This is an optimization exercise on Yosys and OpenROAD, whose aim is small area, not a production implementation. Function was checked by simulation only, so behaviour that the tests miss may differ from the original. The series may have gaps, and a smaller design here may also do less where the tests do not look.

$ cat design/flow/flow/run.sh
#!/bin/bash
# Own layout flow: the standard ORFS flow, with one change in synthesis:
# the combinational logic is mapped by ABC with an area-oriented script
# (flow/abc.script: &deepsyn, then repeated choice computation and area-
# recovering mapping) instead of ORFS's delay-oriented abc_speed script.
# Everything else (the yosys passes, flip-flop mapping, flattening and
# renaming, floorplan, placement, CTS, routing) is the standard flow.
set -euo pipefail
W=$(pwd)
LOG=$W/own_flow.log
{
  echo "own flow: $(date)"
  # ORFS's synth.tcl with the ABC script argument replaced
  python3 - "$FLOW_HOME/scripts/synth.tcl" "$W/own_synth_orfs.tcl" <<'PY'
import sys
s = open(sys.argv[1]).read()
old = "  log_cmd abc {*}$abc_args\n"
assert s.count(old) == 1, "synth.tcl abc call not found"
new = ("  set abc_args [lreplace $abc_args 1 1 $::env(OWN_ABC_SCRIPT)]\n"
       "  log_cmd abc {*}$abc_args\n")
open(sys.argv[2], "w").write(s.replace(old, new))
PY
  # The standard flow's synthesis script, sourcing the patched synth.tcl
  grep -q 'source $::env(SCRIPTS_DIR)/synth.tcl' synth_recipe.tcl
  sed 's#source $::env(SCRIPTS_DIR)/synth.tcl#source '"$W"'/own_synth_orfs.tcl#' synth_recipe.tcl > own_synth.tcl
  # The standard layout command, with our synthesis script
  grep -q 'SYNTH_SCRIPT=' standard.sh
  sed 's#SYNTH_SCRIPT=[^ ]*#SYNTH_SCRIPT='"$W"'/own_synth.tcl#' standard.sh > own_standard.sh
  cat own_synth.tcl own_standard.sh
} > "$LOG" 2>&1
export OWN_ABC_SCRIPT=$W/flow/abc.script
bash own_standard.sh finish > "$W/own_make.log" 2>&1
echo "own flow done: $(date)" >> "$LOG"
$ cat design/flow/flow/abc.script
strash
&get -n
&deepsyn -T 180
&put
strash
&get -n
&fraig -x
&put
scorr
dc2
dretime
strash
&get -n
&dch -f
&nf -R 1000 -p
&put
strash
dc2
&get -n
&dch -f
&nf -R 1000 -p
&put
strash
dc2
&get -n
&dch -f
&nf -R 1000 -p
&put
strash
dc2
&get -n
&dch -f
&nf -R 1000 -p
&put
$ cat design/flow/standard.sh
#!/bin/bash
# synth_recipe.tcl (not shown) runs the flow's synth.tcl, then flattens the netlist and writes it again
# the make line also repeats each setting of config.mk as NAME=value (left out here)
make -C /OpenROAD-flow-scripts/flow DESIGN_CONFIG=/design/flow/config.mk WORK_HOME=/design/flow/orfs CLKGATE_MAP_FILE= SYNTH_SCRIPT=/design/flow/synth_recipe.tcl "${@:-finish}"
$ cat design/flow/config.mk
export PLATFORM = sky130hd
export DESIGN_NAME = TRexTop
export DESIGN_NICKNAME = TRexTop
export VERILOG_FILES = /design/flow/design.v
export SDC_FILE = /design/flow/constraint.sdc
export NUM_CORES = 4
export LEC_CHECK = 0
export CAP_MARGIN = 10
export CORE_MARGIN = 2
export CORE_UTILIZATION = 60
export CTS_BUF_LIST = sky130_fd_sc_hd__clkbuf_8
export GPL_TIMING_DRIVEN = 0
export SLEW_MARGIN = 10
$ cat design/flow/constraint.sdc
create_clock -name core_clock -period 40.0 [get_ports {clk}]
set_input_delay 8.0000 -clock core_clock [delete_from_list [all_inputs] [get_ports {clk}]]
set_output_delay 8.0000 -clock core_clock [all_outputs]
set_load 0.01 [all_outputs]
$ cat design/flow/design.v
module DinoSprite(input wire [5:0] ps, input wire kv, input wire [6:0] k, input wire [9:0] hc,
                  output wire g, output wire w);
  wire gr, wr;
  wire [9:0] cx = hc - 10'd194;    
  wire cv = (cx[9:7] == 3'd0);
  wire [6:0] cd = cx[6:0];
  wire cd_ge1 = (cd[6] | (cd[5] | (cd[4] | (cd[3] | (cd[2] | (cd[1] | cd[0]))))));
  wire cd_ge106 = (cd[6] & (cd[5] & (cd[4] | (cd[3] & (cd[2] | cd[1])))));
  wire cd_ge110 = (cd[6] & (cd[5] & (cd[4] | (cd[3] & (cd[2] & cd[1])))));
  wire cd_ge114 = (cd[6] & (cd[5] & (cd[4] & (cd[3] | (cd[2] | cd[1])))));
  wire cd_ge12 = (cd[6] | (cd[5] | (cd[4] | (cd[3] & cd[2]))));
  wire cd_ge13 = (cd[6] | (cd[5] | (cd[4] | (cd[3] & (cd[2] & (cd[1] | cd[0]))))));
  wire cd_ge16 = (cd[6] | (cd[5] | cd[4]));
  wire cd_ge17 = (cd[6] | (cd[5] | (cd[4] & (cd[3] | (cd[2] | (cd[1] | cd[0]))))));
  wire cd_ge18 = (cd[6] | (cd[5] | (cd[4] & (cd[3] | (cd[2] | cd[1])))));
  wire cd_ge20 = (cd[6] | (cd[5] | (cd[4] & (cd[3] | cd[2]))));
  wire cd_ge21 = (cd[6] | (cd[5] | (cd[4] & (cd[3] | (cd[2] & (cd[1] | cd[0]))))));
  wire cd_ge22 = (cd[6] | (cd[5] | (cd[4] & (cd[3] | (cd[2] & cd[1])))));
  wire cd_ge24 = (cd[6] | (cd[5] | (cd[4] & cd[3])));
  wire cd_ge25 = (cd[6] | (cd[5] | (cd[4] & (cd[3] & (cd[2] | (cd[1] | cd[0]))))));
  wire cd_ge27 = (cd[6] | (cd[5] | (cd[4] & (cd[3] & (cd[2] | (cd[1] & cd[0]))))));
  wire cd_ge28 = (cd[6] | (cd[5] | (cd[4] & (cd[3] & cd[2]))));
  wire cd_ge29 = (cd[6] | (cd[5] | (cd[4] & (cd[3] & (cd[2] & (cd[1] | cd[0]))))));
  wire cd_ge30 = (cd[6] | (cd[5] | (cd[4] & (cd[3] & (cd[2] & cd[1])))));
  wire cd_ge32 = (cd[6] | cd[5]);
  wire cd_ge33 = (cd[6] | (cd[5] & (cd[4] | (cd[3] | (cd[2] | (cd[1] | cd[0]))))));
  wire cd_ge34 = (cd[6] | (cd[5] & (cd[4] | (cd[3] | (cd[2] | cd[1])))));
  wire cd_ge35 = (cd[6] | (cd[5] & (cd[4] | (cd[3] | (cd[2] | (cd[1] & cd[0]))))));
  wire cd_ge36 = (cd[6] | (cd[5] & (cd[4] | (cd[3] | cd[2]))));
  wire cd_ge37 = (cd[6] | (cd[5] & (cd[4] | (cd[3] | (cd[2] & (cd[1] | cd[0]))))));
  wire cd_ge38 = (cd[6] | (cd[5] & (cd[4] | (cd[3] | (cd[2] & cd[1])))));
  wire cd_ge39 = (cd[6] | (cd[5] & (cd[4] | (cd[3] | (cd[2] & (cd[1] & cd[0]))))));
  wire cd_ge4 = (cd[6] | (cd[5] | (cd[4] | (cd[3] | cd[2]))));
  wire cd_ge41 = (cd[6] | (cd[5] & (cd[4] | (cd[3] & (cd[2] | (cd[1] | cd[0]))))));
  wire cd_ge42 = (cd[6] | (cd[5] & (cd[4] | (cd[3] & (cd[2] | cd[1])))));
  wire cd_ge45 = (cd[6] | (cd[5] & (cd[4] | (cd[3] & (cd[2] & (cd[1] | cd[0]))))));
  wire cd_ge46 = (cd[6] | (cd[5] & (cd[4] | (cd[3] & (cd[2] & cd[1])))));
  wire cd_ge47 = (cd[6] | (cd[5] & (cd[4] | (cd[3] & (cd[2] & (cd[1] & cd[0]))))));
  wire cd_ge48 = (cd[6] | (cd[5] & cd[4]));
  wire cd_ge49 = (cd[6] | (cd[5] & (cd[4] & (cd[3] | (cd[2] | (cd[1] | cd[0]))))));
  wire cd_ge5 = (cd[6] | (cd[5] | (cd[4] | (cd[3] | (cd[2] & (cd[1] | cd[0]))))));
  wire cd_ge50 = (cd[6] | (cd[5] & (cd[4] & (cd[3] | (cd[2] | cd[1])))));
  wire cd_ge51 = (cd[6] | (cd[5] & (cd[4] & (cd[3] | (cd[2] | (cd[1] & cd[0]))))));
  wire cd_ge52 = (cd[6] | (cd[5] & (cd[4] & (cd[3] | cd[2]))));
  wire cd_ge54 = (cd[6] | (cd[5] & (cd[4] & (cd[3] | (cd[2] & cd[1])))));
  wire cd_ge55 = (cd[6] | (cd[5] & (cd[4] & (cd[3] | (cd[2] & (cd[1] & cd[0]))))));
  wire cd_ge56 = (cd[6] | (cd[5] & (cd[4] & cd[3])));
  wire cd_ge57 = (cd[6] | (cd[5] & (cd[4] & (cd[3] & (cd[2] | (cd[1] | cd[0]))))));
  wire cd_ge58 = (cd[6] | (cd[5] & (cd[4] & (cd[3] & (cd[2] | cd[1])))));
  wire cd_ge60 = (cd[6] | (cd[5] & (cd[4] & (cd[3] & cd[2]))));
  wire cd_ge61 = (cd[6] | (cd[5] & (cd[4] & (cd[3] & (cd[2] & (cd[1] | cd[0]))))));
  wire cd_ge63 = (cd[6] | (cd[5] & (cd[4] & (cd[3] & (cd[2] & (cd[1] & cd[0]))))));
  wire cd_ge64 = cd[6];
  wire cd_ge65 = (cd[6] & (cd[5] | (cd[4] | (cd[3] | (cd[2] | (cd[1] | cd[0]))))));
  wire cd_ge66 = (cd[6] & (cd[5] | (cd[4] | (cd[3] | (cd[2] | cd[1])))));
  wire cd_ge68 = (cd[6] & (cd[5] | (cd[4] | (cd[3] | cd[2]))));
  wire cd_ge69 = (cd[6] & (cd[5] | (cd[4] | (cd[3] | (cd[2] & (cd[1] | cd[0]))))));
  wire cd_ge70 = (cd[6] & (cd[5] | (cd[4] | (cd[3] | (cd[2] & cd[1])))));
  wire cd_ge75 = (cd[6] & (cd[5] | (cd[4] | (cd[3] & (cd[2] | (cd[1] & cd[0]))))));
  wire cd_ge76 = (cd[6] & (cd[5] | (cd[4] | (cd[3] & cd[2]))));
  wire cd_ge79 = (cd[6] & (cd[5] | (cd[4] | (cd[3] & (cd[2] & (cd[1] & cd[0]))))));
  wire cd_ge8 = (cd[6] | (cd[5] | (cd[4] | cd[3])));
  wire cd_ge80 = (cd[6] & (cd[5] | cd[4]));
  wire cd_ge82 = (cd[6] & (cd[5] | (cd[4] & (cd[3] | (cd[2] | cd[1])))));
  wire cd_ge84 = (cd[6] & (cd[5] | (cd[4] & (cd[3] | cd[2]))));
  wire cd_ge87 = (cd[6] & (cd[5] | (cd[4] & (cd[3] | (cd[2] & (cd[1] & cd[0]))))));
  wire cd_ge9 = (cd[6] | (cd[5] | (cd[4] | (cd[3] & (cd[2] | (cd[1] | cd[0]))))));
  wire cd_ge94 = (cd[6] & (cd[5] | (cd[4] & (cd[3] & (cd[2] & cd[1])))));
  wire k_ge1 = (k[6] | (k[5] | (k[4] | (k[3] | (k[2] | (k[1] | k[0]))))));
  wire k_ge10 = (k[6] | (k[5] | (k[4] | (k[3] & (k[2] | k[1])))));
  wire k_ge12 = (k[6] | (k[5] | (k[4] | (k[3] & k[2]))));
  wire k_ge14 = (k[6] | (k[5] | (k[4] | (k[3] & (k[2] & k[1])))));
  wire k_ge16 = (k[6] | (k[5] | k[4]));
  wire k_ge18 = (k[6] | (k[5] | (k[4] & (k[3] | (k[2] | k[1])))));
  wire k_ge20 = (k[6] | (k[5] | (k[4] & (k[3] | k[2]))));
  wire k_ge22 = (k[6] | (k[5] | (k[4] & (k[3] | (k[2] & k[1])))));
  wire k_ge24 = (k[6] | (k[5] | (k[4] & k[3])));
  wire k_ge28 = (k[6] | (k[5] | (k[4] & (k[3] & k[2]))));
  wire k_ge32 = (k[6] | k[5]);
  wire k_ge34 = (k[6] | (k[5] & (k[4] | (k[3] | (k[2] | k[1])))));
  wire k_ge36 = (k[6] | (k[5] & (k[4] | (k[3] | k[2]))));
  wire k_ge4 = (k[6] | (k[5] | (k[4] | (k[3] | k[2]))));
  wire k_ge40 = (k[6] | (k[5] & (k[4] | k[3])));
  wire k_ge44 = (k[6] | (k[5] & (k[4] | (k[3] & k[2]))));
  wire k_ge48 = (k[6] | (k[5] & k[4]));
  wire k_ge50 = (k[6] | (k[5] & (k[4] & (k[3] | (k[2] | k[1])))));
  wire k_ge52 = (k[6] | (k[5] & (k[4] & (k[3] | k[2]))));
  wire k_ge54 = (k[6] | (k[5] & (k[4] & (k[3] | (k[2] & k[1])))));
  wire k_ge56 = (k[6] | (k[5] & (k[4] & k[3])));
  wire k_ge60 = (k[6] | (k[5] & (k[4] & (k[3] & k[2]))));
  wire k_ge61 = (k[6] | (k[5] & (k[4] & (k[3] & (k[2] & (k[1] | k[0]))))));
  wire k_ge64 = k[6];
  wire k_ge68 = (k[6] & (k[5] | (k[4] | (k[3] | k[2]))));
  wire k_ge70 = (k[6] & (k[5] | (k[4] | (k[3] | (k[2] & k[1])))));
  wire k_ge76 = (k[6] & (k[5] | (k[4] | (k[3] & k[2]))));
  wire k_ge78 = (k[6] & (k[5] | (k[4] | (k[3] & (k[2] & k[1])))));
  wire k_ge8 = (k[6] | (k[5] | (k[4] | k[3])));
  wire k_ge80 = (k[6] & (k[5] | k[4]));
  wire k_ge82 = (k[6] & (k[5] | (k[4] & (k[3] | (k[2] | k[1])))));
  wire k_ge84 = (k[6] & (k[5] | (k[4] & (k[3] | k[2]))));
  wire k_ge86 = (k[6] & (k[5] | (k[4] & (k[3] | (k[2] & k[1])))));
  wire k_ge90 = (k[6] & (k[5] | (k[4] & (k[3] & (k[2] | k[1])))));
  assign gr =
      (ps[2] | ps[3] | ps[4]) & k_ge4 & ~k_ge48 & cd_ge25 & ~cd_ge28
    | (ps[2] | ps[3] | ps[4]) & k_ge4 & ~k_ge8 & cd_ge25 & ~cd_ge32
    | ps[0] & k_ge4 & ~k_ge8 & cd_ge27 & ~cd_ge34
    | ps[0] & k_ge4 & ~k_ge20 & cd_ge27 & ~cd_ge30
    | ps[5] & k_ge4 & ~k_ge52 & cd_ge39 & ~cd_ge42
    | ps[5] & k_ge4 & ~k_ge8 & cd_ge39 & ~cd_ge46
    | (ps[1] | ps[2] | ps[3]) & k_ge4 & ~k_ge86 & cd_ge45 & ~cd_ge48
    | (ps[1] | ps[2] | ps[3]) & k_ge4 & ~k_ge8 & cd_ge45 & ~cd_ge52
    | (ps[2] | ps[3] | ps[4]) & k_ge12 & ~k_ge48 & cd_ge25 & ~cd_ge32
    | (ps[0] | ps[5]) & k_ge12 & ~k_ge16 & cd_ge27 & ~cd_ge34
    | ps[1] & k_ge12 & ~k_ge16 & cd_ge29 & ~cd_ge36
    | ps[5] & k_ge12 & ~k_ge52 & cd_ge39 & ~cd_ge46
    | (ps[0] | ps[5]) & k_ge14 & ~k_ge52 & cd_ge63 & ~cd_ge66
    | (ps[0] | ps[5]) & k_ge14 & ~k_ge18 & cd_ge63 & ~cd_ge70
    | (ps[1] | ps[2] | ps[3] | ps[4]) & k_ge16 & ~k_ge48 & cd_ge25 & ~cd_ge32
    | k_ge16 & ~k_ge20 & cd_ge27 & ~cd_ge30
    | ps[0] & k_ge16 & ~k_ge48 & cd_ge29 & ~cd_ge38
    | (ps[2] | ps[3] | ps[4]) & k_ge16 & ~k_ge52 & cd_ge29 & ~cd_ge36
    | ps[5] & k_ge16 & ~k_ge52 & cd_ge39 & ~cd_ge50
    | (ps[1] | ps[2] | ps[3]) & k_ge16 & ~k_ge60 & cd_ge41 & ~cd_ge48
    | ps[4] & k_ge16 & ~k_ge20 & cd_ge45 & ~cd_ge54
    | ps[0] & k_ge16 & ~k_ge20 & cd_ge47 & ~cd_ge56
    | (ps[1] | ps[2] | ps[3] | ps[4]) & k_ge20 & ~k_ge44 & cd_ge21 & ~cd_ge48
    | (ps[0] | ps[5]) & k_ge20 & ~k_ge48 & cd_ge29 & ~cd_ge52
    | (ps[1] | ps[2] | ps[3] | ps[4]) & k_ge20 & ~k_ge56 & cd_ge35 & ~cd_ge48
    | (ps[0] | ps[5]) & k_ge22 & ~k_ge48 & cd_ge29 & ~cd_ge70
    | (ps[1] | ps[2] | ps[3] | ps[4]) & k_ge24 & ~k_ge44 & cd_ge17 & ~cd_ge52
    | k_ge24 & ~k_ge48 & cd_ge25 & ~cd_ge52
    | (ps[1] | ps[2] | ps[3] | ps[4]) & k_ge24 & ~k_ge86 & cd_ge45 & ~cd_ge52
    | (ps[0] | ps[5]) & k_ge24 & ~k_ge28 & cd_ge79 & ~cd_ge106
    | (ps[1] | ps[2] | ps[3] | ps[4]) & k_ge28 & ~k_ge44 & cd_ge13 & ~cd_ge56
    | (ps[0] | ps[5]) & k_ge28 & ~k_ge44 & cd_ge21 & ~cd_ge94
    | (ps[0] | ps[5]) & k_ge28 & ~k_ge50 & cd_ge75 & ~cd_ge82
    | (ps[1] | ps[2] | ps[3] | ps[4]) & k_ge32 & ~k_ge48 & cd_ge9 & ~cd_ge16
    | k_ge32 & ~k_ge44 & cd_ge17 & ~cd_ge56
    | (ps[0] | ps[5]) & k_ge32 & ~k_ge50 & cd_ge87 & ~cd_ge114
    | (ps[1] | ps[2] | ps[3] | ps[4]) & k_ge34 & ~k_ge60 & cd_ge41 & ~cd_ge60
    | (ps[1] | ps[3] | ps[4]) & k_ge34 & ~k_ge80 & cd_ge45 & ~cd_ge60
    | (ps[1] | ps[2] | ps[3] | ps[4]) & k_ge36 & ~k_ge60 & cd_ge5 & ~cd_ge8
    | (ps[1] | ps[2] | ps[3] | ps[4]) & k_ge36 & ~k_ge52 & cd_ge5 & ~cd_ge12
    | k_ge36 & ~k_ge44 & cd_ge13 & ~cd_ge60
    | (ps[0] | ps[5]) & k_ge40 & ~k_ge48 & cd_ge9 & ~cd_ge82
    | k_ge44 & ~k_ge56 & cd_ge5 & ~cd_ge8
    | (ps[0] | ps[5]) & k_ge44 & ~k_ge52 & cd_ge5 & ~cd_ge16
    | k_ge44 & ~k_ge48 & cd_ge65 & ~cd_ge68
    | (ps[1] | ps[2] | ps[3] | ps[4]) & k_ge48 & ~k_ge52 & cd_ge29 & ~cd_ge68
    | k_ge48 & ~k_ge52 & cd_ge33 & ~cd_ge66
    | (ps[0] | ps[5]) & k_ge48 & ~k_ge54 & cd_ge79 & ~cd_ge110
    | (ps[1] | ps[2] | ps[3] | ps[4]) & k_ge60 & ~k_ge64 & cd_ge45 & ~cd_ge76
    | (ps[1] | ps[2] | ps[3] | ps[4]) & k_ge60 & ~k_ge76 & cd_ge45 & ~cd_ge64
    | ps[2] & k_ge64 & ~k_ge86 & cd_ge61 & ~cd_ge84
    | (ps[1] | ps[3] | ps[4]) & k_ge68 & ~k_ge86 & cd_ge57 & ~cd_ge84
    | ps[2] & k_ge78 & ~k_ge82 & cd_ge55 & ~cd_ge58
    | (ps[1] | ps[2] | ps[3] | ps[4]) & k_ge84 & ~k_ge90 & cd_ge49 & ~cd_ge80;
  assign wr =
      (ps[0] | ps[5]) & ~k_ge32 & ~cd_ge12
    | (ps[0] | ps[5]) & ~k_ge36 & ~cd_ge8
    | (ps[0] | ps[5]) & ~k_ge40 & ~cd_ge4
    | (ps[0] | ps[5]) & ~k_ge24 & ~cd_ge18
    | (ps[0] | ps[5]) & ~k_ge14 & ~cd_ge22
    | (ps[0] | ps[5]) & ~k_ge28 & ~cd_ge16
    | ~k_ge28 & ~cd_ge12
    | ~k_ge32 & ~cd_ge8
    | ~k_ge24 & ~cd_ge16
    | ps[1] & ~k_ge12 & ~cd_ge24
    | ~k_ge36 & ~cd_ge4
    | (ps[1] | ps[2] | ps[3] | ps[4]) & ~k_ge16 & ~cd_ge20
    | ps[1] & ~k_ge8
    | (ps[1] | ps[5]) & ~k_ge8 & ~cd_ge34
    | (ps[1] | ps[2] | ps[3] | ps[4]) & ~k_ge12 & cd_ge37
    | (ps[2] | ps[3] | ps[4]) & ~k_ge16 & cd_ge37
    | (ps[0] | ps[1] | ps[2] | ps[3] | ps[4]) & ~k_ge16 & cd_ge39 & ~cd_ge46
    | (ps[0] | ps[1] | ps[2] | ps[3] | ps[4]) & ~k_ge12 & cd_ge39 & ~cd_ge58
    | ~k_ge10 & cd_ge51
    | (ps[1] | ps[2] | ps[3] | ps[4] | ps[5]) & ~k_ge16 & cd_ge51 & ~cd_ge58
    | (ps[1] | ps[2] | ps[3] | ps[4] | ps[5]) & ~k_ge18 & cd_ge55 & ~cd_ge58
    | (ps[2] | ps[3] | ps[4]) & k_ge8 & ~k_ge12 & cd_ge33
    | k_ge8 & ~k_ge12 & cd_ge47 & ~cd_ge58
    | (ps[0] | ps[5]) & k_ge18 & ~k_ge24 & ~cd_ge22
    | (ps[1] | ps[2] | ps[3] | ps[4]) & k_ge52 & cd_ge13 & ~cd_ge24
    | (ps[0] | ps[5]) & k_ge52 & ~k_ge60 & cd_ge21 & ~cd_ge28
    | (ps[0] | ps[5]) & k_ge56 & ~k_ge60 & cd_ge13
    | k_ge56 & ~k_ge60 & cd_ge13 & ~cd_ge30
    | (ps[1] | ps[2] | ps[3] | ps[4]) & k_ge60 & ~cd_ge4
    | (ps[1] | ps[2] | ps[3] | ps[4]) & k_ge60 & cd_ge13 & ~cd_ge36
    | k_ge64;
  wire hb = cd_ge1 & ((ps[0] | ps[5]) ? (~cd_ge69 & k_ge1 & ~k_ge61) : (~cd_ge39 & k_ge1 & ~k_ge70));
  assign g = kv & cv & gr;
  assign w = kv & cv & hb & ~gr & ~wr;
endmodule
module ObstacleSprite(input wire cv, input wire [5:0] c, input wire [9:0] vc,
                      output wire g, output wire w);
  wire gr, wr;
  wire c_ge10 = (c[5] | (c[4] | (c[3] & (c[2] | c[1]))));
  wire c_ge12 = (c[5] | (c[4] | (c[3] & c[2])));
  wire c_ge13 = (c[5] | (c[4] | (c[3] & (c[2] & (c[1] | c[0])))));
  wire c_ge15 = (c[5] | (c[4] | (c[3] & (c[2] & (c[1] & c[0])))));
  wire c_ge2 = (c[5] | (c[4] | (c[3] | (c[2] | c[1]))));
  wire c_ge20 = (c[5] | (c[4] & (c[3] | c[2])));
  wire c_ge22 = (c[5] | (c[4] & (c[3] | (c[2] & c[1]))));
  wire c_ge23 = (c[5] | (c[4] & (c[3] | (c[2] & (c[1] & c[0])))));
  wire c_ge25 = (c[5] | (c[4] & (c[3] & (c[2] | (c[1] | c[0])))));
  wire c_ge27 = (c[5] | (c[4] & (c[3] & (c[2] | (c[1] & c[0])))));
  wire c_ge28 = (c[5] | (c[4] & (c[3] & c[2])));
  wire c_ge29 = (c[5] | (c[4] & (c[3] & (c[2] & (c[1] | c[0])))));
  wire c_ge3 = (c[5] | (c[4] | (c[3] | (c[2] | (c[1] & c[0])))));
  wire c_ge30 = (c[5] | (c[4] & (c[3] & (c[2] & c[1]))));
  wire c_ge32 = c[5];
  wire c_ge34 = (c[5] & (c[4] | (c[3] | (c[2] | c[1]))));
  wire c_ge4 = (c[5] | (c[4] | (c[3] | c[2])));
  wire c_ge5 = (c[5] | (c[4] | (c[3] | (c[2] & (c[1] | c[0])))));
  wire c_ge6 = (c[5] | (c[4] | (c[3] | (c[2] & c[1]))));
  wire c_ge7 = (c[5] | (c[4] | (c[3] | (c[2] & (c[1] & c[0])))));
  wire c_ge8 = (c[5] | (c[4] | c[3]));
  wire vc_ge264 = (vc[9] | (vc[8] & (vc[7] | (vc[6] | (vc[5] | (vc[4] | vc[3]))))));
  wire vc_ge321 = (vc[9] | (vc[8] & (vc[7] | (vc[6] & (vc[5] | (vc[4] | (vc[3] | (vc[2] | (vc[1] | vc[0])))))))));
  wire vc_ge324 = (vc[9] | (vc[8] & (vc[7] | (vc[6] & (vc[5] | (vc[4] | (vc[3] | vc[2])))))));
  wire vc_ge326 = (vc[9] | (vc[8] & (vc[7] | (vc[6] & (vc[5] | (vc[4] | (vc[3] | (vc[2] & vc[1]))))))));
  wire vc_ge332 = (vc[9] | (vc[8] & (vc[7] | (vc[6] & (vc[5] | (vc[4] | (vc[3] & vc[2])))))));
  wire vc_ge334 = (vc[9] | (vc[8] & (vc[7] | (vc[6] & (vc[5] | (vc[4] | (vc[3] & (vc[2] & vc[1]))))))));
  wire vc_ge340 = (vc[9] | (vc[8] & (vc[7] | (vc[6] & (vc[5] | (vc[4] & (vc[3] | vc[2])))))));
  wire vc_ge342 = (vc[9] | (vc[8] & (vc[7] | (vc[6] & (vc[5] | (vc[4] & (vc[3] | (vc[2] & vc[1]))))))));
  wire vc_ge354 = (vc[9] | (vc[8] & (vc[7] | (vc[6] & (vc[5] & (vc[4] | (vc[3] | (vc[2] | vc[1]))))))));
  wire vc_ge356 = (vc[9] | (vc[8] & (vc[7] | (vc[6] & (vc[5] & (vc[4] | (vc[3] | vc[2])))))));
  wire vc_ge358 = (vc[9] | (vc[8] & (vc[7] | (vc[6] & (vc[5] & (vc[4] | (vc[3] | (vc[2] & vc[1]))))))));
  wire vc_ge360 = (vc[9] | (vc[8] & (vc[7] | (vc[6] & (vc[5] & (vc[4] | vc[3]))))));
  wire vc_ge362 = (vc[9] | (vc[8] & (vc[7] | (vc[6] & (vc[5] & (vc[4] | (vc[3] & (vc[2] | vc[1]))))))));
  wire vc_ge364 = (vc[9] | (vc[8] & (vc[7] | (vc[6] & (vc[5] & (vc[4] | (vc[3] & vc[2])))))));
  wire vc_ge366 = (vc[9] | (vc[8] & (vc[7] | (vc[6] & (vc[5] & (vc[4] | (vc[3] & (vc[2] & vc[1]))))))));
  wire vc_ge368 = (vc[9] | (vc[8] & (vc[7] | (vc[6] & (vc[5] & vc[4])))));
  wire vc_ge370 = (vc[9] | (vc[8] & (vc[7] | (vc[6] & (vc[5] & (vc[4] & (vc[3] | (vc[2] | vc[1]))))))));
  wire vc_ge390 = (vc[9] | (vc[8] & (vc[7] & (vc[6] | (vc[5] | (vc[4] | (vc[3] | (vc[2] & vc[1]))))))));
  wire vc_ge391 = (vc[9] | (vc[8] & (vc[7] & (vc[6] | (vc[5] | (vc[4] | (vc[3] | (vc[2] & (vc[1] & vc[0])))))))));
  wire vc_ge392 = (vc[9] | (vc[8] & (vc[7] & (vc[6] | (vc[5] | (vc[4] | vc[3]))))));
  assign gr =
      ~vc_ge390 & vc_ge326 & c_ge13 & ~c_ge22
    | ~vc_ge390 & vc_ge324 & c_ge15 & ~c_ge20
    | ~vc_ge368 & vc_ge362 & c_ge7 & ~c_ge22
    | ~vc_ge366 & vc_ge340 & c_ge5 & ~c_ge6
    | ~vc_ge366 & vc_ge362 & c_ge5 & ~c_ge22
    | ~vc_ge364 & vc_ge342 & c_ge3 & ~c_ge8
    | ~vc_ge360 & vc_ge354 & c_ge13 & ~c_ge28
    | ~vc_ge358 & vc_ge334 & c_ge27 & ~c_ge30
    | ~vc_ge358 & vc_ge332 & c_ge29 & ~c_ge30
    | ~vc_ge356 & vc_ge334 & c_ge27 & ~c_ge32;
  assign wr =
      ~vc_ge392 & vc_ge390 & ~c_ge12
    | ~vc_ge392 & vc_ge370 & ~c_ge10
    | ~vc_ge392 & vc_ge264 & ~c_ge2
    | ~vc_ge392 & vc_ge368 & ~c_ge6
    | ~vc_ge392 & vc_ge366 & ~c_ge4
    | ~vc_ge392 & vc_ge390 & c_ge23 & ~c_ge34
    | ~vc_ge392 & vc_ge264 & c_ge25 & ~c_ge34;
  assign g = cv & gr;
  assign w = cv & ~vc_ge391 & vc_ge321 & ~gr & ~wr;    
endmodule
module GroundSprite(input wire [10:0] u, input wire h, input wire [9:0] vc, output wire g);
  wire u_ge1 = (u[10] | (u[9] | (u[8] | (u[7] | (u[6] | (u[5] | (u[4] | (u[3] | (u[2] | (u[1] | u[0]))))))))));
  wire u_ge1000 = (u[10] | (u[9] & (u[8] & (u[7] & (u[6] & (u[5] & (u[4] | u[3])))))));
  wire u_ge1031 = (u[10] & (u[9] | (u[8] | (u[7] | (u[6] | (u[5] | (u[4] | (u[3] | (u[2] & (u[1] & u[0]))))))))));
  wire u_ge1036 = (u[10] & (u[9] | (u[8] | (u[7] | (u[6] | (u[5] | (u[4] | (u[3] & u[2]))))))));
  wire u_ge104 = (u[10] | (u[9] | (u[8] | (u[7] | (u[6] & (u[5] & (u[4] | u[3])))))));
  wire u_ge1049 = (u[10] & (u[9] | (u[8] | (u[7] | (u[6] | (u[5] | (u[4] & (u[3] & (u[2] | (u[1] | u[0]))))))))));
  wire u_ge1052 = (u[10] & (u[9] | (u[8] | (u[7] | (u[6] | (u[5] | (u[4] & (u[3] & u[2]))))))));
  wire u_ge1091 = (u[10] & (u[9] | (u[8] | (u[7] | (u[6] & (u[5] | (u[4] | (u[3] | (u[2] | (u[1] & u[0]))))))))));
  wire u_ge1092 = (u[10] & (u[9] | (u[8] | (u[7] | (u[6] & (u[5] | (u[4] | (u[3] | u[2]))))))));
  wire u_ge1099 = (u[10] & (u[9] | (u[8] | (u[7] | (u[6] & (u[5] | (u[4] | (u[3] & (u[2] | (u[1] & u[0]))))))))));
  wire u_ge1102 = (u[10] & (u[9] | (u[8] | (u[7] | (u[6] & (u[5] | (u[4] | (u[3] & (u[2] & u[1])))))))));
  wire u_ge111 = (u[10] | (u[9] | (u[8] | (u[7] | (u[6] & (u[5] & (u[4] | (u[3] & (u[2] & (u[1] & u[0]))))))))));
  wire u_ge1127 = (u[10] & (u[9] | (u[8] | (u[7] | (u[6] & (u[5] & (u[4] | (u[3] | (u[2] & (u[1] & u[0]))))))))));
  wire u_ge1132 = (u[10] & (u[9] | (u[8] | (u[7] | (u[6] & (u[5] & (u[4] | (u[3] & u[2]))))))));
  wire u_ge1145 = (u[10] & (u[9] | (u[8] | (u[7] | (u[6] & (u[5] & (u[4] & (u[3] & (u[2] | (u[1] | u[0]))))))))));
  wire u_ge1146 = (u[10] & (u[9] | (u[8] | (u[7] | (u[6] & (u[5] & (u[4] & (u[3] & (u[2] | u[1])))))))));
  wire u_ge1151 = (u[10] & (u[9] | (u[8] | (u[7] | (u[6] & (u[5] & (u[4] & (u[3] & (u[2] & (u[1] & u[0]))))))))));
  wire u_ge1158 = (u[10] & (u[9] | (u[8] | (u[7] & (u[6] | (u[5] | (u[4] | (u[3] | (u[2] & u[1])))))))));
  wire u_ge116 = (u[10] | (u[9] | (u[8] | (u[7] | (u[6] & (u[5] & (u[4] & (u[3] | u[2]))))))));
  wire u_ge1177 = (u[10] & (u[9] | (u[8] | (u[7] & (u[6] | (u[5] | (u[4] & (u[3] & (u[2] | (u[1] | u[0]))))))))));
  wire u_ge1178 = (u[10] & (u[9] | (u[8] | (u[7] & (u[6] | (u[5] | (u[4] & (u[3] & (u[2] | u[1])))))))));
  wire u_ge13 = (u[10] | (u[9] | (u[8] | (u[7] | (u[6] | (u[5] | (u[4] | (u[3] & (u[2] & (u[1] | u[0]))))))))));
  wire u_ge141 = (u[10] | (u[9] | (u[8] | (u[7] & (u[6] | (u[5] | (u[4] | (u[3] & (u[2] & (u[1] | u[0]))))))))));
  wire u_ge144 = (u[10] | (u[9] | (u[8] | (u[7] & (u[6] | (u[5] | u[4]))))));
  wire u_ge171 = (u[10] | (u[9] | (u[8] | (u[7] & (u[6] | (u[5] & (u[4] | (u[3] & (u[2] | (u[1] & u[0]))))))))));
  wire u_ge172 = (u[10] | (u[9] | (u[8] | (u[7] & (u[6] | (u[5] & (u[4] | (u[3] & u[2]))))))));
  wire u_ge181 = (u[10] | (u[9] | (u[8] | (u[7] & (u[6] | (u[5] & (u[4] & (u[3] | (u[2] & (u[1] | u[0]))))))))));
  wire u_ge188 = (u[10] | (u[9] | (u[8] | (u[7] & (u[6] | (u[5] & (u[4] & (u[3] & u[2]))))))));
  wire u_ge20 = (u[10] | (u[9] | (u[8] | (u[7] | (u[6] | (u[5] | (u[4] & (u[3] | u[2]))))))));
  wire u_ge205 = (u[10] | (u[9] | (u[8] | (u[7] & (u[6] & (u[5] | (u[4] | (u[3] & (u[2] & (u[1] | u[0]))))))))));
  wire u_ge208 = (u[10] | (u[9] | (u[8] | (u[7] & (u[6] & (u[5] | u[4]))))));
  wire u_ge245 = (u[10] | (u[9] | (u[8] | (u[7] & (u[6] & (u[5] & (u[4] & (u[3] | (u[2] & (u[1] | u[0]))))))))));
  wire u_ge246 = (u[10] | (u[9] | (u[8] | (u[7] & (u[6] & (u[5] & (u[4] & (u[3] | (u[2] & u[1])))))))));
  wire u_ge259 = (u[10] | (u[9] | (u[8] & (u[7] | (u[6] | (u[5] | (u[4] | (u[3] | (u[2] | (u[1] & u[0]))))))))));
  wire u_ge260 = (u[10] | (u[9] | (u[8] & (u[7] | (u[6] | (u[5] | (u[4] | (u[3] | u[2]))))))));
  wire u_ge261 = (u[10] | (u[9] | (u[8] & (u[7] | (u[6] | (u[5] | (u[4] | (u[3] | (u[2] & (u[1] | u[0]))))))))));
  wire u_ge262 = (u[10] | (u[9] | (u[8] & (u[7] | (u[6] | (u[5] | (u[4] | (u[3] | (u[2] & u[1])))))))));
  wire u_ge265 = (u[10] | (u[9] | (u[8] & (u[7] | (u[6] | (u[5] | (u[4] | (u[3] & (u[2] | (u[1] | u[0]))))))))));
  wire u_ge266 = (u[10] | (u[9] | (u[8] & (u[7] | (u[6] | (u[5] | (u[4] | (u[3] & (u[2] | u[1])))))))));
  wire u_ge267 = (u[10] | (u[9] | (u[8] & (u[7] | (u[6] | (u[5] | (u[4] | (u[3] & (u[2] | (u[1] & u[0]))))))))));
  wire u_ge268 = (u[10] | (u[9] | (u[8] & (u[7] | (u[6] | (u[5] | (u[4] | (u[3] & u[2]))))))));
  wire u_ge275 = (u[10] | (u[9] | (u[8] & (u[7] | (u[6] | (u[5] | (u[4] & (u[3] | (u[2] | (u[1] & u[0]))))))))));
  wire u_ge278 = (u[10] | (u[9] | (u[8] & (u[7] | (u[6] | (u[5] | (u[4] & (u[3] | (u[2] & u[1])))))))));
  wire u_ge279 = (u[10] | (u[9] | (u[8] & (u[7] | (u[6] | (u[5] | (u[4] & (u[3] | (u[2] & (u[1] & u[0]))))))))));
  wire u_ge280 = (u[10] | (u[9] | (u[8] & (u[7] | (u[6] | (u[5] | (u[4] & u[3])))))));
  wire u_ge281 = (u[10] | (u[9] | (u[8] & (u[7] | (u[6] | (u[5] | (u[4] & (u[3] & (u[2] | (u[1] | u[0]))))))))));
  wire u_ge282 = (u[10] | (u[9] | (u[8] & (u[7] | (u[6] | (u[5] | (u[4] & (u[3] & (u[2] | u[1])))))))));
  wire u_ge283 = (u[10] | (u[9] | (u[8] & (u[7] | (u[6] | (u[5] | (u[4] & (u[3] & (u[2] | (u[1] & u[0]))))))))));
  wire u_ge286 = (u[10] | (u[9] | (u[8] & (u[7] | (u[6] | (u[5] | (u[4] & (u[3] & (u[2] & u[1])))))))));
  wire u_ge287 = (u[10] | (u[9] | (u[8] & (u[7] | (u[6] | (u[5] | (u[4] & (u[3] & (u[2] & (u[1] & u[0]))))))))));
  wire u_ge29 = (u[10] | (u[9] | (u[8] | (u[7] | (u[6] | (u[5] | (u[4] & (u[3] & (u[2] & (u[1] | u[0]))))))))));
  wire u_ge303 = (u[10] | (u[9] | (u[8] & (u[7] | (u[6] | (u[5] & (u[4] | (u[3] & (u[2] & (u[1] & u[0]))))))))));
  wire u_ge310 = (u[10] | (u[9] | (u[8] & (u[7] | (u[6] | (u[5] & (u[4] & (u[3] | (u[2] & u[1])))))))));
  wire u_ge317 = (u[10] | (u[9] | (u[8] & (u[7] | (u[6] | (u[5] & (u[4] & (u[3] & (u[2] & (u[1] | u[0]))))))))));
  wire u_ge319 = (u[10] | (u[9] | (u[8] & (u[7] | (u[6] | (u[5] & (u[4] & (u[3] & (u[2] & (u[1] & u[0]))))))))));
  wire u_ge32 = (u[10] | (u[9] | (u[8] | (u[7] | (u[6] | u[5])))));
  wire u_ge320 = (u[10] | (u[9] | (u[8] & (u[7] | u[6]))));
  wire u_ge322 = (u[10] | (u[9] | (u[8] & (u[7] | (u[6] & (u[5] | (u[4] | (u[3] | (u[2] | u[1])))))))));
  wire u_ge344 = (u[10] | (u[9] | (u[8] & (u[7] | (u[6] & (u[5] | (u[4] & u[3])))))));
  wire u_ge346 = (u[10] | (u[9] | (u[8] & (u[7] | (u[6] & (u[5] | (u[4] & (u[3] & (u[2] | u[1])))))))));
  wire u_ge347 = (u[10] | (u[9] | (u[8] & (u[7] | (u[6] & (u[5] | (u[4] & (u[3] & (u[2] | (u[1] & u[0]))))))))));
  wire u_ge349 = (u[10] | (u[9] | (u[8] & (u[7] | (u[6] & (u[5] | (u[4] & (u[3] & (u[2] & (u[1] | u[0]))))))))));
  wire u_ge357 = (u[10] | (u[9] | (u[8] & (u[7] | (u[6] & (u[5] & (u[4] | (u[3] | (u[2] & (u[1] | u[0]))))))))));
  wire u_ge358 = (u[10] | (u[9] | (u[8] & (u[7] | (u[6] & (u[5] & (u[4] | (u[3] | (u[2] & u[1])))))))));
  wire u_ge365 = (u[10] | (u[9] | (u[8] & (u[7] | (u[6] & (u[5] & (u[4] | (u[3] & (u[2] & (u[1] | u[0]))))))))));
  wire u_ge368 = (u[10] | (u[9] | (u[8] & (u[7] | (u[6] & (u[5] & u[4]))))));
  wire u_ge377 = (u[10] | (u[9] | (u[8] & (u[7] | (u[6] & (u[5] & (u[4] & (u[3] & (u[2] | (u[1] | u[0]))))))))));
  wire u_ge382 = (u[10] | (u[9] | (u[8] & (u[7] | (u[6] & (u[5] & (u[4] & (u[3] & (u[2] & u[1])))))))));
  wire u_ge431 = (u[10] | (u[9] | (u[8] & (u[7] & (u[6] | (u[5] & (u[4] | (u[3] & (u[2] & (u[1] & u[0]))))))))));
  wire u_ge432 = (u[10] | (u[9] | (u[8] & (u[7] & (u[6] | (u[5] & u[4]))))));
  wire u_ge453 = (u[10] | (u[9] | (u[8] & (u[7] & (u[6] & (u[5] | (u[4] | (u[3] | (u[2] & (u[1] | u[0]))))))))));
  wire u_ge458 = (u[10] | (u[9] | (u[8] & (u[7] & (u[6] & (u[5] | (u[4] | (u[3] & (u[2] | u[1])))))))));
  wire u_ge463 = (u[10] | (u[9] | (u[8] & (u[7] & (u[6] & (u[5] | (u[4] | (u[3] & (u[2] & (u[1] & u[0]))))))))));
  wire u_ge464 = (u[10] | (u[9] | (u[8] & (u[7] & (u[6] & (u[5] | u[4]))))));
  wire u_ge493 = (u[10] | (u[9] | (u[8] & (u[7] & (u[6] & (u[5] & (u[4] | (u[3] & (u[2] & (u[1] | u[0]))))))))));
  wire u_ge494 = (u[10] | (u[9] | (u[8] & (u[7] & (u[6] & (u[5] & (u[4] | (u[3] & (u[2] & u[1])))))))));
  wire u_ge525 = (u[10] | (u[9] & (u[8] | (u[7] | (u[6] | (u[5] | (u[4] | (u[3] & (u[2] & (u[1] | u[0]))))))))));
  wire u_ge526 = (u[10] | (u[9] & (u[8] | (u[7] | (u[6] | (u[5] | (u[4] | (u[3] & (u[2] & u[1])))))))));
  wire u_ge533 = (u[10] | (u[9] & (u[8] | (u[7] | (u[6] | (u[5] | (u[4] & (u[3] | (u[2] & (u[1] | u[0]))))))))));
  wire u_ge536 = (u[10] | (u[9] & (u[8] | (u[7] | (u[6] | (u[5] | (u[4] & u[3])))))));
  wire u_ge565 = (u[10] | (u[9] & (u[8] | (u[7] | (u[6] | (u[5] & (u[4] & (u[3] | (u[2] & (u[1] | u[0]))))))))));
  wire u_ge570 = (u[10] | (u[9] & (u[8] | (u[7] | (u[6] | (u[5] & (u[4] & (u[3] & (u[2] | u[1])))))))));
  wire u_ge599 = (u[10] | (u[9] & (u[8] | (u[7] | (u[6] & (u[5] | (u[4] & (u[3] | (u[2] & (u[1] & u[0]))))))))));
  wire u_ge600 = (u[10] | (u[9] & (u[8] | (u[7] | (u[6] & (u[5] | (u[4] & u[3])))))));
  wire u_ge643 = (u[10] | (u[9] & (u[8] | (u[7] & (u[6] | (u[5] | (u[4] | (u[3] | (u[2] | (u[1] & u[0]))))))))));
  wire u_ge646 = (u[10] | (u[9] & (u[8] | (u[7] & (u[6] | (u[5] | (u[4] | (u[3] | (u[2] & u[1])))))))));
  wire u_ge671 = (u[10] | (u[9] & (u[8] | (u[7] & (u[6] | (u[5] | (u[4] & (u[3] & (u[2] & (u[1] & u[0]))))))))));
  wire u_ge676 = (u[10] | (u[9] & (u[8] | (u[7] & (u[6] | (u[5] & (u[4] | (u[3] | u[2]))))))));
  wire u_ge707 = (u[10] | (u[9] & (u[8] | (u[7] & (u[6] & (u[5] | (u[4] | (u[3] | (u[2] | (u[1] & u[0]))))))))));
  wire u_ge714 = (u[10] | (u[9] & (u[8] | (u[7] & (u[6] & (u[5] | (u[4] | (u[3] & (u[2] | u[1])))))))));
  wire u_ge725 = (u[10] | (u[9] & (u[8] | (u[7] & (u[6] & (u[5] | (u[4] & (u[3] | (u[2] & (u[1] | u[0]))))))))));
  wire u_ge726 = (u[10] | (u[9] & (u[8] | (u[7] & (u[6] & (u[5] | (u[4] & (u[3] | (u[2] & u[1])))))))));
  wire u_ge763 = (u[10] | (u[9] & (u[8] | (u[7] & (u[6] & (u[5] & (u[4] & (u[3] & (u[2] | (u[1] & u[0]))))))))));
  wire u_ge768 = (u[10] | (u[9] & u[8]));
  wire u_ge8 = (u[10] | (u[9] | (u[8] | (u[7] | (u[6] | (u[5] | (u[4] | u[3])))))));
  wire u_ge821 = (u[10] | (u[9] & (u[8] & (u[7] | (u[6] | (u[5] & (u[4] & (u[3] | (u[2] & (u[1] | u[0]))))))))));
  wire u_ge824 = (u[10] | (u[9] & (u[8] & (u[7] | (u[6] | (u[5] & (u[4] & u[3])))))));
  wire u_ge83 = (u[10] | (u[9] | (u[8] | (u[7] | (u[6] & (u[5] | (u[4] & (u[3] | (u[2] | (u[1] & u[0]))))))))));
  wire u_ge833 = (u[10] | (u[9] & (u[8] & (u[7] | (u[6] & (u[5] | (u[4] | (u[3] | (u[2] | (u[1] | u[0]))))))))));
  wire u_ge84 = (u[10] | (u[9] | (u[8] | (u[7] | (u[6] & (u[5] | (u[4] & (u[3] | u[2]))))))));
  wire u_ge840 = (u[10] | (u[9] & (u[8] & (u[7] | (u[6] & (u[5] | (u[4] | u[3])))))));
  wire u_ge857 = (u[10] | (u[9] & (u[8] & (u[7] | (u[6] & (u[5] | (u[4] & (u[3] & (u[2] | (u[1] | u[0]))))))))));
  wire u_ge858 = (u[10] | (u[9] & (u[8] & (u[7] | (u[6] & (u[5] | (u[4] & (u[3] & (u[2] | u[1])))))))));
  wire u_ge877 = (u[10] | (u[9] & (u[8] & (u[7] | (u[6] & (u[5] & (u[4] | (u[3] & (u[2] & (u[1] | u[0]))))))))));
  wire u_ge882 = (u[10] | (u[9] & (u[8] & (u[7] | (u[6] & (u[5] & (u[4] & (u[3] | (u[2] | u[1])))))))));
  wire u_ge901 = (u[10] | (u[9] & (u[8] & (u[7] & (u[6] | (u[5] | (u[4] | (u[3] | (u[2] & (u[1] | u[0]))))))))));
  wire u_ge902 = (u[10] | (u[9] & (u[8] & (u[7] & (u[6] | (u[5] | (u[4] | (u[3] | (u[2] & u[1])))))))));
  wire u_ge903 = (u[10] | (u[9] & (u[8] & (u[7] & (u[6] | (u[5] | (u[4] | (u[3] | (u[2] & (u[1] & u[0]))))))))));
  wire u_ge904 = (u[10] | (u[9] & (u[8] & (u[7] & (u[6] | (u[5] | (u[4] | u[3])))))));
  wire u_ge907 = (u[10] | (u[9] & (u[8] & (u[7] & (u[6] | (u[5] | (u[4] | (u[3] & (u[2] | (u[1] & u[0]))))))))));
  wire u_ge908 = (u[10] | (u[9] & (u[8] & (u[7] & (u[6] | (u[5] | (u[4] | (u[3] & u[2]))))))));
  wire u_ge909 = (u[10] | (u[9] & (u[8] & (u[7] & (u[6] | (u[5] | (u[4] | (u[3] & (u[2] & (u[1] | u[0]))))))))));
  wire u_ge910 = (u[10] | (u[9] & (u[8] & (u[7] & (u[6] | (u[5] | (u[4] | (u[3] & (u[2] & u[1])))))))));
  wire u_ge920 = (u[10] | (u[9] & (u[8] & (u[7] & (u[6] | (u[5] | (u[4] & u[3])))))));
  wire u_ge921 = (u[10] | (u[9] & (u[8] & (u[7] & (u[6] | (u[5] | (u[4] & (u[3] & (u[2] | (u[1] | u[0]))))))))));
  wire u_ge922 = (u[10] | (u[9] & (u[8] & (u[7] & (u[6] | (u[5] | (u[4] & (u[3] & (u[2] | u[1])))))))));
  wire u_ge923 = (u[10] | (u[9] & (u[8] & (u[7] & (u[6] | (u[5] | (u[4] & (u[3] & (u[2] | (u[1] & u[0]))))))))));
  wire u_ge924 = (u[10] | (u[9] & (u[8] & (u[7] & (u[6] | (u[5] | (u[4] & (u[3] & u[2]))))))));
  wire u_ge925 = (u[10] | (u[9] & (u[8] & (u[7] & (u[6] | (u[5] | (u[4] & (u[3] & (u[2] & (u[1] | u[0]))))))))));
  wire u_ge928 = (u[10] | (u[9] & (u[8] & (u[7] & (u[6] | u[5])))));
  wire u_ge929 = (u[10] | (u[9] & (u[8] & (u[7] & (u[6] | (u[5] & (u[4] | (u[3] | (u[2] | (u[1] | u[0]))))))))));
  wire u_ge932 = (u[10] | (u[9] & (u[8] & (u[7] & (u[6] | (u[5] & (u[4] | (u[3] | u[2]))))))));
  wire u_ge949 = (u[10] | (u[9] & (u[8] & (u[7] & (u[6] | (u[5] & (u[4] & (u[3] | (u[2] & (u[1] | u[0]))))))))));
  wire u_ge950 = (u[10] | (u[9] & (u[8] & (u[7] & (u[6] | (u[5] & (u[4] & (u[3] | (u[2] & u[1])))))))));
  wire u_ge951 = (u[10] | (u[9] & (u[8] & (u[7] & (u[6] | (u[5] & (u[4] & (u[3] | (u[2] & (u[1] & u[0]))))))))));
  wire u_ge952 = (u[10] | (u[9] & (u[8] & (u[7] & (u[6] | (u[5] & (u[4] & u[3])))))));
  wire u_ge955 = (u[10] | (u[9] & (u[8] & (u[7] & (u[6] | (u[5] & (u[4] & (u[3] & (u[2] | (u[1] & u[0]))))))))));
  wire u_ge956 = (u[10] | (u[9] & (u[8] & (u[7] & (u[6] | (u[5] & (u[4] & (u[3] & u[2]))))))));
  wire u_ge957 = (u[10] | (u[9] & (u[8] & (u[7] & (u[6] | (u[5] & (u[4] & (u[3] & (u[2] & (u[1] | u[0]))))))))));
  wire u_ge958 = (u[10] | (u[9] & (u[8] & (u[7] & (u[6] | (u[5] & (u[4] & (u[3] & (u[2] & u[1])))))))));
  wire u_ge968 = (u[10] | (u[9] & (u[8] & (u[7] & (u[6] & (u[5] | (u[4] | u[3])))))));
  wire u_ge969 = (u[10] | (u[9] & (u[8] & (u[7] & (u[6] & (u[5] | (u[4] | (u[3] & (u[2] | (u[1] | u[0]))))))))));
  wire u_ge97 = (u[10] | (u[9] | (u[8] | (u[7] | (u[6] & (u[5] & (u[4] | (u[3] | (u[2] | (u[1] | u[0]))))))))));
  wire u_ge970 = (u[10] | (u[9] & (u[8] & (u[7] & (u[6] & (u[5] | (u[4] | (u[3] & (u[2] | u[1])))))))));
  wire u_ge971 = (u[10] | (u[9] & (u[8] & (u[7] & (u[6] & (u[5] | (u[4] | (u[3] & (u[2] | (u[1] & u[0]))))))))));
  wire u_ge972 = (u[10] | (u[9] & (u[8] & (u[7] & (u[6] & (u[5] | (u[4] | (u[3] & u[2]))))))));
  wire u_ge973 = (u[10] | (u[9] & (u[8] & (u[7] & (u[6] & (u[5] | (u[4] | (u[3] & (u[2] & (u[1] | u[0]))))))))));
  wire u_ge976 = (u[10] | (u[9] & (u[8] & (u[7] & (u[6] & (u[5] | u[4]))))));
  wire u_ge977 = (u[10] | (u[9] & (u[8] & (u[7] & (u[6] & (u[5] | (u[4] & (u[3] | (u[2] | (u[1] | u[0]))))))))));
  wire u_ge983 = (u[10] | (u[9] & (u[8] & (u[7] & (u[6] & (u[5] | (u[4] & (u[3] | (u[2] & (u[1] & u[0]))))))))));
  wire u_ge984 = (u[10] | (u[9] & (u[8] & (u[7] & (u[6] & (u[5] | (u[4] & u[3])))))));
  wire u_ge995 = (u[10] | (u[9] & (u[8] & (u[7] & (u[6] & (u[5] & (u[4] | (u[3] | (u[2] | (u[1] & u[0]))))))))));
  wire vc_ge366 = (vc[9] | (vc[8] & (vc[7] | (vc[6] & (vc[5] & (vc[4] | (vc[3] & (vc[2] & vc[1]))))))));
  wire vc_ge368 = (vc[9] | (vc[8] & (vc[7] | (vc[6] & (vc[5] & vc[4])))));
  wire vc_ge370 = (vc[9] | (vc[8] & (vc[7] | (vc[6] & (vc[5] & (vc[4] & (vc[3] | (vc[2] | vc[1]))))))));
  wire vc_ge372 = (vc[9] | (vc[8] & (vc[7] | (vc[6] & (vc[5] & (vc[4] & (vc[3] | vc[2])))))));
  wire vc_ge374 = (vc[9] | (vc[8] & (vc[7] | (vc[6] & (vc[5] & (vc[4] & (vc[3] | (vc[2] & vc[1]))))))));
  wire vc_ge376 = (vc[9] | (vc[8] & (vc[7] | (vc[6] & (vc[5] & (vc[4] & vc[3]))))));
  wire vc_ge378 = (vc[9] | (vc[8] & (vc[7] | (vc[6] & (vc[5] & (vc[4] & (vc[3] & (vc[2] | vc[1]))))))));
  wire vc_ge380 = (vc[9] | (vc[8] & (vc[7] | (vc[6] & (vc[5] & (vc[4] & (vc[3] & vc[2])))))));
  wire vc_ge382 = (vc[9] | (vc[8] & (vc[7] | (vc[6] & (vc[5] & (vc[4] & (vc[3] & (vc[2] & vc[1]))))))));
  wire vc_ge384 = (vc[9] | (vc[8] & vc[7]));
  wire vc_ge386 = (vc[9] | (vc[8] & (vc[7] & (vc[6] | (vc[5] | (vc[4] | (vc[3] | (vc[2] | vc[1]))))))));
  wire vc_ge388 = (vc[9] | (vc[8] & (vc[7] & (vc[6] | (vc[5] | (vc[4] | (vc[3] | vc[2])))))));
  wire vc_ge390 = (vc[9] | (vc[8] & (vc[7] & (vc[6] | (vc[5] | (vc[4] | (vc[3] | (vc[2] & vc[1]))))))));
  assign g =
      ~vc_ge390 & vc_ge388 & u_ge1 & ~u_ge8
    | ~vc_ge390 & vc_ge388 & u_ge29 & ~u_ge32
    | ~vc_ge390 & vc_ge388 & u_ge97 & ~u_ge104
    | ~vc_ge390 & vc_ge388 & u_ge245 & ~u_ge246
    | ~vc_ge390 & vc_ge388 & u_ge671 & ~u_ge676
    | ~vc_ge390 & vc_ge388 & u_ge833 & ~u_ge840
    | ~vc_ge390 & vc_ge388 & u_ge857 & ~u_ge858
    | ~vc_ge390 & vc_ge388 & u_ge1049 & ~u_ge1052
    | ~vc_ge390 & vc_ge388 & u_ge1177 & ~u_ge1178
    | ~vc_ge388 & vc_ge386 & u_ge83 & ~u_ge84
    | ~vc_ge388 & vc_ge386 & u_ge141 & ~u_ge144
    | ~vc_ge388 & vc_ge386 & u_ge181 & ~u_ge188
    | ~vc_ge388 & vc_ge386 & u_ge275 & ~u_ge278
    | ~vc_ge388 & vc_ge386 & u_ge357 & ~u_ge358
    | ~vc_ge388 & vc_ge386 & u_ge377 & ~u_ge382
    | ~vc_ge388 & vc_ge386 & u_ge525 & ~u_ge526
    | ~vc_ge388 & vc_ge386 & u_ge533 & ~u_ge536
    | ~vc_ge388 & vc_ge386 & u_ge565 & ~u_ge570
    | ~vc_ge388 & vc_ge386 & u_ge929 & ~u_ge932
    | ~vc_ge388 & vc_ge386 & u_ge1145 & ~u_ge1146
    | ~vc_ge386 & vc_ge384 & u_ge463 & ~u_ge464
    | ~vc_ge386 & vc_ge384 & u_ge599 & ~u_ge600
    | ~vc_ge386 & vc_ge384 & u_ge821 & ~u_ge824
    | ~vc_ge386 & vc_ge384 & u_ge983 & ~u_ge984
    | ~vc_ge386 & vc_ge384 & u_ge1031 & ~u_ge1036
    | ~vc_ge384 & vc_ge382 & u_ge13 & ~u_ge20
    | ~vc_ge384 & vc_ge382 & u_ge171 & ~u_ge172
    | ~vc_ge384 & vc_ge382 & u_ge205 & ~u_ge208
    | ~vc_ge384 & vc_ge382 & u_ge365 & ~u_ge368
    | ~vc_ge384 & vc_ge382 & u_ge431 & ~u_ge432
    | ~vc_ge384 & vc_ge382 & u_ge493 & ~u_ge494
    | ~vc_ge384 & vc_ge382 & u_ge643 & ~u_ge646
    | ~vc_ge384 & vc_ge382 & u_ge725 & ~u_ge726
    | ~vc_ge384 & vc_ge382 & u_ge763 & ~u_ge768
    | ~vc_ge384 & vc_ge382 & u_ge877 & ~u_ge882
    | ~vc_ge384 & vc_ge382 & u_ge995 & ~u_ge1000
    | ~vc_ge384 & vc_ge382 & u_ge1091 & ~u_ge1092
    | ~vc_ge384 & vc_ge382 & u_ge1099 & ~u_ge1102
    | ~vc_ge384 & vc_ge382 & u_ge1127 & ~u_ge1132
    | ~vc_ge382 & vc_ge380 & u_ge111 & ~u_ge116
    | ~vc_ge382 & vc_ge380 & u_ge303 & ~u_ge310
    | ~vc_ge382 & vc_ge380 & u_ge453 & ~u_ge458
    | ~vc_ge382 & vc_ge380 & u_ge707 & ~u_ge714
    | ~vc_ge382 & vc_ge380 & u_ge1151 & ~u_ge1158
    | h & ~vc_ge380 & vc_ge378 & u_ge320 & ~u_ge346
    | h & ~vc_ge378 & vc_ge376 & u_ge317 & ~u_ge322
    | h & ~vc_ge378 & vc_ge376 & u_ge344 & ~u_ge349
    | ~h & ~vc_ge376 & vc_ge374 & u_ge1
    | ~vc_ge376 & vc_ge374 & u_ge1 & ~u_ge260
    | ~vc_ge376 & vc_ge374 & u_ge286 & ~u_ge319
    | ~vc_ge376 & vc_ge374 & u_ge347 & ~u_ge902
    | ~vc_ge376 & vc_ge374 & u_ge928 & ~u_ge950
    | ~vc_ge376 & vc_ge374 & u_ge976
    | h & ~vc_ge374 & vc_ge372 & u_ge259 & ~u_ge262
    | h & ~vc_ge374 & vc_ge372 & u_ge282 & ~u_ge287
    | h & ~vc_ge374 & vc_ge372 & u_ge901 & ~u_ge904
    | h & ~vc_ge374 & vc_ge372 & u_ge924 & ~u_ge929
    | h & ~vc_ge374 & vc_ge372 & u_ge949 & ~u_ge952
    | h & ~vc_ge374 & vc_ge372 & u_ge972 & ~u_ge977
    | h & ~vc_ge372 & vc_ge370 & u_ge261 & ~u_ge266
    | h & ~vc_ge372 & vc_ge370 & u_ge280 & ~u_ge283
    | h & ~vc_ge372 & vc_ge370 & u_ge903 & ~u_ge908
    | h & ~vc_ge372 & vc_ge370 & u_ge922 & ~u_ge925
    | h & ~vc_ge372 & vc_ge370 & u_ge951 & ~u_ge956
    | h & ~vc_ge372 & vc_ge370 & u_ge970 & ~u_ge973
    | h & ~vc_ge370 & vc_ge368 & u_ge265 & ~u_ge268
    | h & ~vc_ge370 & vc_ge368 & u_ge278 & ~u_ge281
    | h & ~vc_ge370 & vc_ge368 & u_ge907 & ~u_ge910
    | h & ~vc_ge370 & vc_ge368 & u_ge920 & ~u_ge923
    | h & ~vc_ge370 & vc_ge368 & u_ge955 & ~u_ge958
    | h & ~vc_ge370 & vc_ge368 & u_ge968 & ~u_ge971
    | h & ~vc_ge368 & vc_ge366 & u_ge267 & ~u_ge279
    | h & ~vc_ge368 & vc_ge366 & u_ge909 & ~u_ge921
    | h & ~vc_ge368 & vc_ge366 & u_ge957 & ~u_ge969;
endmodule
module DigitSprite(input wire [3:0] d, input wire [4:0] cg, input wire [9:0] vc, output wire g);
  wire cg_ge10 = (cg[4] | (cg[3] & (cg[2] | cg[1])));
  wire cg_ge12 = (cg[4] | (cg[3] & cg[2]));
  wire cg_ge14 = (cg[4] | (cg[3] & (cg[2] & cg[1])));
  wire cg_ge17 = (cg[4] & (cg[3] | (cg[2] | (cg[1] | cg[0]))));
  wire cg_ge2 = (cg[4] | (cg[3] | (cg[2] | cg[1])));
  wire cg_ge4 = (cg[4] | (cg[3] | cg[2]));
  wire cg_ge5 = (cg[4] | (cg[3] | (cg[2] & (cg[1] | cg[0]))));
  wire cg_ge7 = (cg[4] | (cg[3] | (cg[2] & (cg[1] & cg[0]))));
  wire cg_ge9 = (cg[4] | (cg[3] & (cg[2] | (cg[1] | cg[0]))));
  wire vc_ge65 = (vc[9] | (vc[8] | (vc[7] | (vc[6] & (vc[5] | (vc[4] | (vc[3] | (vc[2] | (vc[1] | vc[0])))))))));
  wire vc_ge68 = (vc[9] | (vc[8] | (vc[7] | (vc[6] & (vc[5] | (vc[4] | (vc[3] | vc[2])))))));
  wire vc_ge71 = (vc[9] | (vc[8] | (vc[7] | (vc[6] & (vc[5] | (vc[4] | (vc[3] | (vc[2] & (vc[1] & vc[0])))))))));
  wire vc_ge74 = (vc[9] | (vc[8] | (vc[7] | (vc[6] & (vc[5] | (vc[4] | (vc[3] & (vc[2] | vc[1]))))))));
  wire vc_ge77 = (vc[9] | (vc[8] | (vc[7] | (vc[6] & (vc[5] | (vc[4] | (vc[3] & (vc[2] & (vc[1] | vc[0])))))))));
  wire vc_ge80 = (vc[9] | (vc[8] | (vc[7] | (vc[6] & (vc[5] | vc[4])))));
  assign g =
      ((d == 4'd2)) & vc_ge77 & ~cg_ge7
    | ((d == 4'd1) | (d == 4'd2)) & vc_ge80 & cg_ge2 & ~cg_ge17
    | ((d == 4'd1) | (d == 4'd2) | (d == 4'd3) | (d == 4'd5) | (d == 4'd6) | (d == 4'd8) | (d == 4'd9)) & vc_ge80 & cg_ge2 & ~cg_ge12
    | ((d == 4'd0) | (d == 4'd1) | (d == 4'd2) | (d == 4'd3) | (d == 4'd5) | (d == 4'd6) | (d == 4'd8) | (d == 4'd9)) & vc_ge80 & cg_ge5 & ~cg_ge12
    | ((d == 4'd7)) & vc_ge74 & cg_ge5 & ~cg_ge9
    | ((d == 4'd1)) & cg_ge7 & ~cg_ge12
    | ((d == 4'd1) | (d == 4'd4) | (d == 4'd9)) & vc_ge77 & cg_ge10 & ~cg_ge12
    | ((d == 4'd3) | (d == 4'd4) | (d == 4'd5) | (d == 4'd6) | (d == 4'd8)) & vc_ge74 & cg_ge12 & ~cg_ge14
    | ((d == 4'd2) | (d == 4'd3) | (d == 4'd5) | (d == 4'd6)) & ~vc_ge80 & vc_ge77 & ~cg_ge4
    | ((d == 4'd6) | (d == 4'd8)) & ~vc_ge80 & vc_ge74 & ~cg_ge2
    | ((d == 4'd0) | (d == 4'd2)) & ~vc_ge80 & vc_ge77 & cg_ge2 & ~cg_ge7
    | ((d == 4'd3) | (d == 4'd5) | (d == 4'd6) | (d == 4'd8)) & ~vc_ge80 & vc_ge74 & cg_ge12 & ~cg_ge17
    | ((d == 4'd0) | (d == 4'd4) | (d == 4'd5) | (d == 4'd9)) & ~vc_ge80 & vc_ge68 & cg_ge12 & ~cg_ge14
    | ((d == 4'd0) | (d == 4'd4) | (d == 4'd6)) & ~vc_ge77 & vc_ge71 & ~cg_ge4
    | ((d == 4'd2) | (d == 4'd4)) & ~vc_ge77 & vc_ge74 & cg_ge2 & ~cg_ge12
    | ((d == 4'd4) | (d == 4'd8)) & ~vc_ge77 & vc_ge74 & cg_ge7 & ~cg_ge17
    | ((d == 4'd0) | (d == 4'd5) | (d == 4'd9)) & ~vc_ge77 & vc_ge71 & cg_ge12 & ~cg_ge17
    | ((d == 4'd6) | (d == 4'd8) | (d == 4'd9)) & ~vc_ge74 & vc_ge71 & cg_ge2 & ~cg_ge12
    | ((d == 4'd2) | (d == 4'd3) | (d == 4'd6) | (d == 4'd9)) & ~vc_ge74 & vc_ge71 & cg_ge5 & ~cg_ge14
    | ((d == 4'd1) | (d == 4'd2) | (d == 4'd3) | (d == 4'd6) | (d == 4'd7) | (d == 4'd8) | (d == 4'd9)) & ~vc_ge74 & vc_ge71 & cg_ge7 & ~cg_ge12
    | ((d == 4'd1) | (d == 4'd2) | (d == 4'd3) | (d == 4'd4) | (d == 4'd7)) & ~vc_ge74 & vc_ge68 & cg_ge10 & ~cg_ge12
    | ((d == 4'd0) | (d == 4'd5) | (d == 4'd6) | (d == 4'd8) | (d == 4'd9)) & ~vc_ge71 & vc_ge68 & ~cg_ge4
    | ((d == 4'd4) | (d == 4'd5) | (d == 4'd8)) & ~vc_ge71 & vc_ge68 & cg_ge2 & ~cg_ge7
    | ((d == 4'd0) | (d == 4'd5) | (d == 4'd6) | (d == 4'd8) | (d == 4'd9)) & ~vc_ge71 & vc_ge65 & cg_ge2 & ~cg_ge4
    | ((d == 4'd1) | (d == 4'd3) | (d == 4'd5)) & ~vc_ge71 & vc_ge68 & cg_ge7 & ~cg_ge12
    | ((d == 4'd0) | (d == 4'd2) | (d == 4'd4) | (d == 4'd7) | (d == 4'd8) | (d == 4'd9)) & ~vc_ge71 & vc_ge65 & cg_ge12 & ~cg_ge14
    | ((d == 4'd0) | (d == 4'd2) | (d == 4'd9)) & ~vc_ge71 & vc_ge68 & cg_ge12 & ~cg_ge17
    | ((d == 4'd2) | (d == 4'd5) | (d == 4'd7) | (d == 4'd8) | (d == 4'd9)) & ~vc_ge68 & vc_ge65 & ~cg_ge4
    | ((d == 4'd5) | (d == 4'd7)) & ~vc_ge68 & ~cg_ge4
    | ((d == 4'd6)) & ~vc_ge68 & vc_ge65 & cg_ge2 & ~cg_ge7
    | ((d == 4'd1) | (d == 4'd4)) & ~vc_ge68 & vc_ge65 & cg_ge5 & ~cg_ge12
    | ((d == 4'd0) | (d == 4'd3) | (d == 4'd4)) & ~vc_ge68 & vc_ge65 & cg_ge10 & ~cg_ge14
    | ((d == 4'd2) | (d == 4'd7) | (d == 4'd9)) & ~vc_ge68 & vc_ge65 & cg_ge12 & ~cg_ge17
    | ((d == 4'd3) | (d == 4'd7)) & ~vc_ge65 & cg_ge2 & ~cg_ge17
    | ((d == 4'd2) | (d == 4'd3) | (d == 4'd5) | (d == 4'd7) | (d == 4'd8) | (d == 4'd9)) & ~vc_ge65 & cg_ge2 & ~cg_ge12
    | ((d == 4'd0) | (d == 4'd2) | (d == 4'd3) | (d == 4'd5) | (d == 4'd6) | (d == 4'd7) | (d == 4'd8) | (d == 4'd9)) & ~vc_ge65 & cg_ge5 & ~cg_ge12
    | ((d == 4'd2) | (d == 4'd3) | (d == 4'd4) | (d == 4'd5) | (d == 4'd6) | (d == 4'd7) | (d == 4'd9)) & ~vc_ge65 & cg_ge7 & ~cg_ge14;
endmodule
module TRexTop(
    input  wire       clk,
    input  wire       btnR,
    input  wire       duckButton,
    input  wire       jumpButton,
    input  wire       restart,
    output wire       Hsync,
    output wire       Vsync,
    output wire [2:0] vgaRed,
    output wire [2:0] vgaGreen,
    output wire [1:0] vgaBlue,
    output wire       led,
    output wire       run,
    output wire       dead);
   wire rst = btnR;
   reg [9:0] hc;    
   reg [9:0] vc;    
   wire hend = (hc == 10'd799);
   always @(posedge clk) begin
      if (rst) begin
         hc <= 10'd0;
         vc <= 10'd0;
      end else if (hend) begin
         hc <= 10'd0;
         vc <= (vc == 10'd520) ? 10'd0 : vc + 10'd1;
      end else
         hc <= hc + 10'd1;
   end
   assign Hsync = (hc >= 10'd96);
   assign Vsync = (vc >= 10'd2);
   reg [2:0] q;
   reg [1:0] m3;
   always @(posedge clk) begin
      if (rst) begin
         q  <= 3'd0;
         m3 <= 2'd0;
      end else begin
         if (hend) q <= q + 3'd1;
         m3 <= (m3 == 2'd2) ? 2'd0 : m3 + 2'd1;
      end
   end
   wire anim      = q[0];                                   
   wire released  = q[2];                                   
   wire lo31      = (hc[4:0] == 5'd31);
   wire scoreTick = lo31 & ~(q[0] ^ hc[5]);                  
   wire [1:0] fph = q[1:0] + hc[6:5];
   wire frameTick = lo31 & (fph == 2'd1);                    
   wire moveTick  = (hc[1:0] == 2'd1) & (m3 == 2'd2);        
   reg js0, js1, jump; reg [5:0] jcnt;
   reg ds0, ds1, duck; reg [5:0] dcnt;
   always @(posedge clk) begin
      if (rst) begin
         js0 <= 1'b0; js1 <= 1'b0; ds0 <= 1'b0; ds1 <= 1'b0;
      end else begin
         js0 <= jumpButton; js1 <= js0;
         ds0 <= duckButton; ds1 <= ds0;
      end
   end
   wire jz = (jcnt[4:0] == 5'd0);
   wire dz = (dcnt[4:0] == 5'd0);
   always @(posedge clk) begin
      if (rst) begin
         jcnt <= 6'd0; jump <= 1'b0;
      end else if (js1 == jump)
         jcnt <= 6'd0;
      else begin
         jcnt <= {jcnt[4:0], jcnt[5] ^ jcnt[4] ^ jz};
         if (jcnt[5] & jz) jump <= ~jump;
      end
   end
   always @(posedge clk) begin
      if (rst) begin
         dcnt <= 6'd0; duck <= 1'b0;
      end else if (ds1 == duck)
         dcnt <= 6'd0;
      else begin
         dcnt <= {dcnt[4:0], dcnt[5] ^ dcnt[4] ^ dz};
         if (dcnt[5] & dz) duck <= ~duck;
      end
   end
   reg [1:0] st;      
   reg collided;
   always @(posedge clk) begin
      if (rst)
         st <= 2'b00;
      else case (st)
         2'b00: if (jump) st <= 2'b10;
         2'b10: if (collided) st <= 2'b01;
         2'b01: if (restart) st <= 2'b00;
         default: st <= 2'b00;
      endcase
   end
   assign run  = st[1];
   assign dead = st[0];
   assign led  = collided;
   reg [5:0] jp;
   wire onGround = (jp == 6'd0) | (jp == 6'd37) | (jp == 6'd38);    
   always @(posedge clk) begin
      if (rst)
         jp <= 6'd0;
      else if (frameTick) begin
         case (st)
            2'b00: if (jp != 6'd0) jp <= 6'd38;
            2'b10: if (jp == 6'd0) begin
                      if (jump) jp <= 6'd1;
                   end else if (jp >= 6'd37)
                      jp <= 6'd0;
                   else
                      jp <= jp + 6'd1;
            default: ;
         endcase
      end
   end
   wire [8:0] dy =
      ({9{jp == 6'd0}} & 9'd391) |
      ({9{jp == 6'd1}} & 9'd374) |
      ({9{jp == 6'd2}} & 9'd357) |
      ({9{jp == 6'd3}} & 9'd341) |
      ({9{jp == 6'd4}} & 9'd326) |
      ({9{jp == 6'd5}} & 9'd312) |
      ({9{jp == 6'd6}} & 9'd299) |
      ({9{jp == 6'd7}} & 9'd287) |
      ({9{jp == 6'd8}} & 9'd276) |
      ({9{jp == 6'd9}} & 9'd266) |
      ({9{jp == 6'd10}} & 9'd257) |
      ({9{jp == 6'd11}} & 9'd249) |
      ({9{jp == 6'd12}} & 9'd242) |
      ({9{jp == 6'd13}} & 9'd236) |
      ({9{jp == 6'd14}} & 9'd231) |
      ({9{jp == 6'd15}} & 9'd227) |
      ({9{jp == 6'd16}} & 9'd224) |
      ({9{jp == 6'd17}} & 9'd222) |
      ({9{jp == 6'd18}} & 9'd221) |
      ({9{jp == 6'd19}} & 9'd221) |
      ({9{jp == 6'd20}} & 9'd222) |
      ({9{jp == 6'd21}} & 9'd224) |
      ({9{jp == 6'd22}} & 9'd227) |
      ({9{jp == 6'd23}} & 9'd231) |
      ({9{jp == 6'd24}} & 9'd236) |
      ({9{jp == 6'd25}} & 9'd242) |
      ({9{jp == 6'd26}} & 9'd249) |
      ({9{jp == 6'd27}} & 9'd257) |
      ({9{jp == 6'd28}} & 9'd266) |
      ({9{jp == 6'd29}} & 9'd276) |
      ({9{jp == 6'd30}} & 9'd287) |
      ({9{jp == 6'd31}} & 9'd299) |
      ({9{jp == 6'd32}} & 9'd312) |
      ({9{jp == 6'd33}} & 9'd326) |
      ({9{jp == 6'd34}} & 9'd341) |
      ({9{jp == 6'd35}} & 9'd357) |
      ({9{jp == 6'd36}} & 9'd374) |
      ({9{jp == 6'd37}} & 9'd392) |
      ({9{jp == 6'd38}} & 9'd391);
   wire runPose = ~rst & (st == 2'b10) & onGround;
   wire [5:0] pose;
   assign pose[0] = rst | (runPose & ~anim & duck);
   assign pose[1] = runPose & anim & ~duck;
   assign pose[2] = ~rst & (st == 2'b01);
   assign pose[3] = ~rst & ~(st == 2'b01) & ~runPose;
   assign pose[4] = runPose & ~anim & ~duck;
   assign pose[5] = runPose & anim & duck;
   wire [9:0] kd = {1'b0, dy} - vc;
   wire dkv = (kd[9:7] == 3'b000);
   wire dino_g, dino_w;
   DinoSprite dino(.ps(pose), .kv(dkv), .k(kd[6:0]), .hc(hc), .g(dino_g), .w(dino_w));
   reg [11:0] oz;
   wire ozInRange = (oz >= 12'd145) && (oz <= 12'd784);    
   always @(posedge clk) begin
      if (rst)
         oz <= 12'd824;
      else if (moveTick) begin
         case (st)
            2'b00: oz <= 12'd824;
            2'b10: if (ozInRange || released) oz <= (oz == 12'd144) ? 12'd2191 : oz - 12'd1;
                   else oz <= 12'd784;
            default: ;
         endcase
      end
   end
   wire [10:0] oc = {1'b0, hc} - {1'b0, oz[9:0]};
   wire ocv = (oz[11:10] == 2'b00) & (oc[10:6] == 5'd0) & (oc[5:0] != 6'd0);
   wire obs_g, obs_w0;
   ObstacleSprite obs(.cv(ocv), .c(oc[5:0]), .vc(vc), .g(obs_g), .w(obs_w0));
   wire obs_w = obs_w0 & (hc <= 10'd178);    
   reg        gh;
   reg [10:0] gq;
   always @(posedge clk) begin
      if (rst) begin
         gh <= 1'b1; gq <= 11'd1056;
      end else if (moveTick) begin
         case (st)
            2'b10: if (gq == 11'd1199) begin gq <= 11'd0; gh <= ~gh; end
                   else gq <= gq + 11'd1;
            2'b01: ;
            default: begin gh <= 1'b1; gq <= 11'd1056; end
         endcase
      end
   end
   wire [11:0] gs = {2'b00, hc} + {1'b0, gq};
   wire gwrap = (gs >= 12'd1200);
   wire [10:0] gu = gwrap ? (gs[10:0] - 11'd1200) : gs[10:0];
   wire gnd_g;
   GroundSprite gnd(.u(gu), .h(gh ^ gwrap), .vc(vc), .g(gnd_g));
   reg [3:0] n1, n2, n3, n4;    
   always @(posedge clk) begin
      if (rst) begin
         n1 <= 4'd0; n2 <= 4'd0; n3 <= 4'd0; n4 <= 4'd0;
      end else if (scoreTick & st[1]) begin
         if (n4 == 4'd9) begin
            n4 <= 4'd0;
            if (n3 == 4'd9) begin
               n3 <= 4'd0;
               if (n2 == 4'd9) begin
                  n2 <= 4'd0;
                  n1 <= (n1 == 4'd9) ? 4'd0 : n1 + 4'd1;
               end else n2 <= n2 + 4'd1;
            end else n3 <= n3 + 4'd1;
         end else n4 <= n4 + 4'd1;
      end
   end
   wire [9:0] du = hc - 10'd645;
   wire r1 = (hc >= 10'd675), r2 = (hc >= 10'd705), r3 = (hc >= 10'd735);
   wire [6:0] dcg = du[6:0] - (r3 ? 7'd90 : r2 ? 7'd60 : r1 ? 7'd30 : 7'd0);
   wire [3:0] dsel = r3 ? n4 : r2 ? n3 : r1 ? n2 : n1;
   wire dval = (hc >= 10'd645) & (hc <= 10'd754) & (dcg <= 7'd19) & (vc >= 10'd62) & (vc <= 10'd82);
   wire num_g0;
   DigitSprite num(.d(dsel), .cg(dcg[4:0]), .vc(vc), .g(num_g0));
   wire num_g = dval & num_g0;
   wire inScreen = (hc >= 10'd145) & (hc <= 10'd784) & (vc >= 10'd32) & (vc <= 10'd511);
   wire grey  = dino_g | obs_g | gnd_g | num_g;
   wire white = dino_w | obs_w;
   reg pix;
   always @(posedge clk) begin
      pix <= inScreen & (white | ~grey);
      if (rst) collided <= 1'b0;
      else     collided <= dino_g & obs_g;
   end
   assign vgaRed   = {3{pix}};
   assign vgaGreen = {3{pix}};
   assign vgaBlue  = {2{pix}};
endmodule
==> flow_summary.yaml, run 1 <==
status:
  outcome: "finished clean"
worst_hold_path:
  hold_depth: 1
  whs_endpoint: "ds1"
  hold_class: "reg2reg"
  hp-start: "ds0"
global_route:
  busiest_layer: "met2"
  grt_first_pass_wirelength_mm: 51.0
  grt_max_degree: 39
  use_met1: 0.495
  globalRoute.totalOverflow: 0
  first_global_vias: 10100
logic_synthesis:
  yosys_most_used_dff: "dfxtp_1"
  synth_edf_count: 0
  synth-xor-area-share: 0.0575
  synth_top_family_by_area: "simple AND/OR/NAND/NOR gates"
  ys_seq_area_frac: 0.197
  ys_seq_elements: 93
  netlist_area_mm2: 0.00945
  async_flop_share: 0
  syn-num-nets: 1452
  synth_top_area_share: 0.197
  yosys-top-cells-area: "dfxtp_1 20%, ha_1 9.0%, a21oi_1 7.2%"
  synth_fa_ha_area_frac: 0.0986
  syn_area_per_cell_um2: 6.87
  synth_compound_area_frac: 0.283
  yosys_warnings: 1
  synth_cells: 1375
setup_path:
  startpoint: "btnR"
  cp-end-kind: "flip-flop"
  slowest_stage: "and2_0"
  crit_end: "pix"
  cp-start-kind: "primary input"
  cp.depth: 16
  required_ps: 40310
  critical-path-top-delay-family: "simple AND/OR/NAND/NOR gates"
  reg2reg_slack_ps: 32850
  worst-path-buf-inv: 2
  max_stage_delay_ps: 620
  r2r-end: "pix"
  cp.arrival_ps: 11490
  path_cells: "buf_2 > buf_12 > nor2b_1 > and2_0 > o22ai_1 > a221oi_1 > nand4_1 > o21ai_0 > nand4_1 > a21oi_1 > o32ai_1 > nand2_1 > nand4_1 > a21oi_1 > o211ai_1 > a21oi_1"
placement:
  place_ws_ps: 28680
  dpl.cell_count: 1604
  io_buffer_count: 17
  postPlaceCellArea_mm2: 0.00990
  hpwl_mm: 23.7
floorplan:
  initial_core_util: 0.617
  die_w_um: 129
  row_count: 45
  core-area_mm2: 0.0153
  die_area_mm2: 0.0168
cells_and_area:
  fin_util: 0.661
  layout_common_cells: "174 x nor2_1, 167 x nand2_1, 136 x a21oi_1, 93 x dfxtp_1, 86 x o21ai_0"
  drive_above_1_share: 0.0206
  layout.nets: 1481
  areaGrowthSynthToFinish_pct: 7.21
  nFillCells: 1397
  finalNonFillerCells: 1620
timing:
  rsz0062_at_grt: "false"
  finClkSkew_ps: 15.2
  drv_slew: 0
  hold_viol_final: 0
  fin_crit_sh: 0.279
  fmax_mhz: 89.5
  setup_viol: 0
  worst_slack_ps: 28830
  max_slew.worst_pin.slew_ps: 1220
detailed_routing:
  route.detailed.drc: 0
  drt_iter0_drc: 1954
  drtPass1Iterations: 8
  drt-met1-wl_mm: 12.7
  wl_met3_mm: 3.53
  met2_length_mm: 13.9
  avgRoutedWirePerCell_um: 19.6
  antenna_left: 0
clock_network:
  cts_buffers: 9
  cts.repair.resized: 0
  cts_hold_buf: 0
  clock-root-buffer: "clkbuf_8"
  clock_latency_ps: 400
  clkTransAtPathRegs_ps: 110
  cts.sinks: 93
  htree_levels: 3
  clk_path_buf_depth: 2
  tritoncts: "done"
  post_cts_buffers: 0
run:
  maxCapViolCount: 0
## run 1: cell usage after synthesis, types with 8 or more instances
cell / number
buf_4: 8
o31ai_1: 11
a32oi_1: 10
nand2_1: 167
nand4_1: 27
and2_0: 22
o22ai_1: 17
ha_1: 68
a31oi_1: 27
a21oi_1: 136
o21a_1: 11
xor2_1: 23
o21ai_0: 86
or2_0: 11
and3_1: 28
o21bai_1: 13
o211ai_1: 10
nor2_1: 174
a211oi_1: 19
xnor2_1: 39
nor2b_1: 32
nand2b_1: 24
clkinv_1: 61
dfxtp_1: 93
nor3_1: 84
a21o_1: 11
nor4_1: 23
nand3_1: 36
## run 1: final cells by class
type,count,area [um^2],area share
Buffer,8,60.1,0.00593
Clock inverter,7,86.3,0.00853
Inverter,61,229,0.0226
Clock buffer,9,124,0.0122
Tap cell,211,264,0.0261
Multi-Input combinational cell,1213,7320,0.722
Sequential cell,93,1860,0.184
Timing Repair Buffer,18,185,0.0183
## run 1: state kept, by name, indices dropped and copies added, names as in the netlist, 6 cells and up
register and count:
oz 12, hc 10, jcnt 6, jp 6, vc 10, dcnt 6
gq 11
==> run_1/registers.png <==
Other sequential cells in the stronger gray, the rest of the logic in the fainter gray.
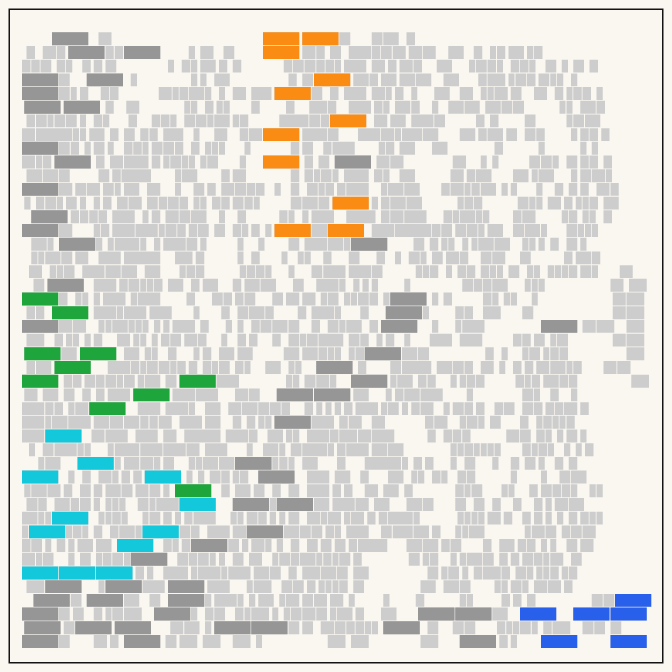
dcnt: shown in blue, sequential cells 6, where bottom right. gq: shown in orange, sequential cells 11, where top middle. hc: shown in green, sequential cells 10, where left middle. oz: shown in cyan, sequential cells 12, where bottom left.
Another 54 sequential cells are not colored.

==> run_1/cell_classes.png <==
Fill, decap, tap and diode cells in gray.
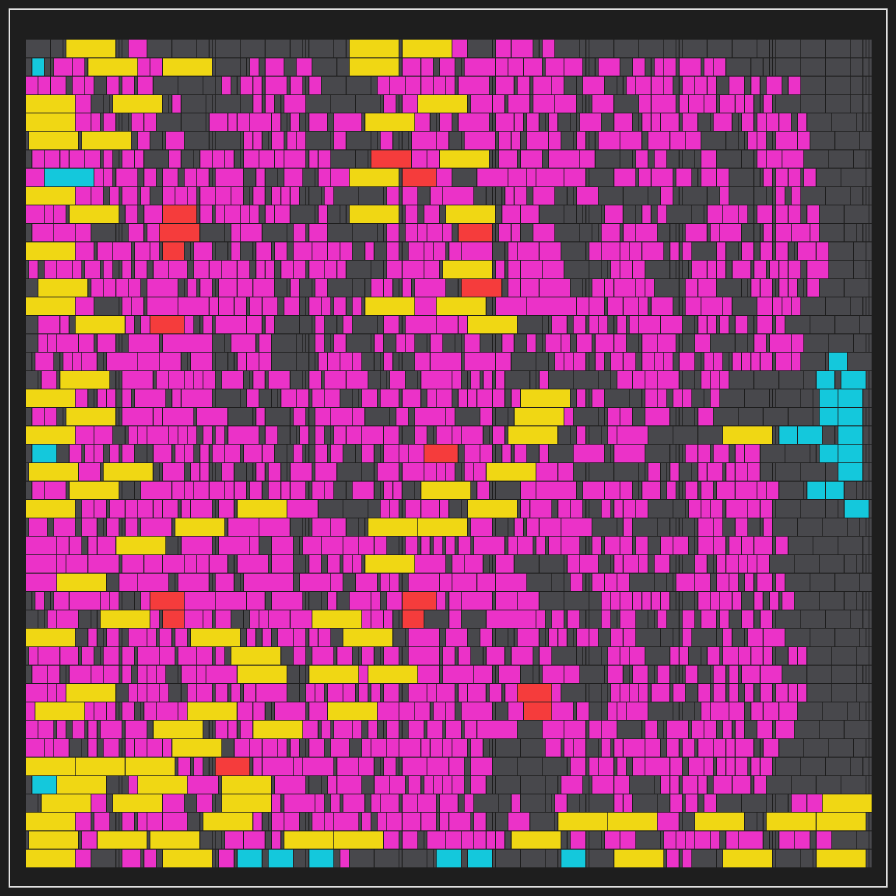
clock drivers and dummy loads: shown in red, cells 16, share of their area 2.1%. other buffers and delay cells: shown in cyan, cells 26, share of their area 2.5%. all other logic: shown in magenta, cells 1274, share of their area 77%. flops: shown in yellow, cells 93, share of their area 19%.

==> run_1/met2.png <==
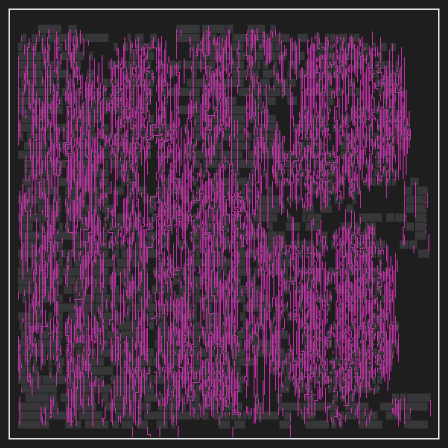
The layer carries 13900 um of wire. The layer holds 44% of the routed length. 1249 nets have wire on it.
DRT Wirelength: 31.8 mm
met2 GRT Util: 0.600
Via Count: 11200

==> run_1/met3.png <==
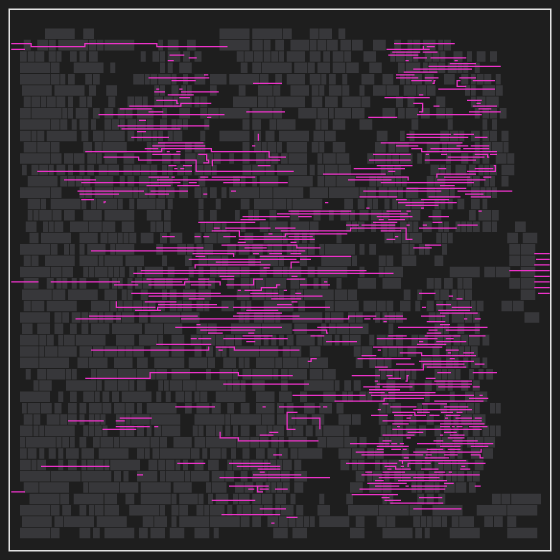
The layer carries 3530 um of wire. The layer holds 11% of the routed length. 268 nets have wire on it. The wires run mostly horizontal. The longest straight run is 62.1 um.
met3 Use GR: 0.0739

==> run_1/final_placement.png <==
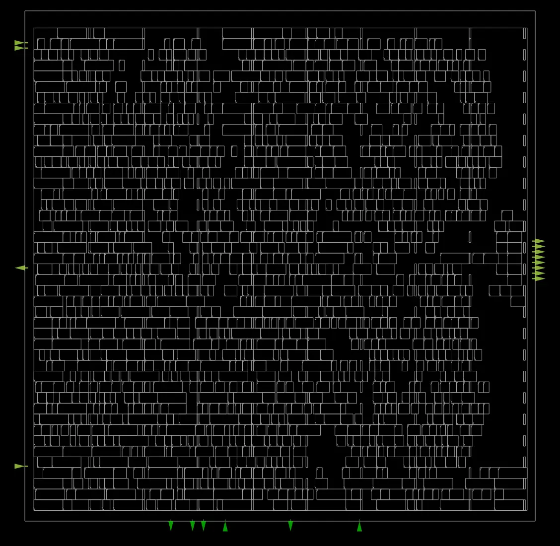

## Run 2: what changed since run 1
--- a/design/flow/config.mk
+++ b/design/flow/config.mk
@@ -8,6 +8,5 @@
 export CAP_MARGIN = 10
 export CORE_MARGIN = 2
 export CORE_UTILIZATION = 60
-export CTS_BUF_LIST = sky130_fd_sc_hd__clkbuf_8
 export GPL_TIMING_DRIVEN = 0
 export SLEW_MARGIN = 10
==> run_2/final_placement.png <==
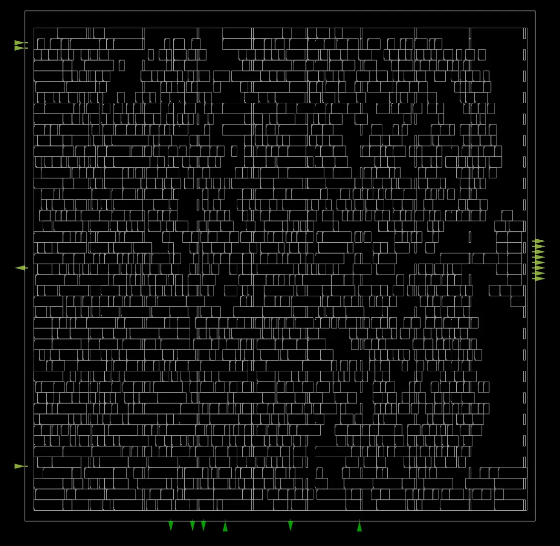
Seq/total area: 0.182
Layout Cells excl Fill: 1620
FFs & Latches: 93

==> run_2/cell_classes.png <==
Fill, decap, tap and diode cells in gray.
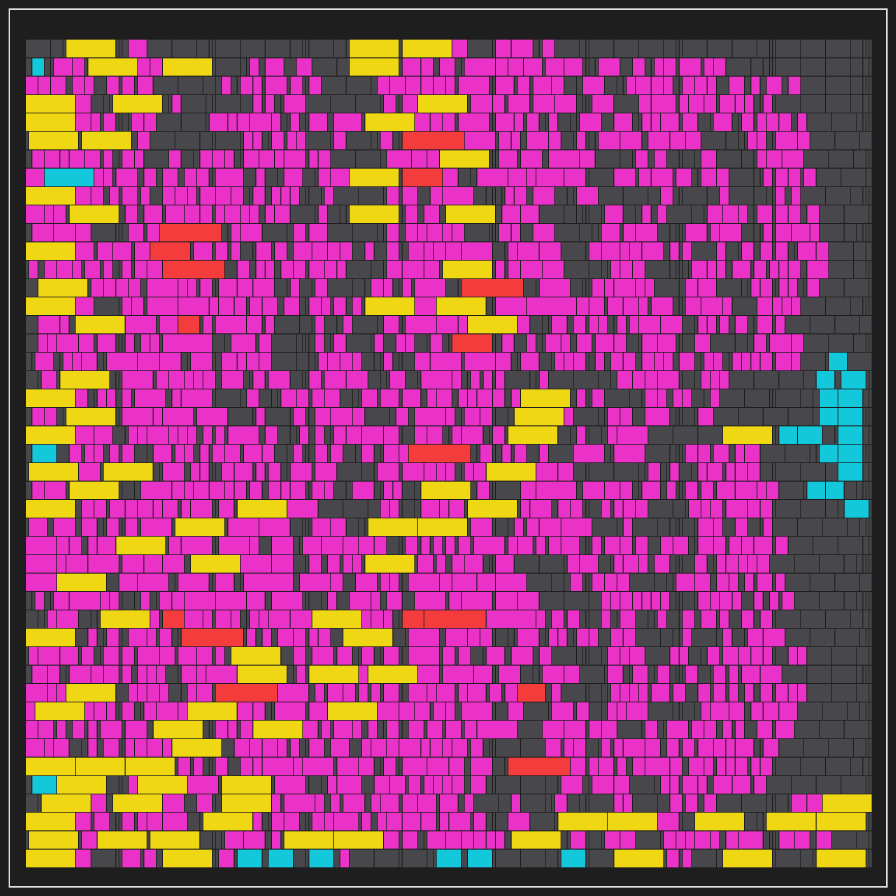
clock drivers and dummy loads: shown in red, cells 16, share of their area 3.1%. other buffers and delay cells: shown in cyan, cells 26, share of their area 2.5%. flops: shown in yellow, cells 93, share of their area 19%. all other logic: shown in magenta, cells 1274, share of their area 76%.
placement row count: 45
core box area: 0.0153 mm^2
Final Core Density: 0.668
Design Area, Final: 0.0102 mm^2

==> run 2 against run 1 <==
  * Utilization up 0.66 points
  * Sequential share of layout area down 0.18 points
  * Routed wire length up 0.92%
  * Critical endpoint unchanged
  * First-iteration DRC count down 0.31%
  * Clock skew down 4.8 ps
  * Global-route usage up 0.18 points
  * Clock-buffer cell count unchanged
  * Critical path depth unchanged
  * Non-clock buffer count unchanged
  * Hold slack worse by 8.9 ps
  * Critical path type unchanged
  * Fmax down 0.74%
  * Largest cell class unchanged
==> flow_summary.yaml, run 2 <==
global_route:
  grt_first_pass_wirelength_mm: 51.4
  grt_max_degree: 39
  first_global_vias: 10200
  globalRoute.totalOverflow: 0
  antenna_found_initial: 0
  grt_usage: 0.379
clock_network:
  cts.repair.resized: 0
  cts.sinks: 93
  clkTransAtPathRegs_ps: 80
  cts_hold_buf: 0
  htree_levels: 3
  clock_latency_ps: 360
  post_cts_buffers: 0
  cts_buffers: 9
  tritoncts: "done"
  clock-root-buffer: "clkbuf_16"
  clk_path_buf_depth: 2
placement:
  io_buffer_count: 17
  place_congestion: 1.12
  hpwl_mm: 23.7
  dpl.cell_count: 1604
detailed_routing:
  antenna_left: 0
  route.detailed.drc: 0
  routed_wl_mm: 32.1
  via_per_inst: 6.97
  drt_iter0_drc: 1948
  avgRoutedWirePerCell_um: 19.8
  via_count: 11300
  drtPass1Iterations: 8
floorplan:
  initial_core_util: 0.617
  die_height_um: 129
  die_area_mm2: 0.0168
  top_level_ports: 18
  die_w_um: 129
logic_synthesis:
  ys_types: 60
  yosys.area_share.simple: 0.329
  ys_seq_elements: 93
  syn-num-nets: 1452
  ys_seq_area_frac: 0.197
  netlist_area_mm2: 0.00945
  synth_top_family_by_area: "simple AND/OR/NAND/NOR gates"
  async_flop_share: 0
  synth_fa_ha_area_frac: 0.0986
  syn_area_per_cell_um2: 6.87
  synth_mux_area_frac: 0.00450
  yosysTopAreaCell: "dfxtp_1"
  synth-xor-area-share: 0.0575
  synth_top_area_share: 0.197
  yosys_warnings: 1
  synth_common_cells: "174 x nor2_1, 167 x nand2_1, 136 x a21oi_1, 93 x dfxtp_1, 86 x o21ai_0"
  synth_edf_count: 0
  post-synth-top-count-cell: "nor2_1"
  yosys-top-cells-area: "dfxtp_1 20%, ha_1 9.0%, a21oi_1 7.2%"
  synth_cells: 1375
  synth_compound_area_frac: 0.283
  yosys_most_used_dff: "dfxtp_1"
cells_and_area:
  multi_input_area_mm2: 0.00732
  areaGrowthSynthToFinish_pct: 8.28
  layout_common_cells: "174 x nor2_1, 167 x nand2_1, 136 x a21oi_1, 93 x dfxtp_1, 86 x o21ai_0"
  final_common_cell: "nor2_1"
  antenna_cells: 0
  regArea_mm2: 0.00186
  reg.largest.list: "oz (12), gq (11)"
  drive_above_1_share: 0.0206
  layout.nets: 1481
  nFillCells: 1380
  largest_reg_flops: 12
  regMostFlops: "oz"
timing:
  hold_viol_final: 0
  setup_viol: 0
  slew_headroom: 0.205
  fmax_mhz: 88.8
  max_slew.worst_pin.slew_ps: 1180
  finClkSkew_ps: 10.3
  timing.setup.tns_ps: 0
  fin_crit_sh: 0.281
  period_needed_ps: 11260
  drv_slew: 0
  rsz0062_at_grt: "false"
setup_path:
  worst-path-buf-inv: 2
  critical-path-top-delay-family: "simple AND/OR/NAND/NOR gates"
  required_ps: 40270
  cp-end-kind: "flip-flop"
  slowest_stage: "and2_0"
  cp.arrival_ps: 11520
  cp-start-kind: "primary input"
  max_stage_delay_ps: 630
  crit_fanout: 38
  path_cells: "buf_2 > buf_12 > nor2b_1 > and2_0 > o22ai_1 > a221oi_1 > nand4_1 > o21ai_0 > nand4_1 > a21oi_1 > o32ai_1 > nand2_1 > nand4_1 > a21oi_1 > o211ai_1 > a21oi_1"
  reg2reg_slack_ps: 32860
  critPathKind: "in2reg"
worst_hold_path:
  hold_class: "reg2reg"
status:
  outcome: "finished clean"
run:
  maxCapViolCount: 0
run 2: path summary, 6_finish.rpt:
path              startpoint   to  cells after the start
setup reg to reg       jp[0]  pix                     26
hold / removal           ds0  ds1                      1
hold reg to reg          ds0  ds1                      1
setup / recovery        btnR  pix                     16
run 2: metal layers:
metal,wire [um],GRT usage,vias to the layer above
met5,0,0,-
met4,1770,0.185,0
met2,13900,0.598,837
met3,3720,0.0681,198
met1,12700,0.502,5080
li1,-,-,5180
run 2: final cells by class:
class / instances / area share
multi-input cells: 1213 / 0.715
well taps: 211 / 0.0258
inverters: 61 / 0.0224
clock inverters: 7 / 0.00844
plain buffers: 8 / 0.00587
clock buffers: 9 / 0.0220
repair buffers: 18 / 0.0181
flip-flops and latches: 93 / 0.182
run 2: per-stage QoR:
stage	hold slack (ps)	worst slack (ps)	util	instance area [um^2]
3_5_place_dp	425	28680	0.647	9900
4_1_cts	443	29020	0.667	10200
3_3_place_gp	414	27030	0.645	9880
2_1_floorplan	405	30150	-	9450
5_1_grt	473	28720	0.668	10200
6_report	438	28740	0.668	10200
==> run_2/registers.png <==
Other sequential cells in the stronger gray, the rest of the logic in the fainter gray.
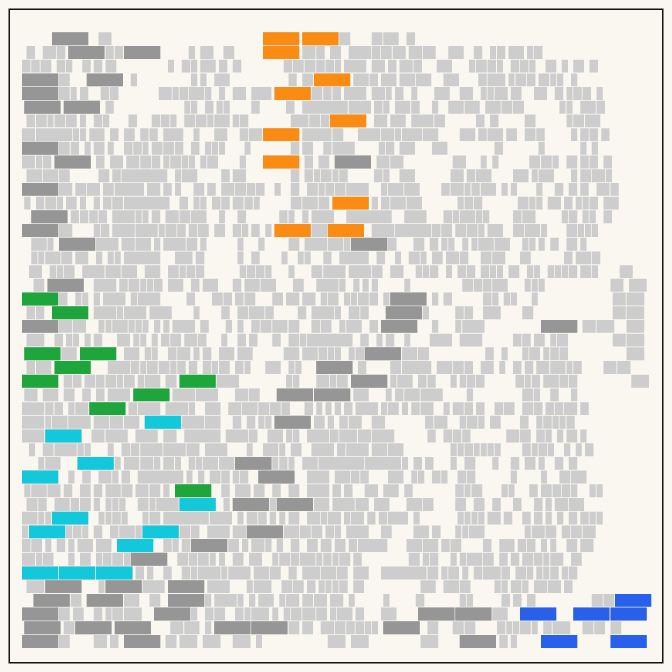

## Run 3: what changed since run 2
--- a/design/flow/design.v
+++ b/design/flow/design.v
@@ -2,7 +2,7 @@
                   output wire g, output wire w);
   wire gr, wr;
   wire [9:0] cx = hc - 10'd194;    
-  wire cv = (cx[9:7] == 3'd0);
+  wire cv = (cx[9:7] == 3'd0) & (cx[6:3] != 4'b1111);    
   wire [6:0] cd = cx[6:0];
   wire cd_ge1 = (cd[6] | (cd[5] | (cd[4] | (cd[3] | (cd[2] | (cd[1] | cd[0]))))));
   wire cd_ge106 = (cd[6] & (cd[5] & (cd[4] | (cd[3] & (cd[2] | cd[1])))));
@@ -706,25 +706,29 @@
    assign pose[4] = runPose & ~anim & ~duck;
    assign pose[5] = runPose & anim & duck;
    wire [9:0] kd = {1'b0, dy} - vc;
-   wire dkv = (kd[9:7] == 3'b000);
+   wire dkv = (kd[9:7] == 3'b000) & ~(kd[6] & kd[5]);    
    wire dino_g, dino_w;
    DinoSprite dino(.ps(pose), .kv(dkv), .k(kd[6:0]), .hc(hc), .g(dino_g), .w(dino_w));
-   reg [11:0] oz;
-   wire ozInRange = (oz >= 12'd145) && (oz <= 12'd784);    
+   reg [9:0] oz;
+   wire ozInRange = (oz >= 10'd145) && (oz <= 10'd784);    
+   wire ozWrapped = (oz[9:5] == 5'b11111);
    always @(posedge clk) begin
       if (rst)
-         oz <= 12'd824;
+         oz <= 10'd824;
       else if (moveTick) begin
          case (st)
-            2'b00: oz <= 12'd824;
-            2'b10: if (ozInRange || released) oz <= (oz == 12'd144) ? 12'd2191 : oz - 12'd1;
-                   else oz <= 12'd784;
+            2'b00: oz <= 10'd824;
+            2'b10: if (ozInRange || released) begin
+                      if (oz == 10'd144) oz <= 10'd1023;
+                      else if (!ozWrapped) oz <= oz - 10'd1;
+                   end else
+                      oz <= 10'd784;
             default: ;
          endcase
       end
    end
-   wire [10:0] oc = {1'b0, hc} - {1'b0, oz[9:0]};
-   wire ocv = (oz[11:10] == 2'b00) & (oc[10:6] == 5'd0) & (oc[5:0] != 6'd0);
+   wire [10:0] oc = {1'b0, hc} - {1'b0, oz};
+   wire ocv = (oc[10:6] == 5'd0) & (oc[5:0] != 6'd0);
    wire obs_g, obs_w0;
    ObstacleSprite obs(.cv(ocv), .c(oc[5:0]), .vc(vc), .g(obs_g), .w(obs_w0));
    wire obs_w = obs_w0 & (hc <= 10'd178);    
--- a/design/flow/flow/abc.script
+++ b/design/flow/flow/abc.script
@@ -1,6 +1,6 @@
 strash
 &get -n
-&deepsyn -T 180
+&deepsyn -T 300
 &put
 strash
 &get -n
--- a/design/flow/config.mk
+++ b/design/flow/config.mk
@@ -8,5 +8,6 @@
 export CAP_MARGIN = 10
 export CORE_MARGIN = 2
 export CORE_UTILIZATION = 60
+export CTS_BUF_LIST = sky130_fd_sc_hd__clkbuf_8
 export GPL_TIMING_DRIVEN = 0
 export SLEW_MARGIN = 10
==> run_3/registers.png <==
Other sequential cells in the stronger gray, the rest of the logic in the fainter gray.
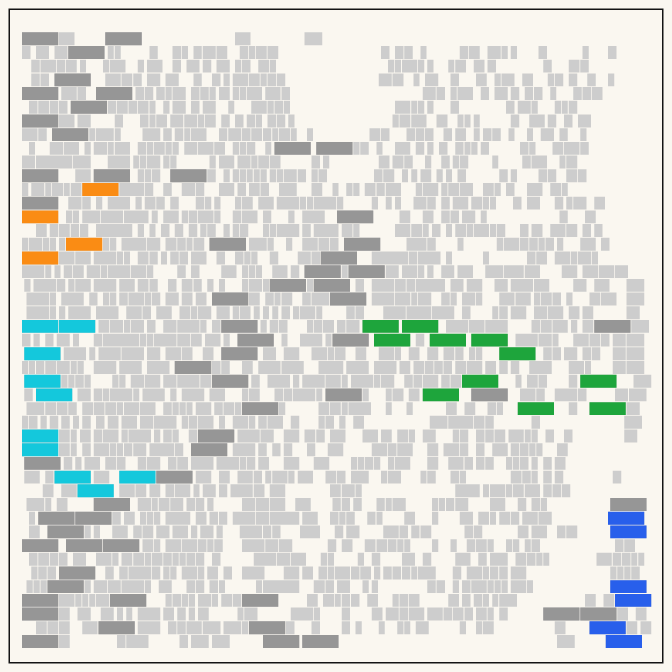
dcnt: shown in blue, sequential cells 6, where bottom right. n4: shown in orange, sequential cells 4. oz: shown in cyan, sequential cells 10. gq: shown in green, sequential cells 11.
Seq/total area: 0.180
Seq. cell area: 0.00182 mm^2
Final Core Density: 0.661

==> run_3/met2.png <==
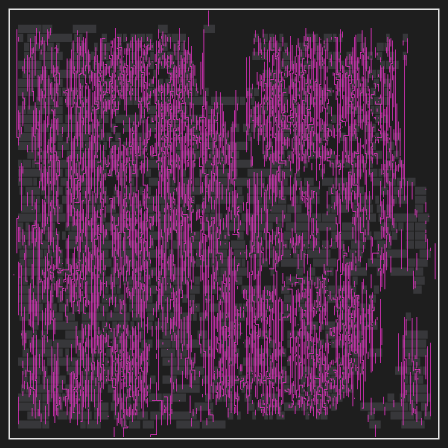
The longest straight run is 64.9 um. The layer holds 43% of the routed length. The wires run mostly vertical.

==> run 3 against run 2 <==
  * Setup slack got worse by 2800 ps
  * Die area about the same
  * Register-to-register slack got worse by 1100 ps
==> flow_summary.yaml, run 3 <==
status:
  outcome: "finished clean"
worst_hold_path:
  hold_class: "reg2reg"
  hp-start: "m3[0]"
detailed_routing:
  antenna_left: 0
  drt-met1-wl_mm: 12.7
  wl_met3_mm: 4.27
  met2_length_mm: 13.7
  avgRoutedWirePerCell_um: 20.0
  route.detailed.drc: 0
  top_layer: "met4"
  routed_wl_mm: 32.2
  drtPass1Iterations: 8
  via_per_inst: 7.08
  drt_iter0_drc: 2418
cells_and_area:
  nFillCells: 1389
  finalNonFillerCells: 1616
  areaGrowthSynthToFinish_pct: 7.19
  final_common_cell: "nor2_1"
  drive_above_1_share: 0.0221
  layout.nets: 1477
  layout_common_cells: "178 x nor2_1, 143 x nand2_1, 135 x a21oi_1, 100 x o21ai_0, 91 x dfxtp_1"
timing:
  finClkSkew_ps: 16.9
  period_needed_ps: 14090
  drv_slew: 0
  rsz0062_at_grt: "false"
  fmax_mhz: 71.0
  timing.setup.tns_ps: 0
  hold_viol_final: 0
  slew_headroom: 0.122
  max_slew.worst_pin.slew_ps: 1280
  fin_crit_sh: 0.352
  setup_viol: 0
clock_network:
  cts_hold_buf: 0
  clkTransAtPathRegs_ps: 110
  clock-root-buffer: "clkbuf_8"
  cts.repair.resized: 0
  clk_path_buf_depth: 2
  tritoncts: "done"
  cts.sinks: 91
  post_cts_buffers: 0
  clock_latency_ps: 390
setup_path:
  cp-start-kind: "primary input"
  cp.arrival_ps: 14290
  crit_fanout: 41
  worst-path-buf-inv: 2
  required_ps: 40200
  startpoint: "btnR"
  cp-end-kind: "flip-flop"
  slowest_stage: "a21oi_1"
  r2r-start: "jp[0]"
  max_stage_delay_ps: 850
  critPathKind: "in2reg"
logic_synthesis:
  async_flop_share: 0
  yosys-top-cells-area: "dfxtp_1 19%, ha_1 9.0%, a21oi_1 7.2%"
  ys_seq_elements: 91
  yosys_warnings: 1
  syn_area_per_cell_um2: 6.91
  yosysTopAreaCell: "dfxtp_1"
  ys_types: 61
  synth_top_area_share: 0.193
  synth_edf_count: 0
  post-synth-top-count-cell: "nor2_1"
  netlist_area_mm2: 0.00945
  yosys_most_used_dff: "dfxtp_1"
global_route:
  antenna_found_initial: 0
  use_met1: 0.511
  grt_max_degree: 42
  use_met2: 0.594
  grt_first_pass_wirelength_mm: 52.0
  grt_usage: 0.383
  first_global_vias: 10300
placement:
  io_buffer_count: 17
  hpwl_mm: 24.0
  place_congestion: 1.08
  dpl.cell_count: 1599
floorplan:
  row_count: 45
  initial_core_util: 0.617
  die_height_um: 129
  core-area_mm2: 0.0153
-- run 3: path summary, 6_finish.rpt --
check                           slack [ps]  cells after the start     to
worst max-delay path                 25910                     22    pix
worst max register to register       31810                     26    pix
worst min register to register         430                      1  m3[0]
worst min-delay path                   430                      1  m3[0]
-- run 3: layout make-up --
type	instances	area, um^2	share of cell area
clock buffer	10	138	0.0136
clock inverter	6	53.8	0.00531
buffer	8	60.1	0.00593
inverter	60	225	0.0222
timing repair buffer	21	209	0.0206
multi-input combinational	1209	7350	0.726
tap	211	264	0.0261
sequential	91	1820	0.180
-- run 3: per-stage QoR --
stage                     instance area, um^2  setup WS, ps  utilization  hold WS, ps
after floorplan                          9450         28670            -          405
after global placement                   9880         24310        0.645          415
after detailed placement                 9930         25950        0.648          425
after CTS                               10100         26320        0.661          440
after global routing                    10100         25650        0.661          444
final                                   10100         25910        0.661          435
-- run 3: cell families after synthesis --
family                     share of synthesized area
buffers and inverters                         0.0302
and+or+nand+nor                                0.310
muxes                                        0.00543
xor gates and xnor gates                      0.0658
AOI/OAI and AO/OA                              0.297
DFF                                            0.193
adders and majority gates                     0.0985
==> run_3/final_placement.png <==
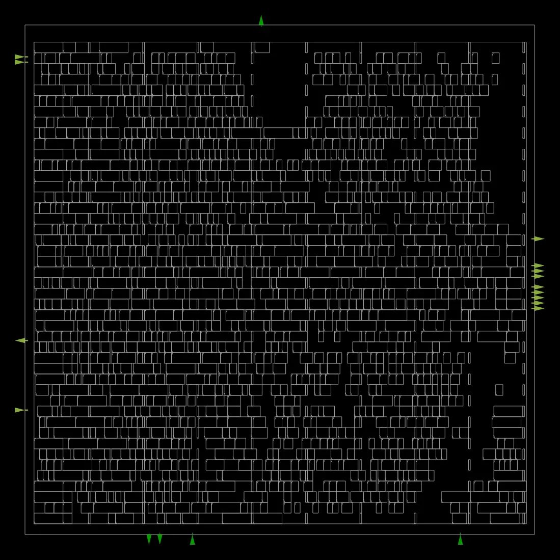

## Run 4: what changed since run 3
--- a/design/flow/design.v
+++ b/design/flow/design.v
@@ -768,11 +768,11 @@
          end else n4 <= n4 + 4'd1;
       end
    end
-   wire [9:0] du = hc - 10'd645;
    wire r1 = (hc >= 10'd675), r2 = (hc >= 10'd705), r3 = (hc >= 10'd735);
-   wire [6:0] dcg = du[6:0] - (r3 ? 7'd90 : r2 ? 7'd60 : r1 ? 7'd30 : 7'd0);
+   wire [1:0] di = r3 ? 2'd3 : r2 ? 2'd2 : r1 ? 2'd1 : 2'd0;
+   wire [4:0] dcg = hc[4:0] + 5'd27 + {3'b000, di, 1'b0};
    wire [3:0] dsel = r3 ? n4 : r2 ? n3 : r1 ? n2 : n1;
-   wire dval = (hc >= 10'd645) & (hc <= 10'd754) & (dcg <= 7'd19) & (vc >= 10'd62) & (vc <= 10'd82);
+   wire dval = (hc >= 10'd645) & (hc <= 10'd754) & (dcg <= 5'd19) & (vc >= 10'd62) & (vc <= 10'd82);
    wire num_g0;
    DigitSprite num(.d(dsel), .cg(dcg[4:0]), .vc(vc), .g(num_g0));
    wire num_g = dval & num_g0;
==> design/flow/flow/run.sh (replaced) <==
#!/bin/bash
# Own layout flow: the standard ORFS flow, with two changes in synthesis:
# adders are not extracted into half/full adder cells but left to ABC, and
# instead of one ABC run with ORFS's delay-oriented abc_speed script, the
# combinational logic is mapped by four ABC runs in parallel, each with the
# area-oriented flow/abc.script (&deepsyn with its own seed, then repeated
# choice computation and area-recovering mapping), and the smallest result is
# kept (flow/own_abc.tcl). Everything else (the yosys passes before and after
# ABC, flip-flop mapping, flattening and renaming, floorplan, placement, CTS,
# routing) is the standard flow.
set -euo pipefail
W=$(pwd)
LOG=$W/own_flow.log
{
  echo "own flow: $(date)"
  # ORFS's synth.tcl with the ABC call replaced by own_abc
  python3 - "$FLOW_HOME/scripts/synth.tcl" "$W/own_synth_orfs.tcl" <<'PY'
import sys
s = open(sys.argv[1]).read()
old = "  log_cmd abc {*}$abc_args\n"
assert s.count(old) == 1, "synth.tcl abc call not found"
new = ("  set abc_args [lreplace $abc_args 1 1 $::env(OWN_ABC_SCRIPT)]\n"
       "  source $::env(OWN_ABC_TCL)\n"
       "  own_abc $abc_args\n")
s = s.replace(old, new)
# no separate half/full adder cells: the adders go to ABC with the rest
a = s.index("# Technology mapping of adders")
b = s.index("# Technology mapping of latches")
s = s[:a] + "# (adder extraction left out: adders are mapped by ABC)\n\n" + s[b:]
open(sys.argv[2], "w").write(s)
PY
  # The standard flow's synthesis script, sourcing the patched synth.tcl
  grep -q 'source $::env(SCRIPTS_DIR)/synth.tcl' synth_recipe.tcl
  sed 's#source $::env(SCRIPTS_DIR)/synth.tcl#source '"$W"'/own_synth_orfs.tcl#' synth_recipe.tcl > own_synth.tcl
  # The standard layout command, with our synthesis script
  grep -q 'SYNTH_SCRIPT=' standard.sh
  sed 's#SYNTH_SCRIPT=[^ ]*#SYNTH_SCRIPT='"$W"'/own_synth.tcl#' standard.sh > own_standard.sh
  cat own_synth.tcl own_standard.sh
} > "$LOG" 2>&1
export OWN_WORK=$W
export OWN_ABC_N=4
export OWN_ABC_TCL=$W/flow/own_abc.tcl
export OWN_ABC_SCRIPT=$W/flow/abc.script
bash own_standard.sh finish > "$W/own_make.log" 2>&1
grep -h "own_abc" orfs/logs/*/*/*/1_2_yosys.log >> "$LOG" 2>&1 || true
echo "own flow done: $(date)" >> "$LOG"
--- a/design/flow/flow/abc.script
+++ b/design/flow/flow/abc.script
@@ -1,6 +1,6 @@
 strash
 &get -n
-&deepsyn -T 300
+&deepsyn -T 900
 &put
 strash
 &get -n
==> design/flow/flow/own_abc.tcl (new file) <==
# own_abc: runs ABC on the design several times in parallel, each with its own
# &deepsyn seed, and keeps the smallest result.
proc own_abc {abc_args} {
  set d $::env(OWN_WORK)/abc_par
  file mkdir $d
  yosys write_rtlil $d/pre.il
  set n $::env(OWN_ABC_N)
  set rest [lrange $abc_args 2 end]
  set f [open $::env(OWN_ABC_SCRIPT) r]; set s [read $f]; close $f
  for {set i 1} {$i <= $n} {incr i} {
    set g [open $d/abc_$i.script w]
    puts -nonewline $g [string map [list "&deepsyn" "&deepsyn -S $i"] $s]
    close $g
    set g [open $d/run_$i.ys w]
    puts $g "read_rtlil $d/pre.il"
    puts $g "abc -script $d/abc_$i.script $rest"
    puts $g "tee -o $d/stat_$i.txt stat $::lib_args"
    puts $g "write_rtlil $d/post_$i.il"
    close $g
  }
  set sh "for i in \$(seq 1 $n); do yosys -s $d/run_\$i.ys > $d/log_\$i.txt 2>&1 & done; wait"
  exec sh -c $sh
  set best 0
  set bestarea 0
  for {set i 1} {$i <= $n} {incr i} {
    if {![file exists $d/post_$i.il] || ![file exists $d/stat_$i.txt]} { continue }
    set g [open $d/stat_$i.txt r]; set t [read $g]; close $g
    if {[regexp {Chip area for (?:top )?module '[^']*': ([0-9.]+)} $t -> a]} {
      puts "own_abc: run $i area $a"
      if {$best == 0 || $a < $bestarea} { set best $i; set bestarea $a }
    }
  }
  if {$best == 0} { error "own_abc: no ABC run finished" }
  puts "own_abc: keeping run $best (area $bestarea)"
  yosys design -reset
  yosys read_rtlil $d/post_$best.il
}
==> run_4/final_placement.png <==
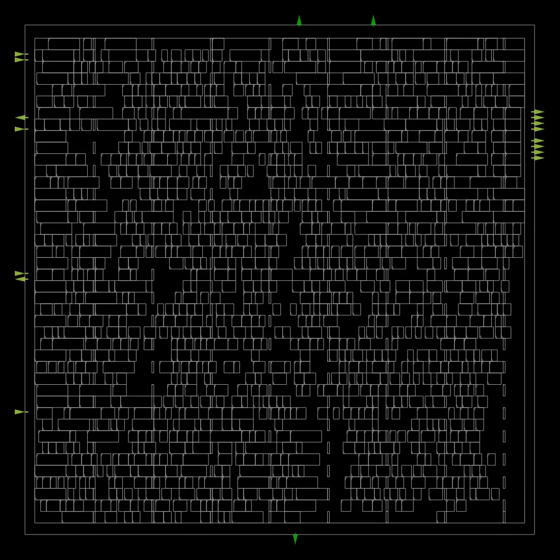
core box area: 0.0132 mm^2
Final Core Density: 0.663

==> run 4 against run 3 <==
  * Still clean on timing, DRC and antenna
  * Clock-buffer cell count down 1
  * Hold slack better by 9.8 ps
  * Critical path depth down 2
  * Setup slack better by 2500 ps
  * Non-clock buffer count unchanged
  * Die area down 14%
  * Global-route usage down 0.76 points
  * Register-to-register slack worse by 880 ps
  * Clock skew up 8.7 ps
==> flow_summary.yaml, run 4 <==
status:
  outcome: "finished clean"
setup_path:
  cp.depth: 20
  cp.arrival_ps: 11900
  r2r-end: "pix"
  ff2ff_path_depth: 27
  crit_fanout: 18
  path_cells: "buf_2 > a21o_1 > nand2_1 > a21oi_1 > o31ai_1 > o21ai_0 > nand3_1 > o21bai_1 > a22oi_1 > a311oi_1 > a31oi_1 > a21oi_1 > nand2_1 > and3_1 > nor3_1 > o21ai_0 > nor3_1 > o221ai_1 > o211ai_1 > and3_1"
  slowest_stage: "a21o_1"
  critical-path-top-delay-family: "compound AO/OA/AOI/OAI gates"
clock_network:
  clock_latency_ps: 410
  post_cts_buffers: 0
  tritoncts: "done"
  clkTransAtPathRegs_ps: 120
  clk_path_buf_depth: 2
run:
  maxCapViolCount: 0
timing:
  timing.setup.tns_ps: 0
  setup_viol: 0
  max_slew.worst_pin.slew_ps: 1260
  drv_slew: 0
  fin_crit_sh: 0.289
floorplan:
  initial_core_util: 0.613
  top_level_ports: 18
  die_w_um: 120
global_route:
  grt_usage: 0.375
  use_met2: 0.574
  globalRoute.totalOverflow: 0
  antenna_found_initial: 1
logic_synthesis:
  ys_seq_elements: 91
  synth_common_cells: "168 x nor2_1, 146 x nand2_1, 136 x a21oi_1, 97 x o21ai_0, 91 x dfxtp_1"
  syn_area_per_cell_um2: 6.64
  yosys_most_used_dff: "dfxtp_1"
cells_and_area:
  regArea_mm2: 0.00182
  areaGrowthSynthToFinish_pct: 8.19
  regMostFlops: "gq"
detailed_routing:
  route.detailed.drc: 0
  via_per_inst: 6.94
  avgRoutedWirePerCell_um: 19.3
  drtPass1Iterations: 9
placement:
  place_congestion: 1.08
==> run_4/met2.png <==
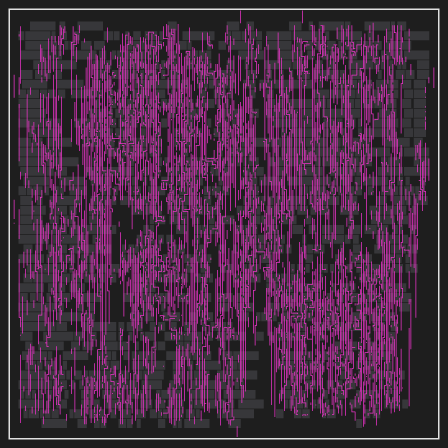
The wires run mostly vertical. The layer carries 11900 um of wire. The layer holds 43% of the routed length.

[run 4: cells by family (layout without fill, tap and decap cells)]
| kind of cell | count (synthesis) | in the layout | synth area share |
|---|---|---|---|
| mux | 2 | 2 | 0.00248 |
| xor+xnor | 72 | 72 | 0.0780 |
| simple gates | 624 | 624 | 0.372 |
| flops | 91 | 91 | 0.225 |
| buf+inv | 25 | 62 | 0.0153 |
| fa+ha+maj | 12 | 12 | 0.0149 |
| compound gates | 392 | 392 | 0.292 |
[run 4: through the flow]
step                setup slack [ps]   util  area, um^2
finish                         28430  0.663        8750
global placement               26420  0.643        8480
global route                   28180  0.663        8750
detailed placement             28190  0.647        8540
floorplan                      29590      -        8090
CTS                            28560  0.663        8740
[run 4: cell type report]
class	count	share of cell area
timing repair buffer	21	0.0243
multi-input combinational	1102	0.704
buffer	8	0.00687
sequential	91	0.209
clock buffer	9	0.0142
clock inverter	7	0.00930
inverter	17	0.00730
tap	176	0.0252
[run 4: routing by layer]
layer,share of wire,vias up
met5,0,-
met4,0.065,0
met3,0.11,173
met2,0.43,668
met1,0.39,4476
li1,-,4608
==> run_4/cell_classes.png <==
Fill, decap, tap and diode cells in gray.
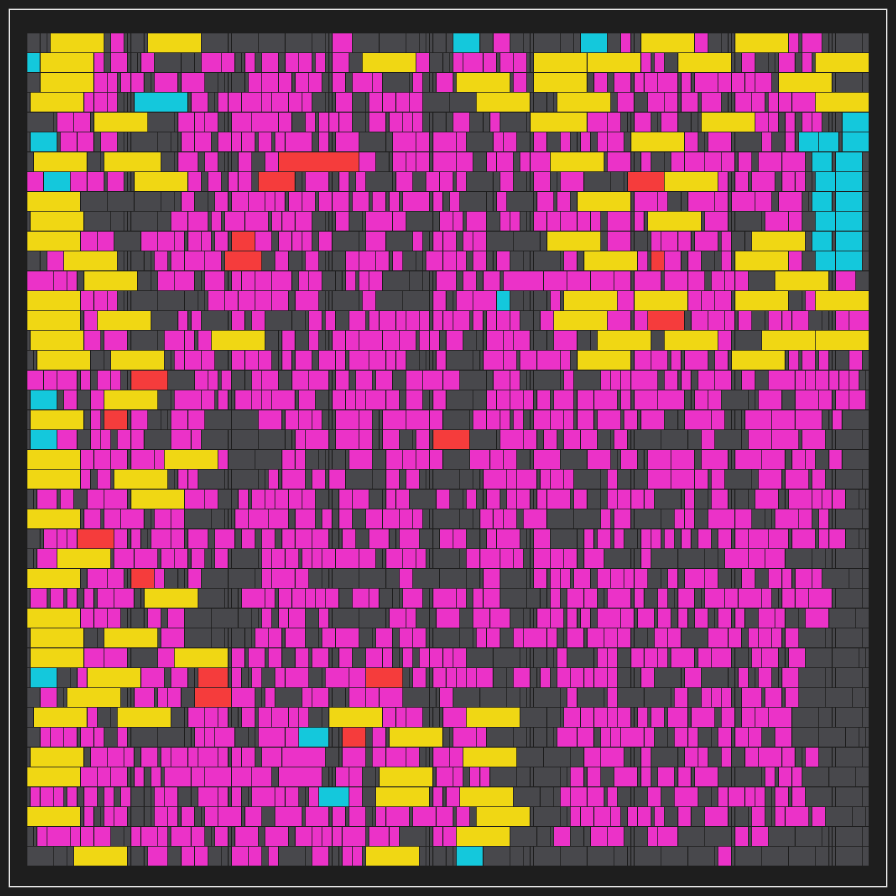

## Run 5: what changed since run 4
--- a/design/flow/flow/abc.script
+++ b/design/flow/flow/abc.script
@@ -1,6 +1,6 @@
 strash
 &get -n
-&deepsyn -T 900
+&deepsyn -T 1800
 &put
 strash
 &get -n
==> run_5/cell_classes.png <==
Fill, decap, tap and diode cells in gray.
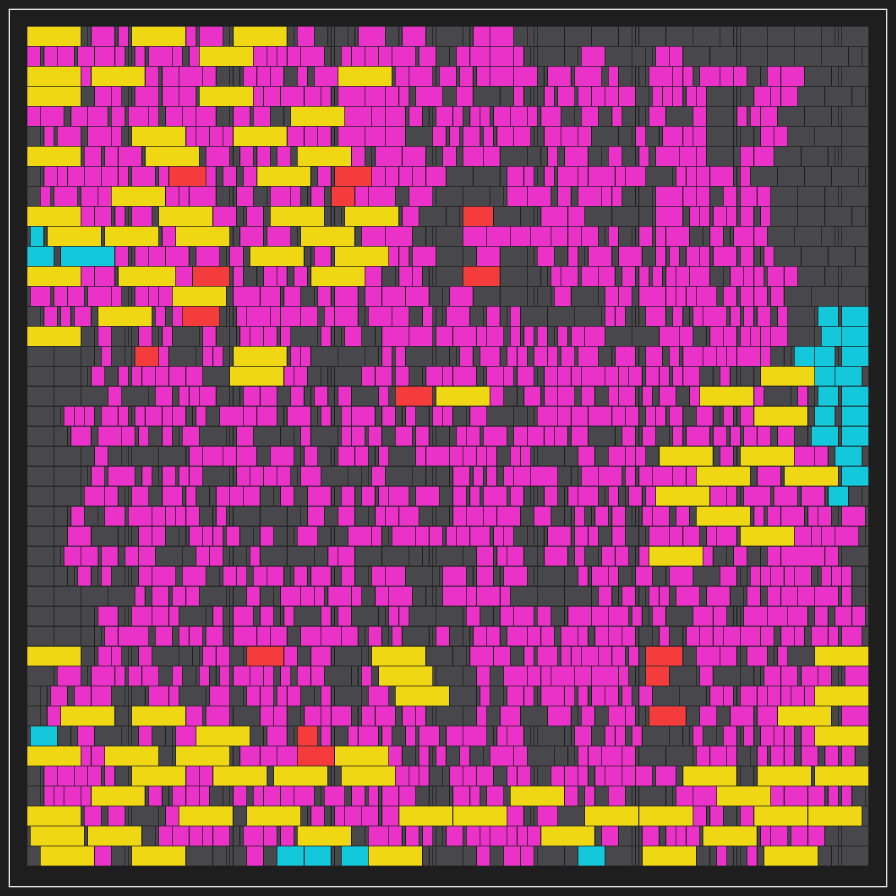
clock drivers and dummy loads: shown in red, cells 15, share of their area 2.2%. all other logic: shown in magenta, cells 1089, share of their area 73%. flops: shown in yellow, cells 91, share of their area 22%. other buffers and delay cells: shown in cyan, cells 26, share of their area 2.9%.
Seq/total area: 0.213
Final Core Density: 0.654
placement row count: 42

==> run 5 against run 4 <==
  * Still clean on timing, DRC and antenna
  * Synthesized cell count is 2.5% lower
  * Utilization shrank 0.91 points
  * Clock-buffer cell count rose by 1
  * First-iteration DRC count decreased by 2.1%
  * Critical path depth down 7
==> flow_summary.yaml, run 5 <==
logic_synthesis:
  ys_seq_area_frac: 0.229
  synth-xor-area-share: 0.0759
  yosys.area_share.simple: 0.364
  yosys_warnings: 1
  syn-num-nets: 1193
  netlist_area_mm2: 0.00796
  synth_edf_count: 0
  async_flop_share: 0
  yosys_most_used_dff: "dfxtp_1"
  synth_compound_area_frac: 0.295
  synth_common_cells: "155 x nand2_1, 151 x nor2_1, 118 x a21oi_1, 91 x dfxtp_1, 91 x o21ai_0"
  ys_seq_elements: 91
  synth_top_area_share: 0.229
  synth_fa_ha_area_frac: 0.0126
  post-synth-top-count-cell: "nand2_1"
clock_network:
  clock-root-buffer: "clkbuf_8"
  cts_buffers: 9
  cts_hold_buf: 0
  tritoncts: "done"
  htree_levels: 3
  cts.repair.resized: 0
  clk_path_buf_depth: 2
  clkTransAtPathRegs_ps: 100
setup_path:
  cp.depth: 13
  slowest_stage: "a21oi_1"
  ff2ff_path_depth: 31
  critPathKind: "in2reg"
  cp.arrival_ps: 11440
  cp-end-kind: "flip-flop"
placement:
  io_buffer_count: 17
  place_ws_ps: 28600
  hpwl_mm: 20.6
timing:
  setup_viol: 0
  fin_crit_sh: 0.278
  drv_slew: 0
  period_needed_ps: 11130
  finClkSkew_ps: 13.8
  slew_headroom: 0.0789
  max_slew.worst_pin.slew_ps: 1350
  rsz0062_at_grt: "false"
detailed_routing:
  drt_iter0_drc: 1551
  antenna_left: 0
  avgRoutedWirePerCell_um: 19.8
  route.detailed.drc: 0
  routed_wl_mm: 27.6
cells_and_area:
  regArea_mm2: 0.00182
  regMostFlops: "gq"
  layout.nets: 1222
  nFillCells: 1210
  largest_reg_flops: 11
  layout_common_cells: "155 x nand2_1, 151 x nor2_1, 118 x a21oi_1, 91 x o21ai_0, 90 x dfxtp_1"
  final_common_cell: "nand2_1"
  drive_above_1_share: 0.0221
  antenna_cells: 0
global_route:
  antenna_found_initial: 0
  grt_max_degree: 40
  met3_usage: 0.0920
  busiest_layer: "met2"
  grt_usage: 0.385
  first_global_vias: 8767
  globalRoute.totalOverflow: 0
  use_met2: 0.572
  grt_first_pass_wirelength_mm: 44.6
  use_met1: 0.532
floorplan:
  die_w_um: 119
  initial_core_util: 0.608
  top_level_ports: 18
  die_area_mm2: 0.0142
worst_hold_path:
  hold_class: "reg2reg"
  hold_depth: 1
run:
  maxCapViolCount: 0
status:
  outcome: "finished clean"
==> run_5/final_placement.png <==
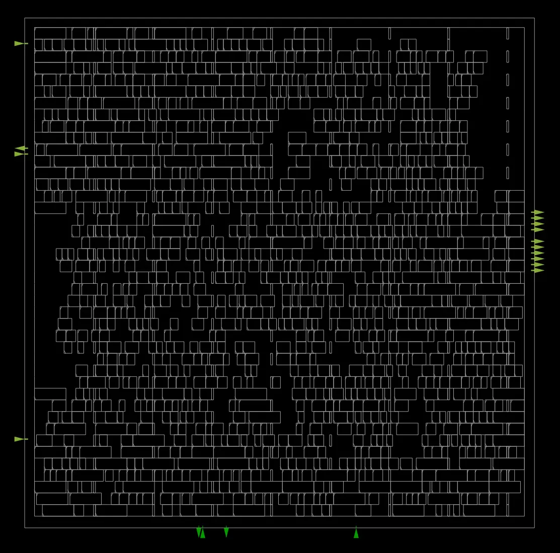
FFs & Latches: 91
core box area: 0.0131 mm^2

## run 5: cell types whose count changed after synthesis, moves of 7 or more
| cell | change |
|---|---|
| nor2_1 | -17 |
| xnor2_1 | -7 |
| nand2_1 | +9 |
| a211oi_1 | +8 |
| a21oi_1 | -18 |
| or2_0 | -9 |
| nand3_1 | -9 |
| nor3b_1 | -10 |
## run 5: cell type report
type / instances / area share
clock inverters: 5 / 0.00526
multi-input cells: 1067 / 0.702
inverters: 22 / 0.00965
repair buffers: 18 / 0.0216
clock buffers: 10 / 0.0161
flip-flops and latches: 91 / 0.213
well taps: 176 / 0.0257
plain buffers: 8 / 0.00702
## run 5: worst paths after layout
kind,start,to,slack [ps]
setup / recovery,btnR,pix,28870
hold reg to reg,js0,js1,450
setup reg to reg,hc[0],pix,30970
hold / removal,js0,js1,450
## run 5: metrics by stage
stage	cells	hold slack [ps]
finish	1397	447
global route	1397	462
CTS	1397	452
detailed placement	1382	428
global placement	1381	416
floorplan	1188	414
## run 5: routing by layer
layer | vias up | wire (um)
met4 | 0 | 1080
met3 | 126 | 3600
met1 | 4408 | 11300
li1 | 4494 | -
met2 | 727 | 11600
met5 | - | 0

re-timing with driven ports:
Ports are ideal in the flow. The routed layouts listed here were re-timed in OpenROAD. Step 1 (the two cells are an assumption about what drives the block):
set clk [get_ports {clk}]
set_driving_cell -lib_cell sky130_fd_sc_hd__clkbuf_16 $clk
set_driving_cell -lib_cell sky130_fd_sc_hd__buf_2 [delete_from_list [all_inputs] $clk]
Step 2 adds t to the input delays and takes it off the output delays; t is the mean of the earliest and latest rising clock arrival at the registers after step 1. Input paths then give back, and output paths get back, about the clock's delay inside the block. Slacks: ideal / step 1 / step 2; pairs: ideal / step 1.
run	t, ns	setup WS [ns]	hold WS [ns]	clock arrival spread, ns
run 1	0.437	28.826 / 28.848 / 28.411	0.447 / 0.447 / 0.447	0.017 / 0.016
run 2	0.402	28.744 / 28.771 / 28.368	0.438 / 0.438 / 0.438	0.011 / 0.011
run 3	0.429	25.914 / 25.938 / 25.509	0.435 / 0.435 / 0.435	0.017 / 0.016
run 4	0.440	28.433 / 28.453 / 28.013	0.445 / 0.445 / 0.445	0.026 / 0.026
run 5	0.418	28.873 / 28.892 / 28.474	0.447 / 0.447 / 0.447	0.014 / 0.014
After both steps setup and hold are still met in every run listed. The setup slack of run 4, which loses most, moves by +0.020 ns with the drivers and by -0.420 ns with both steps.
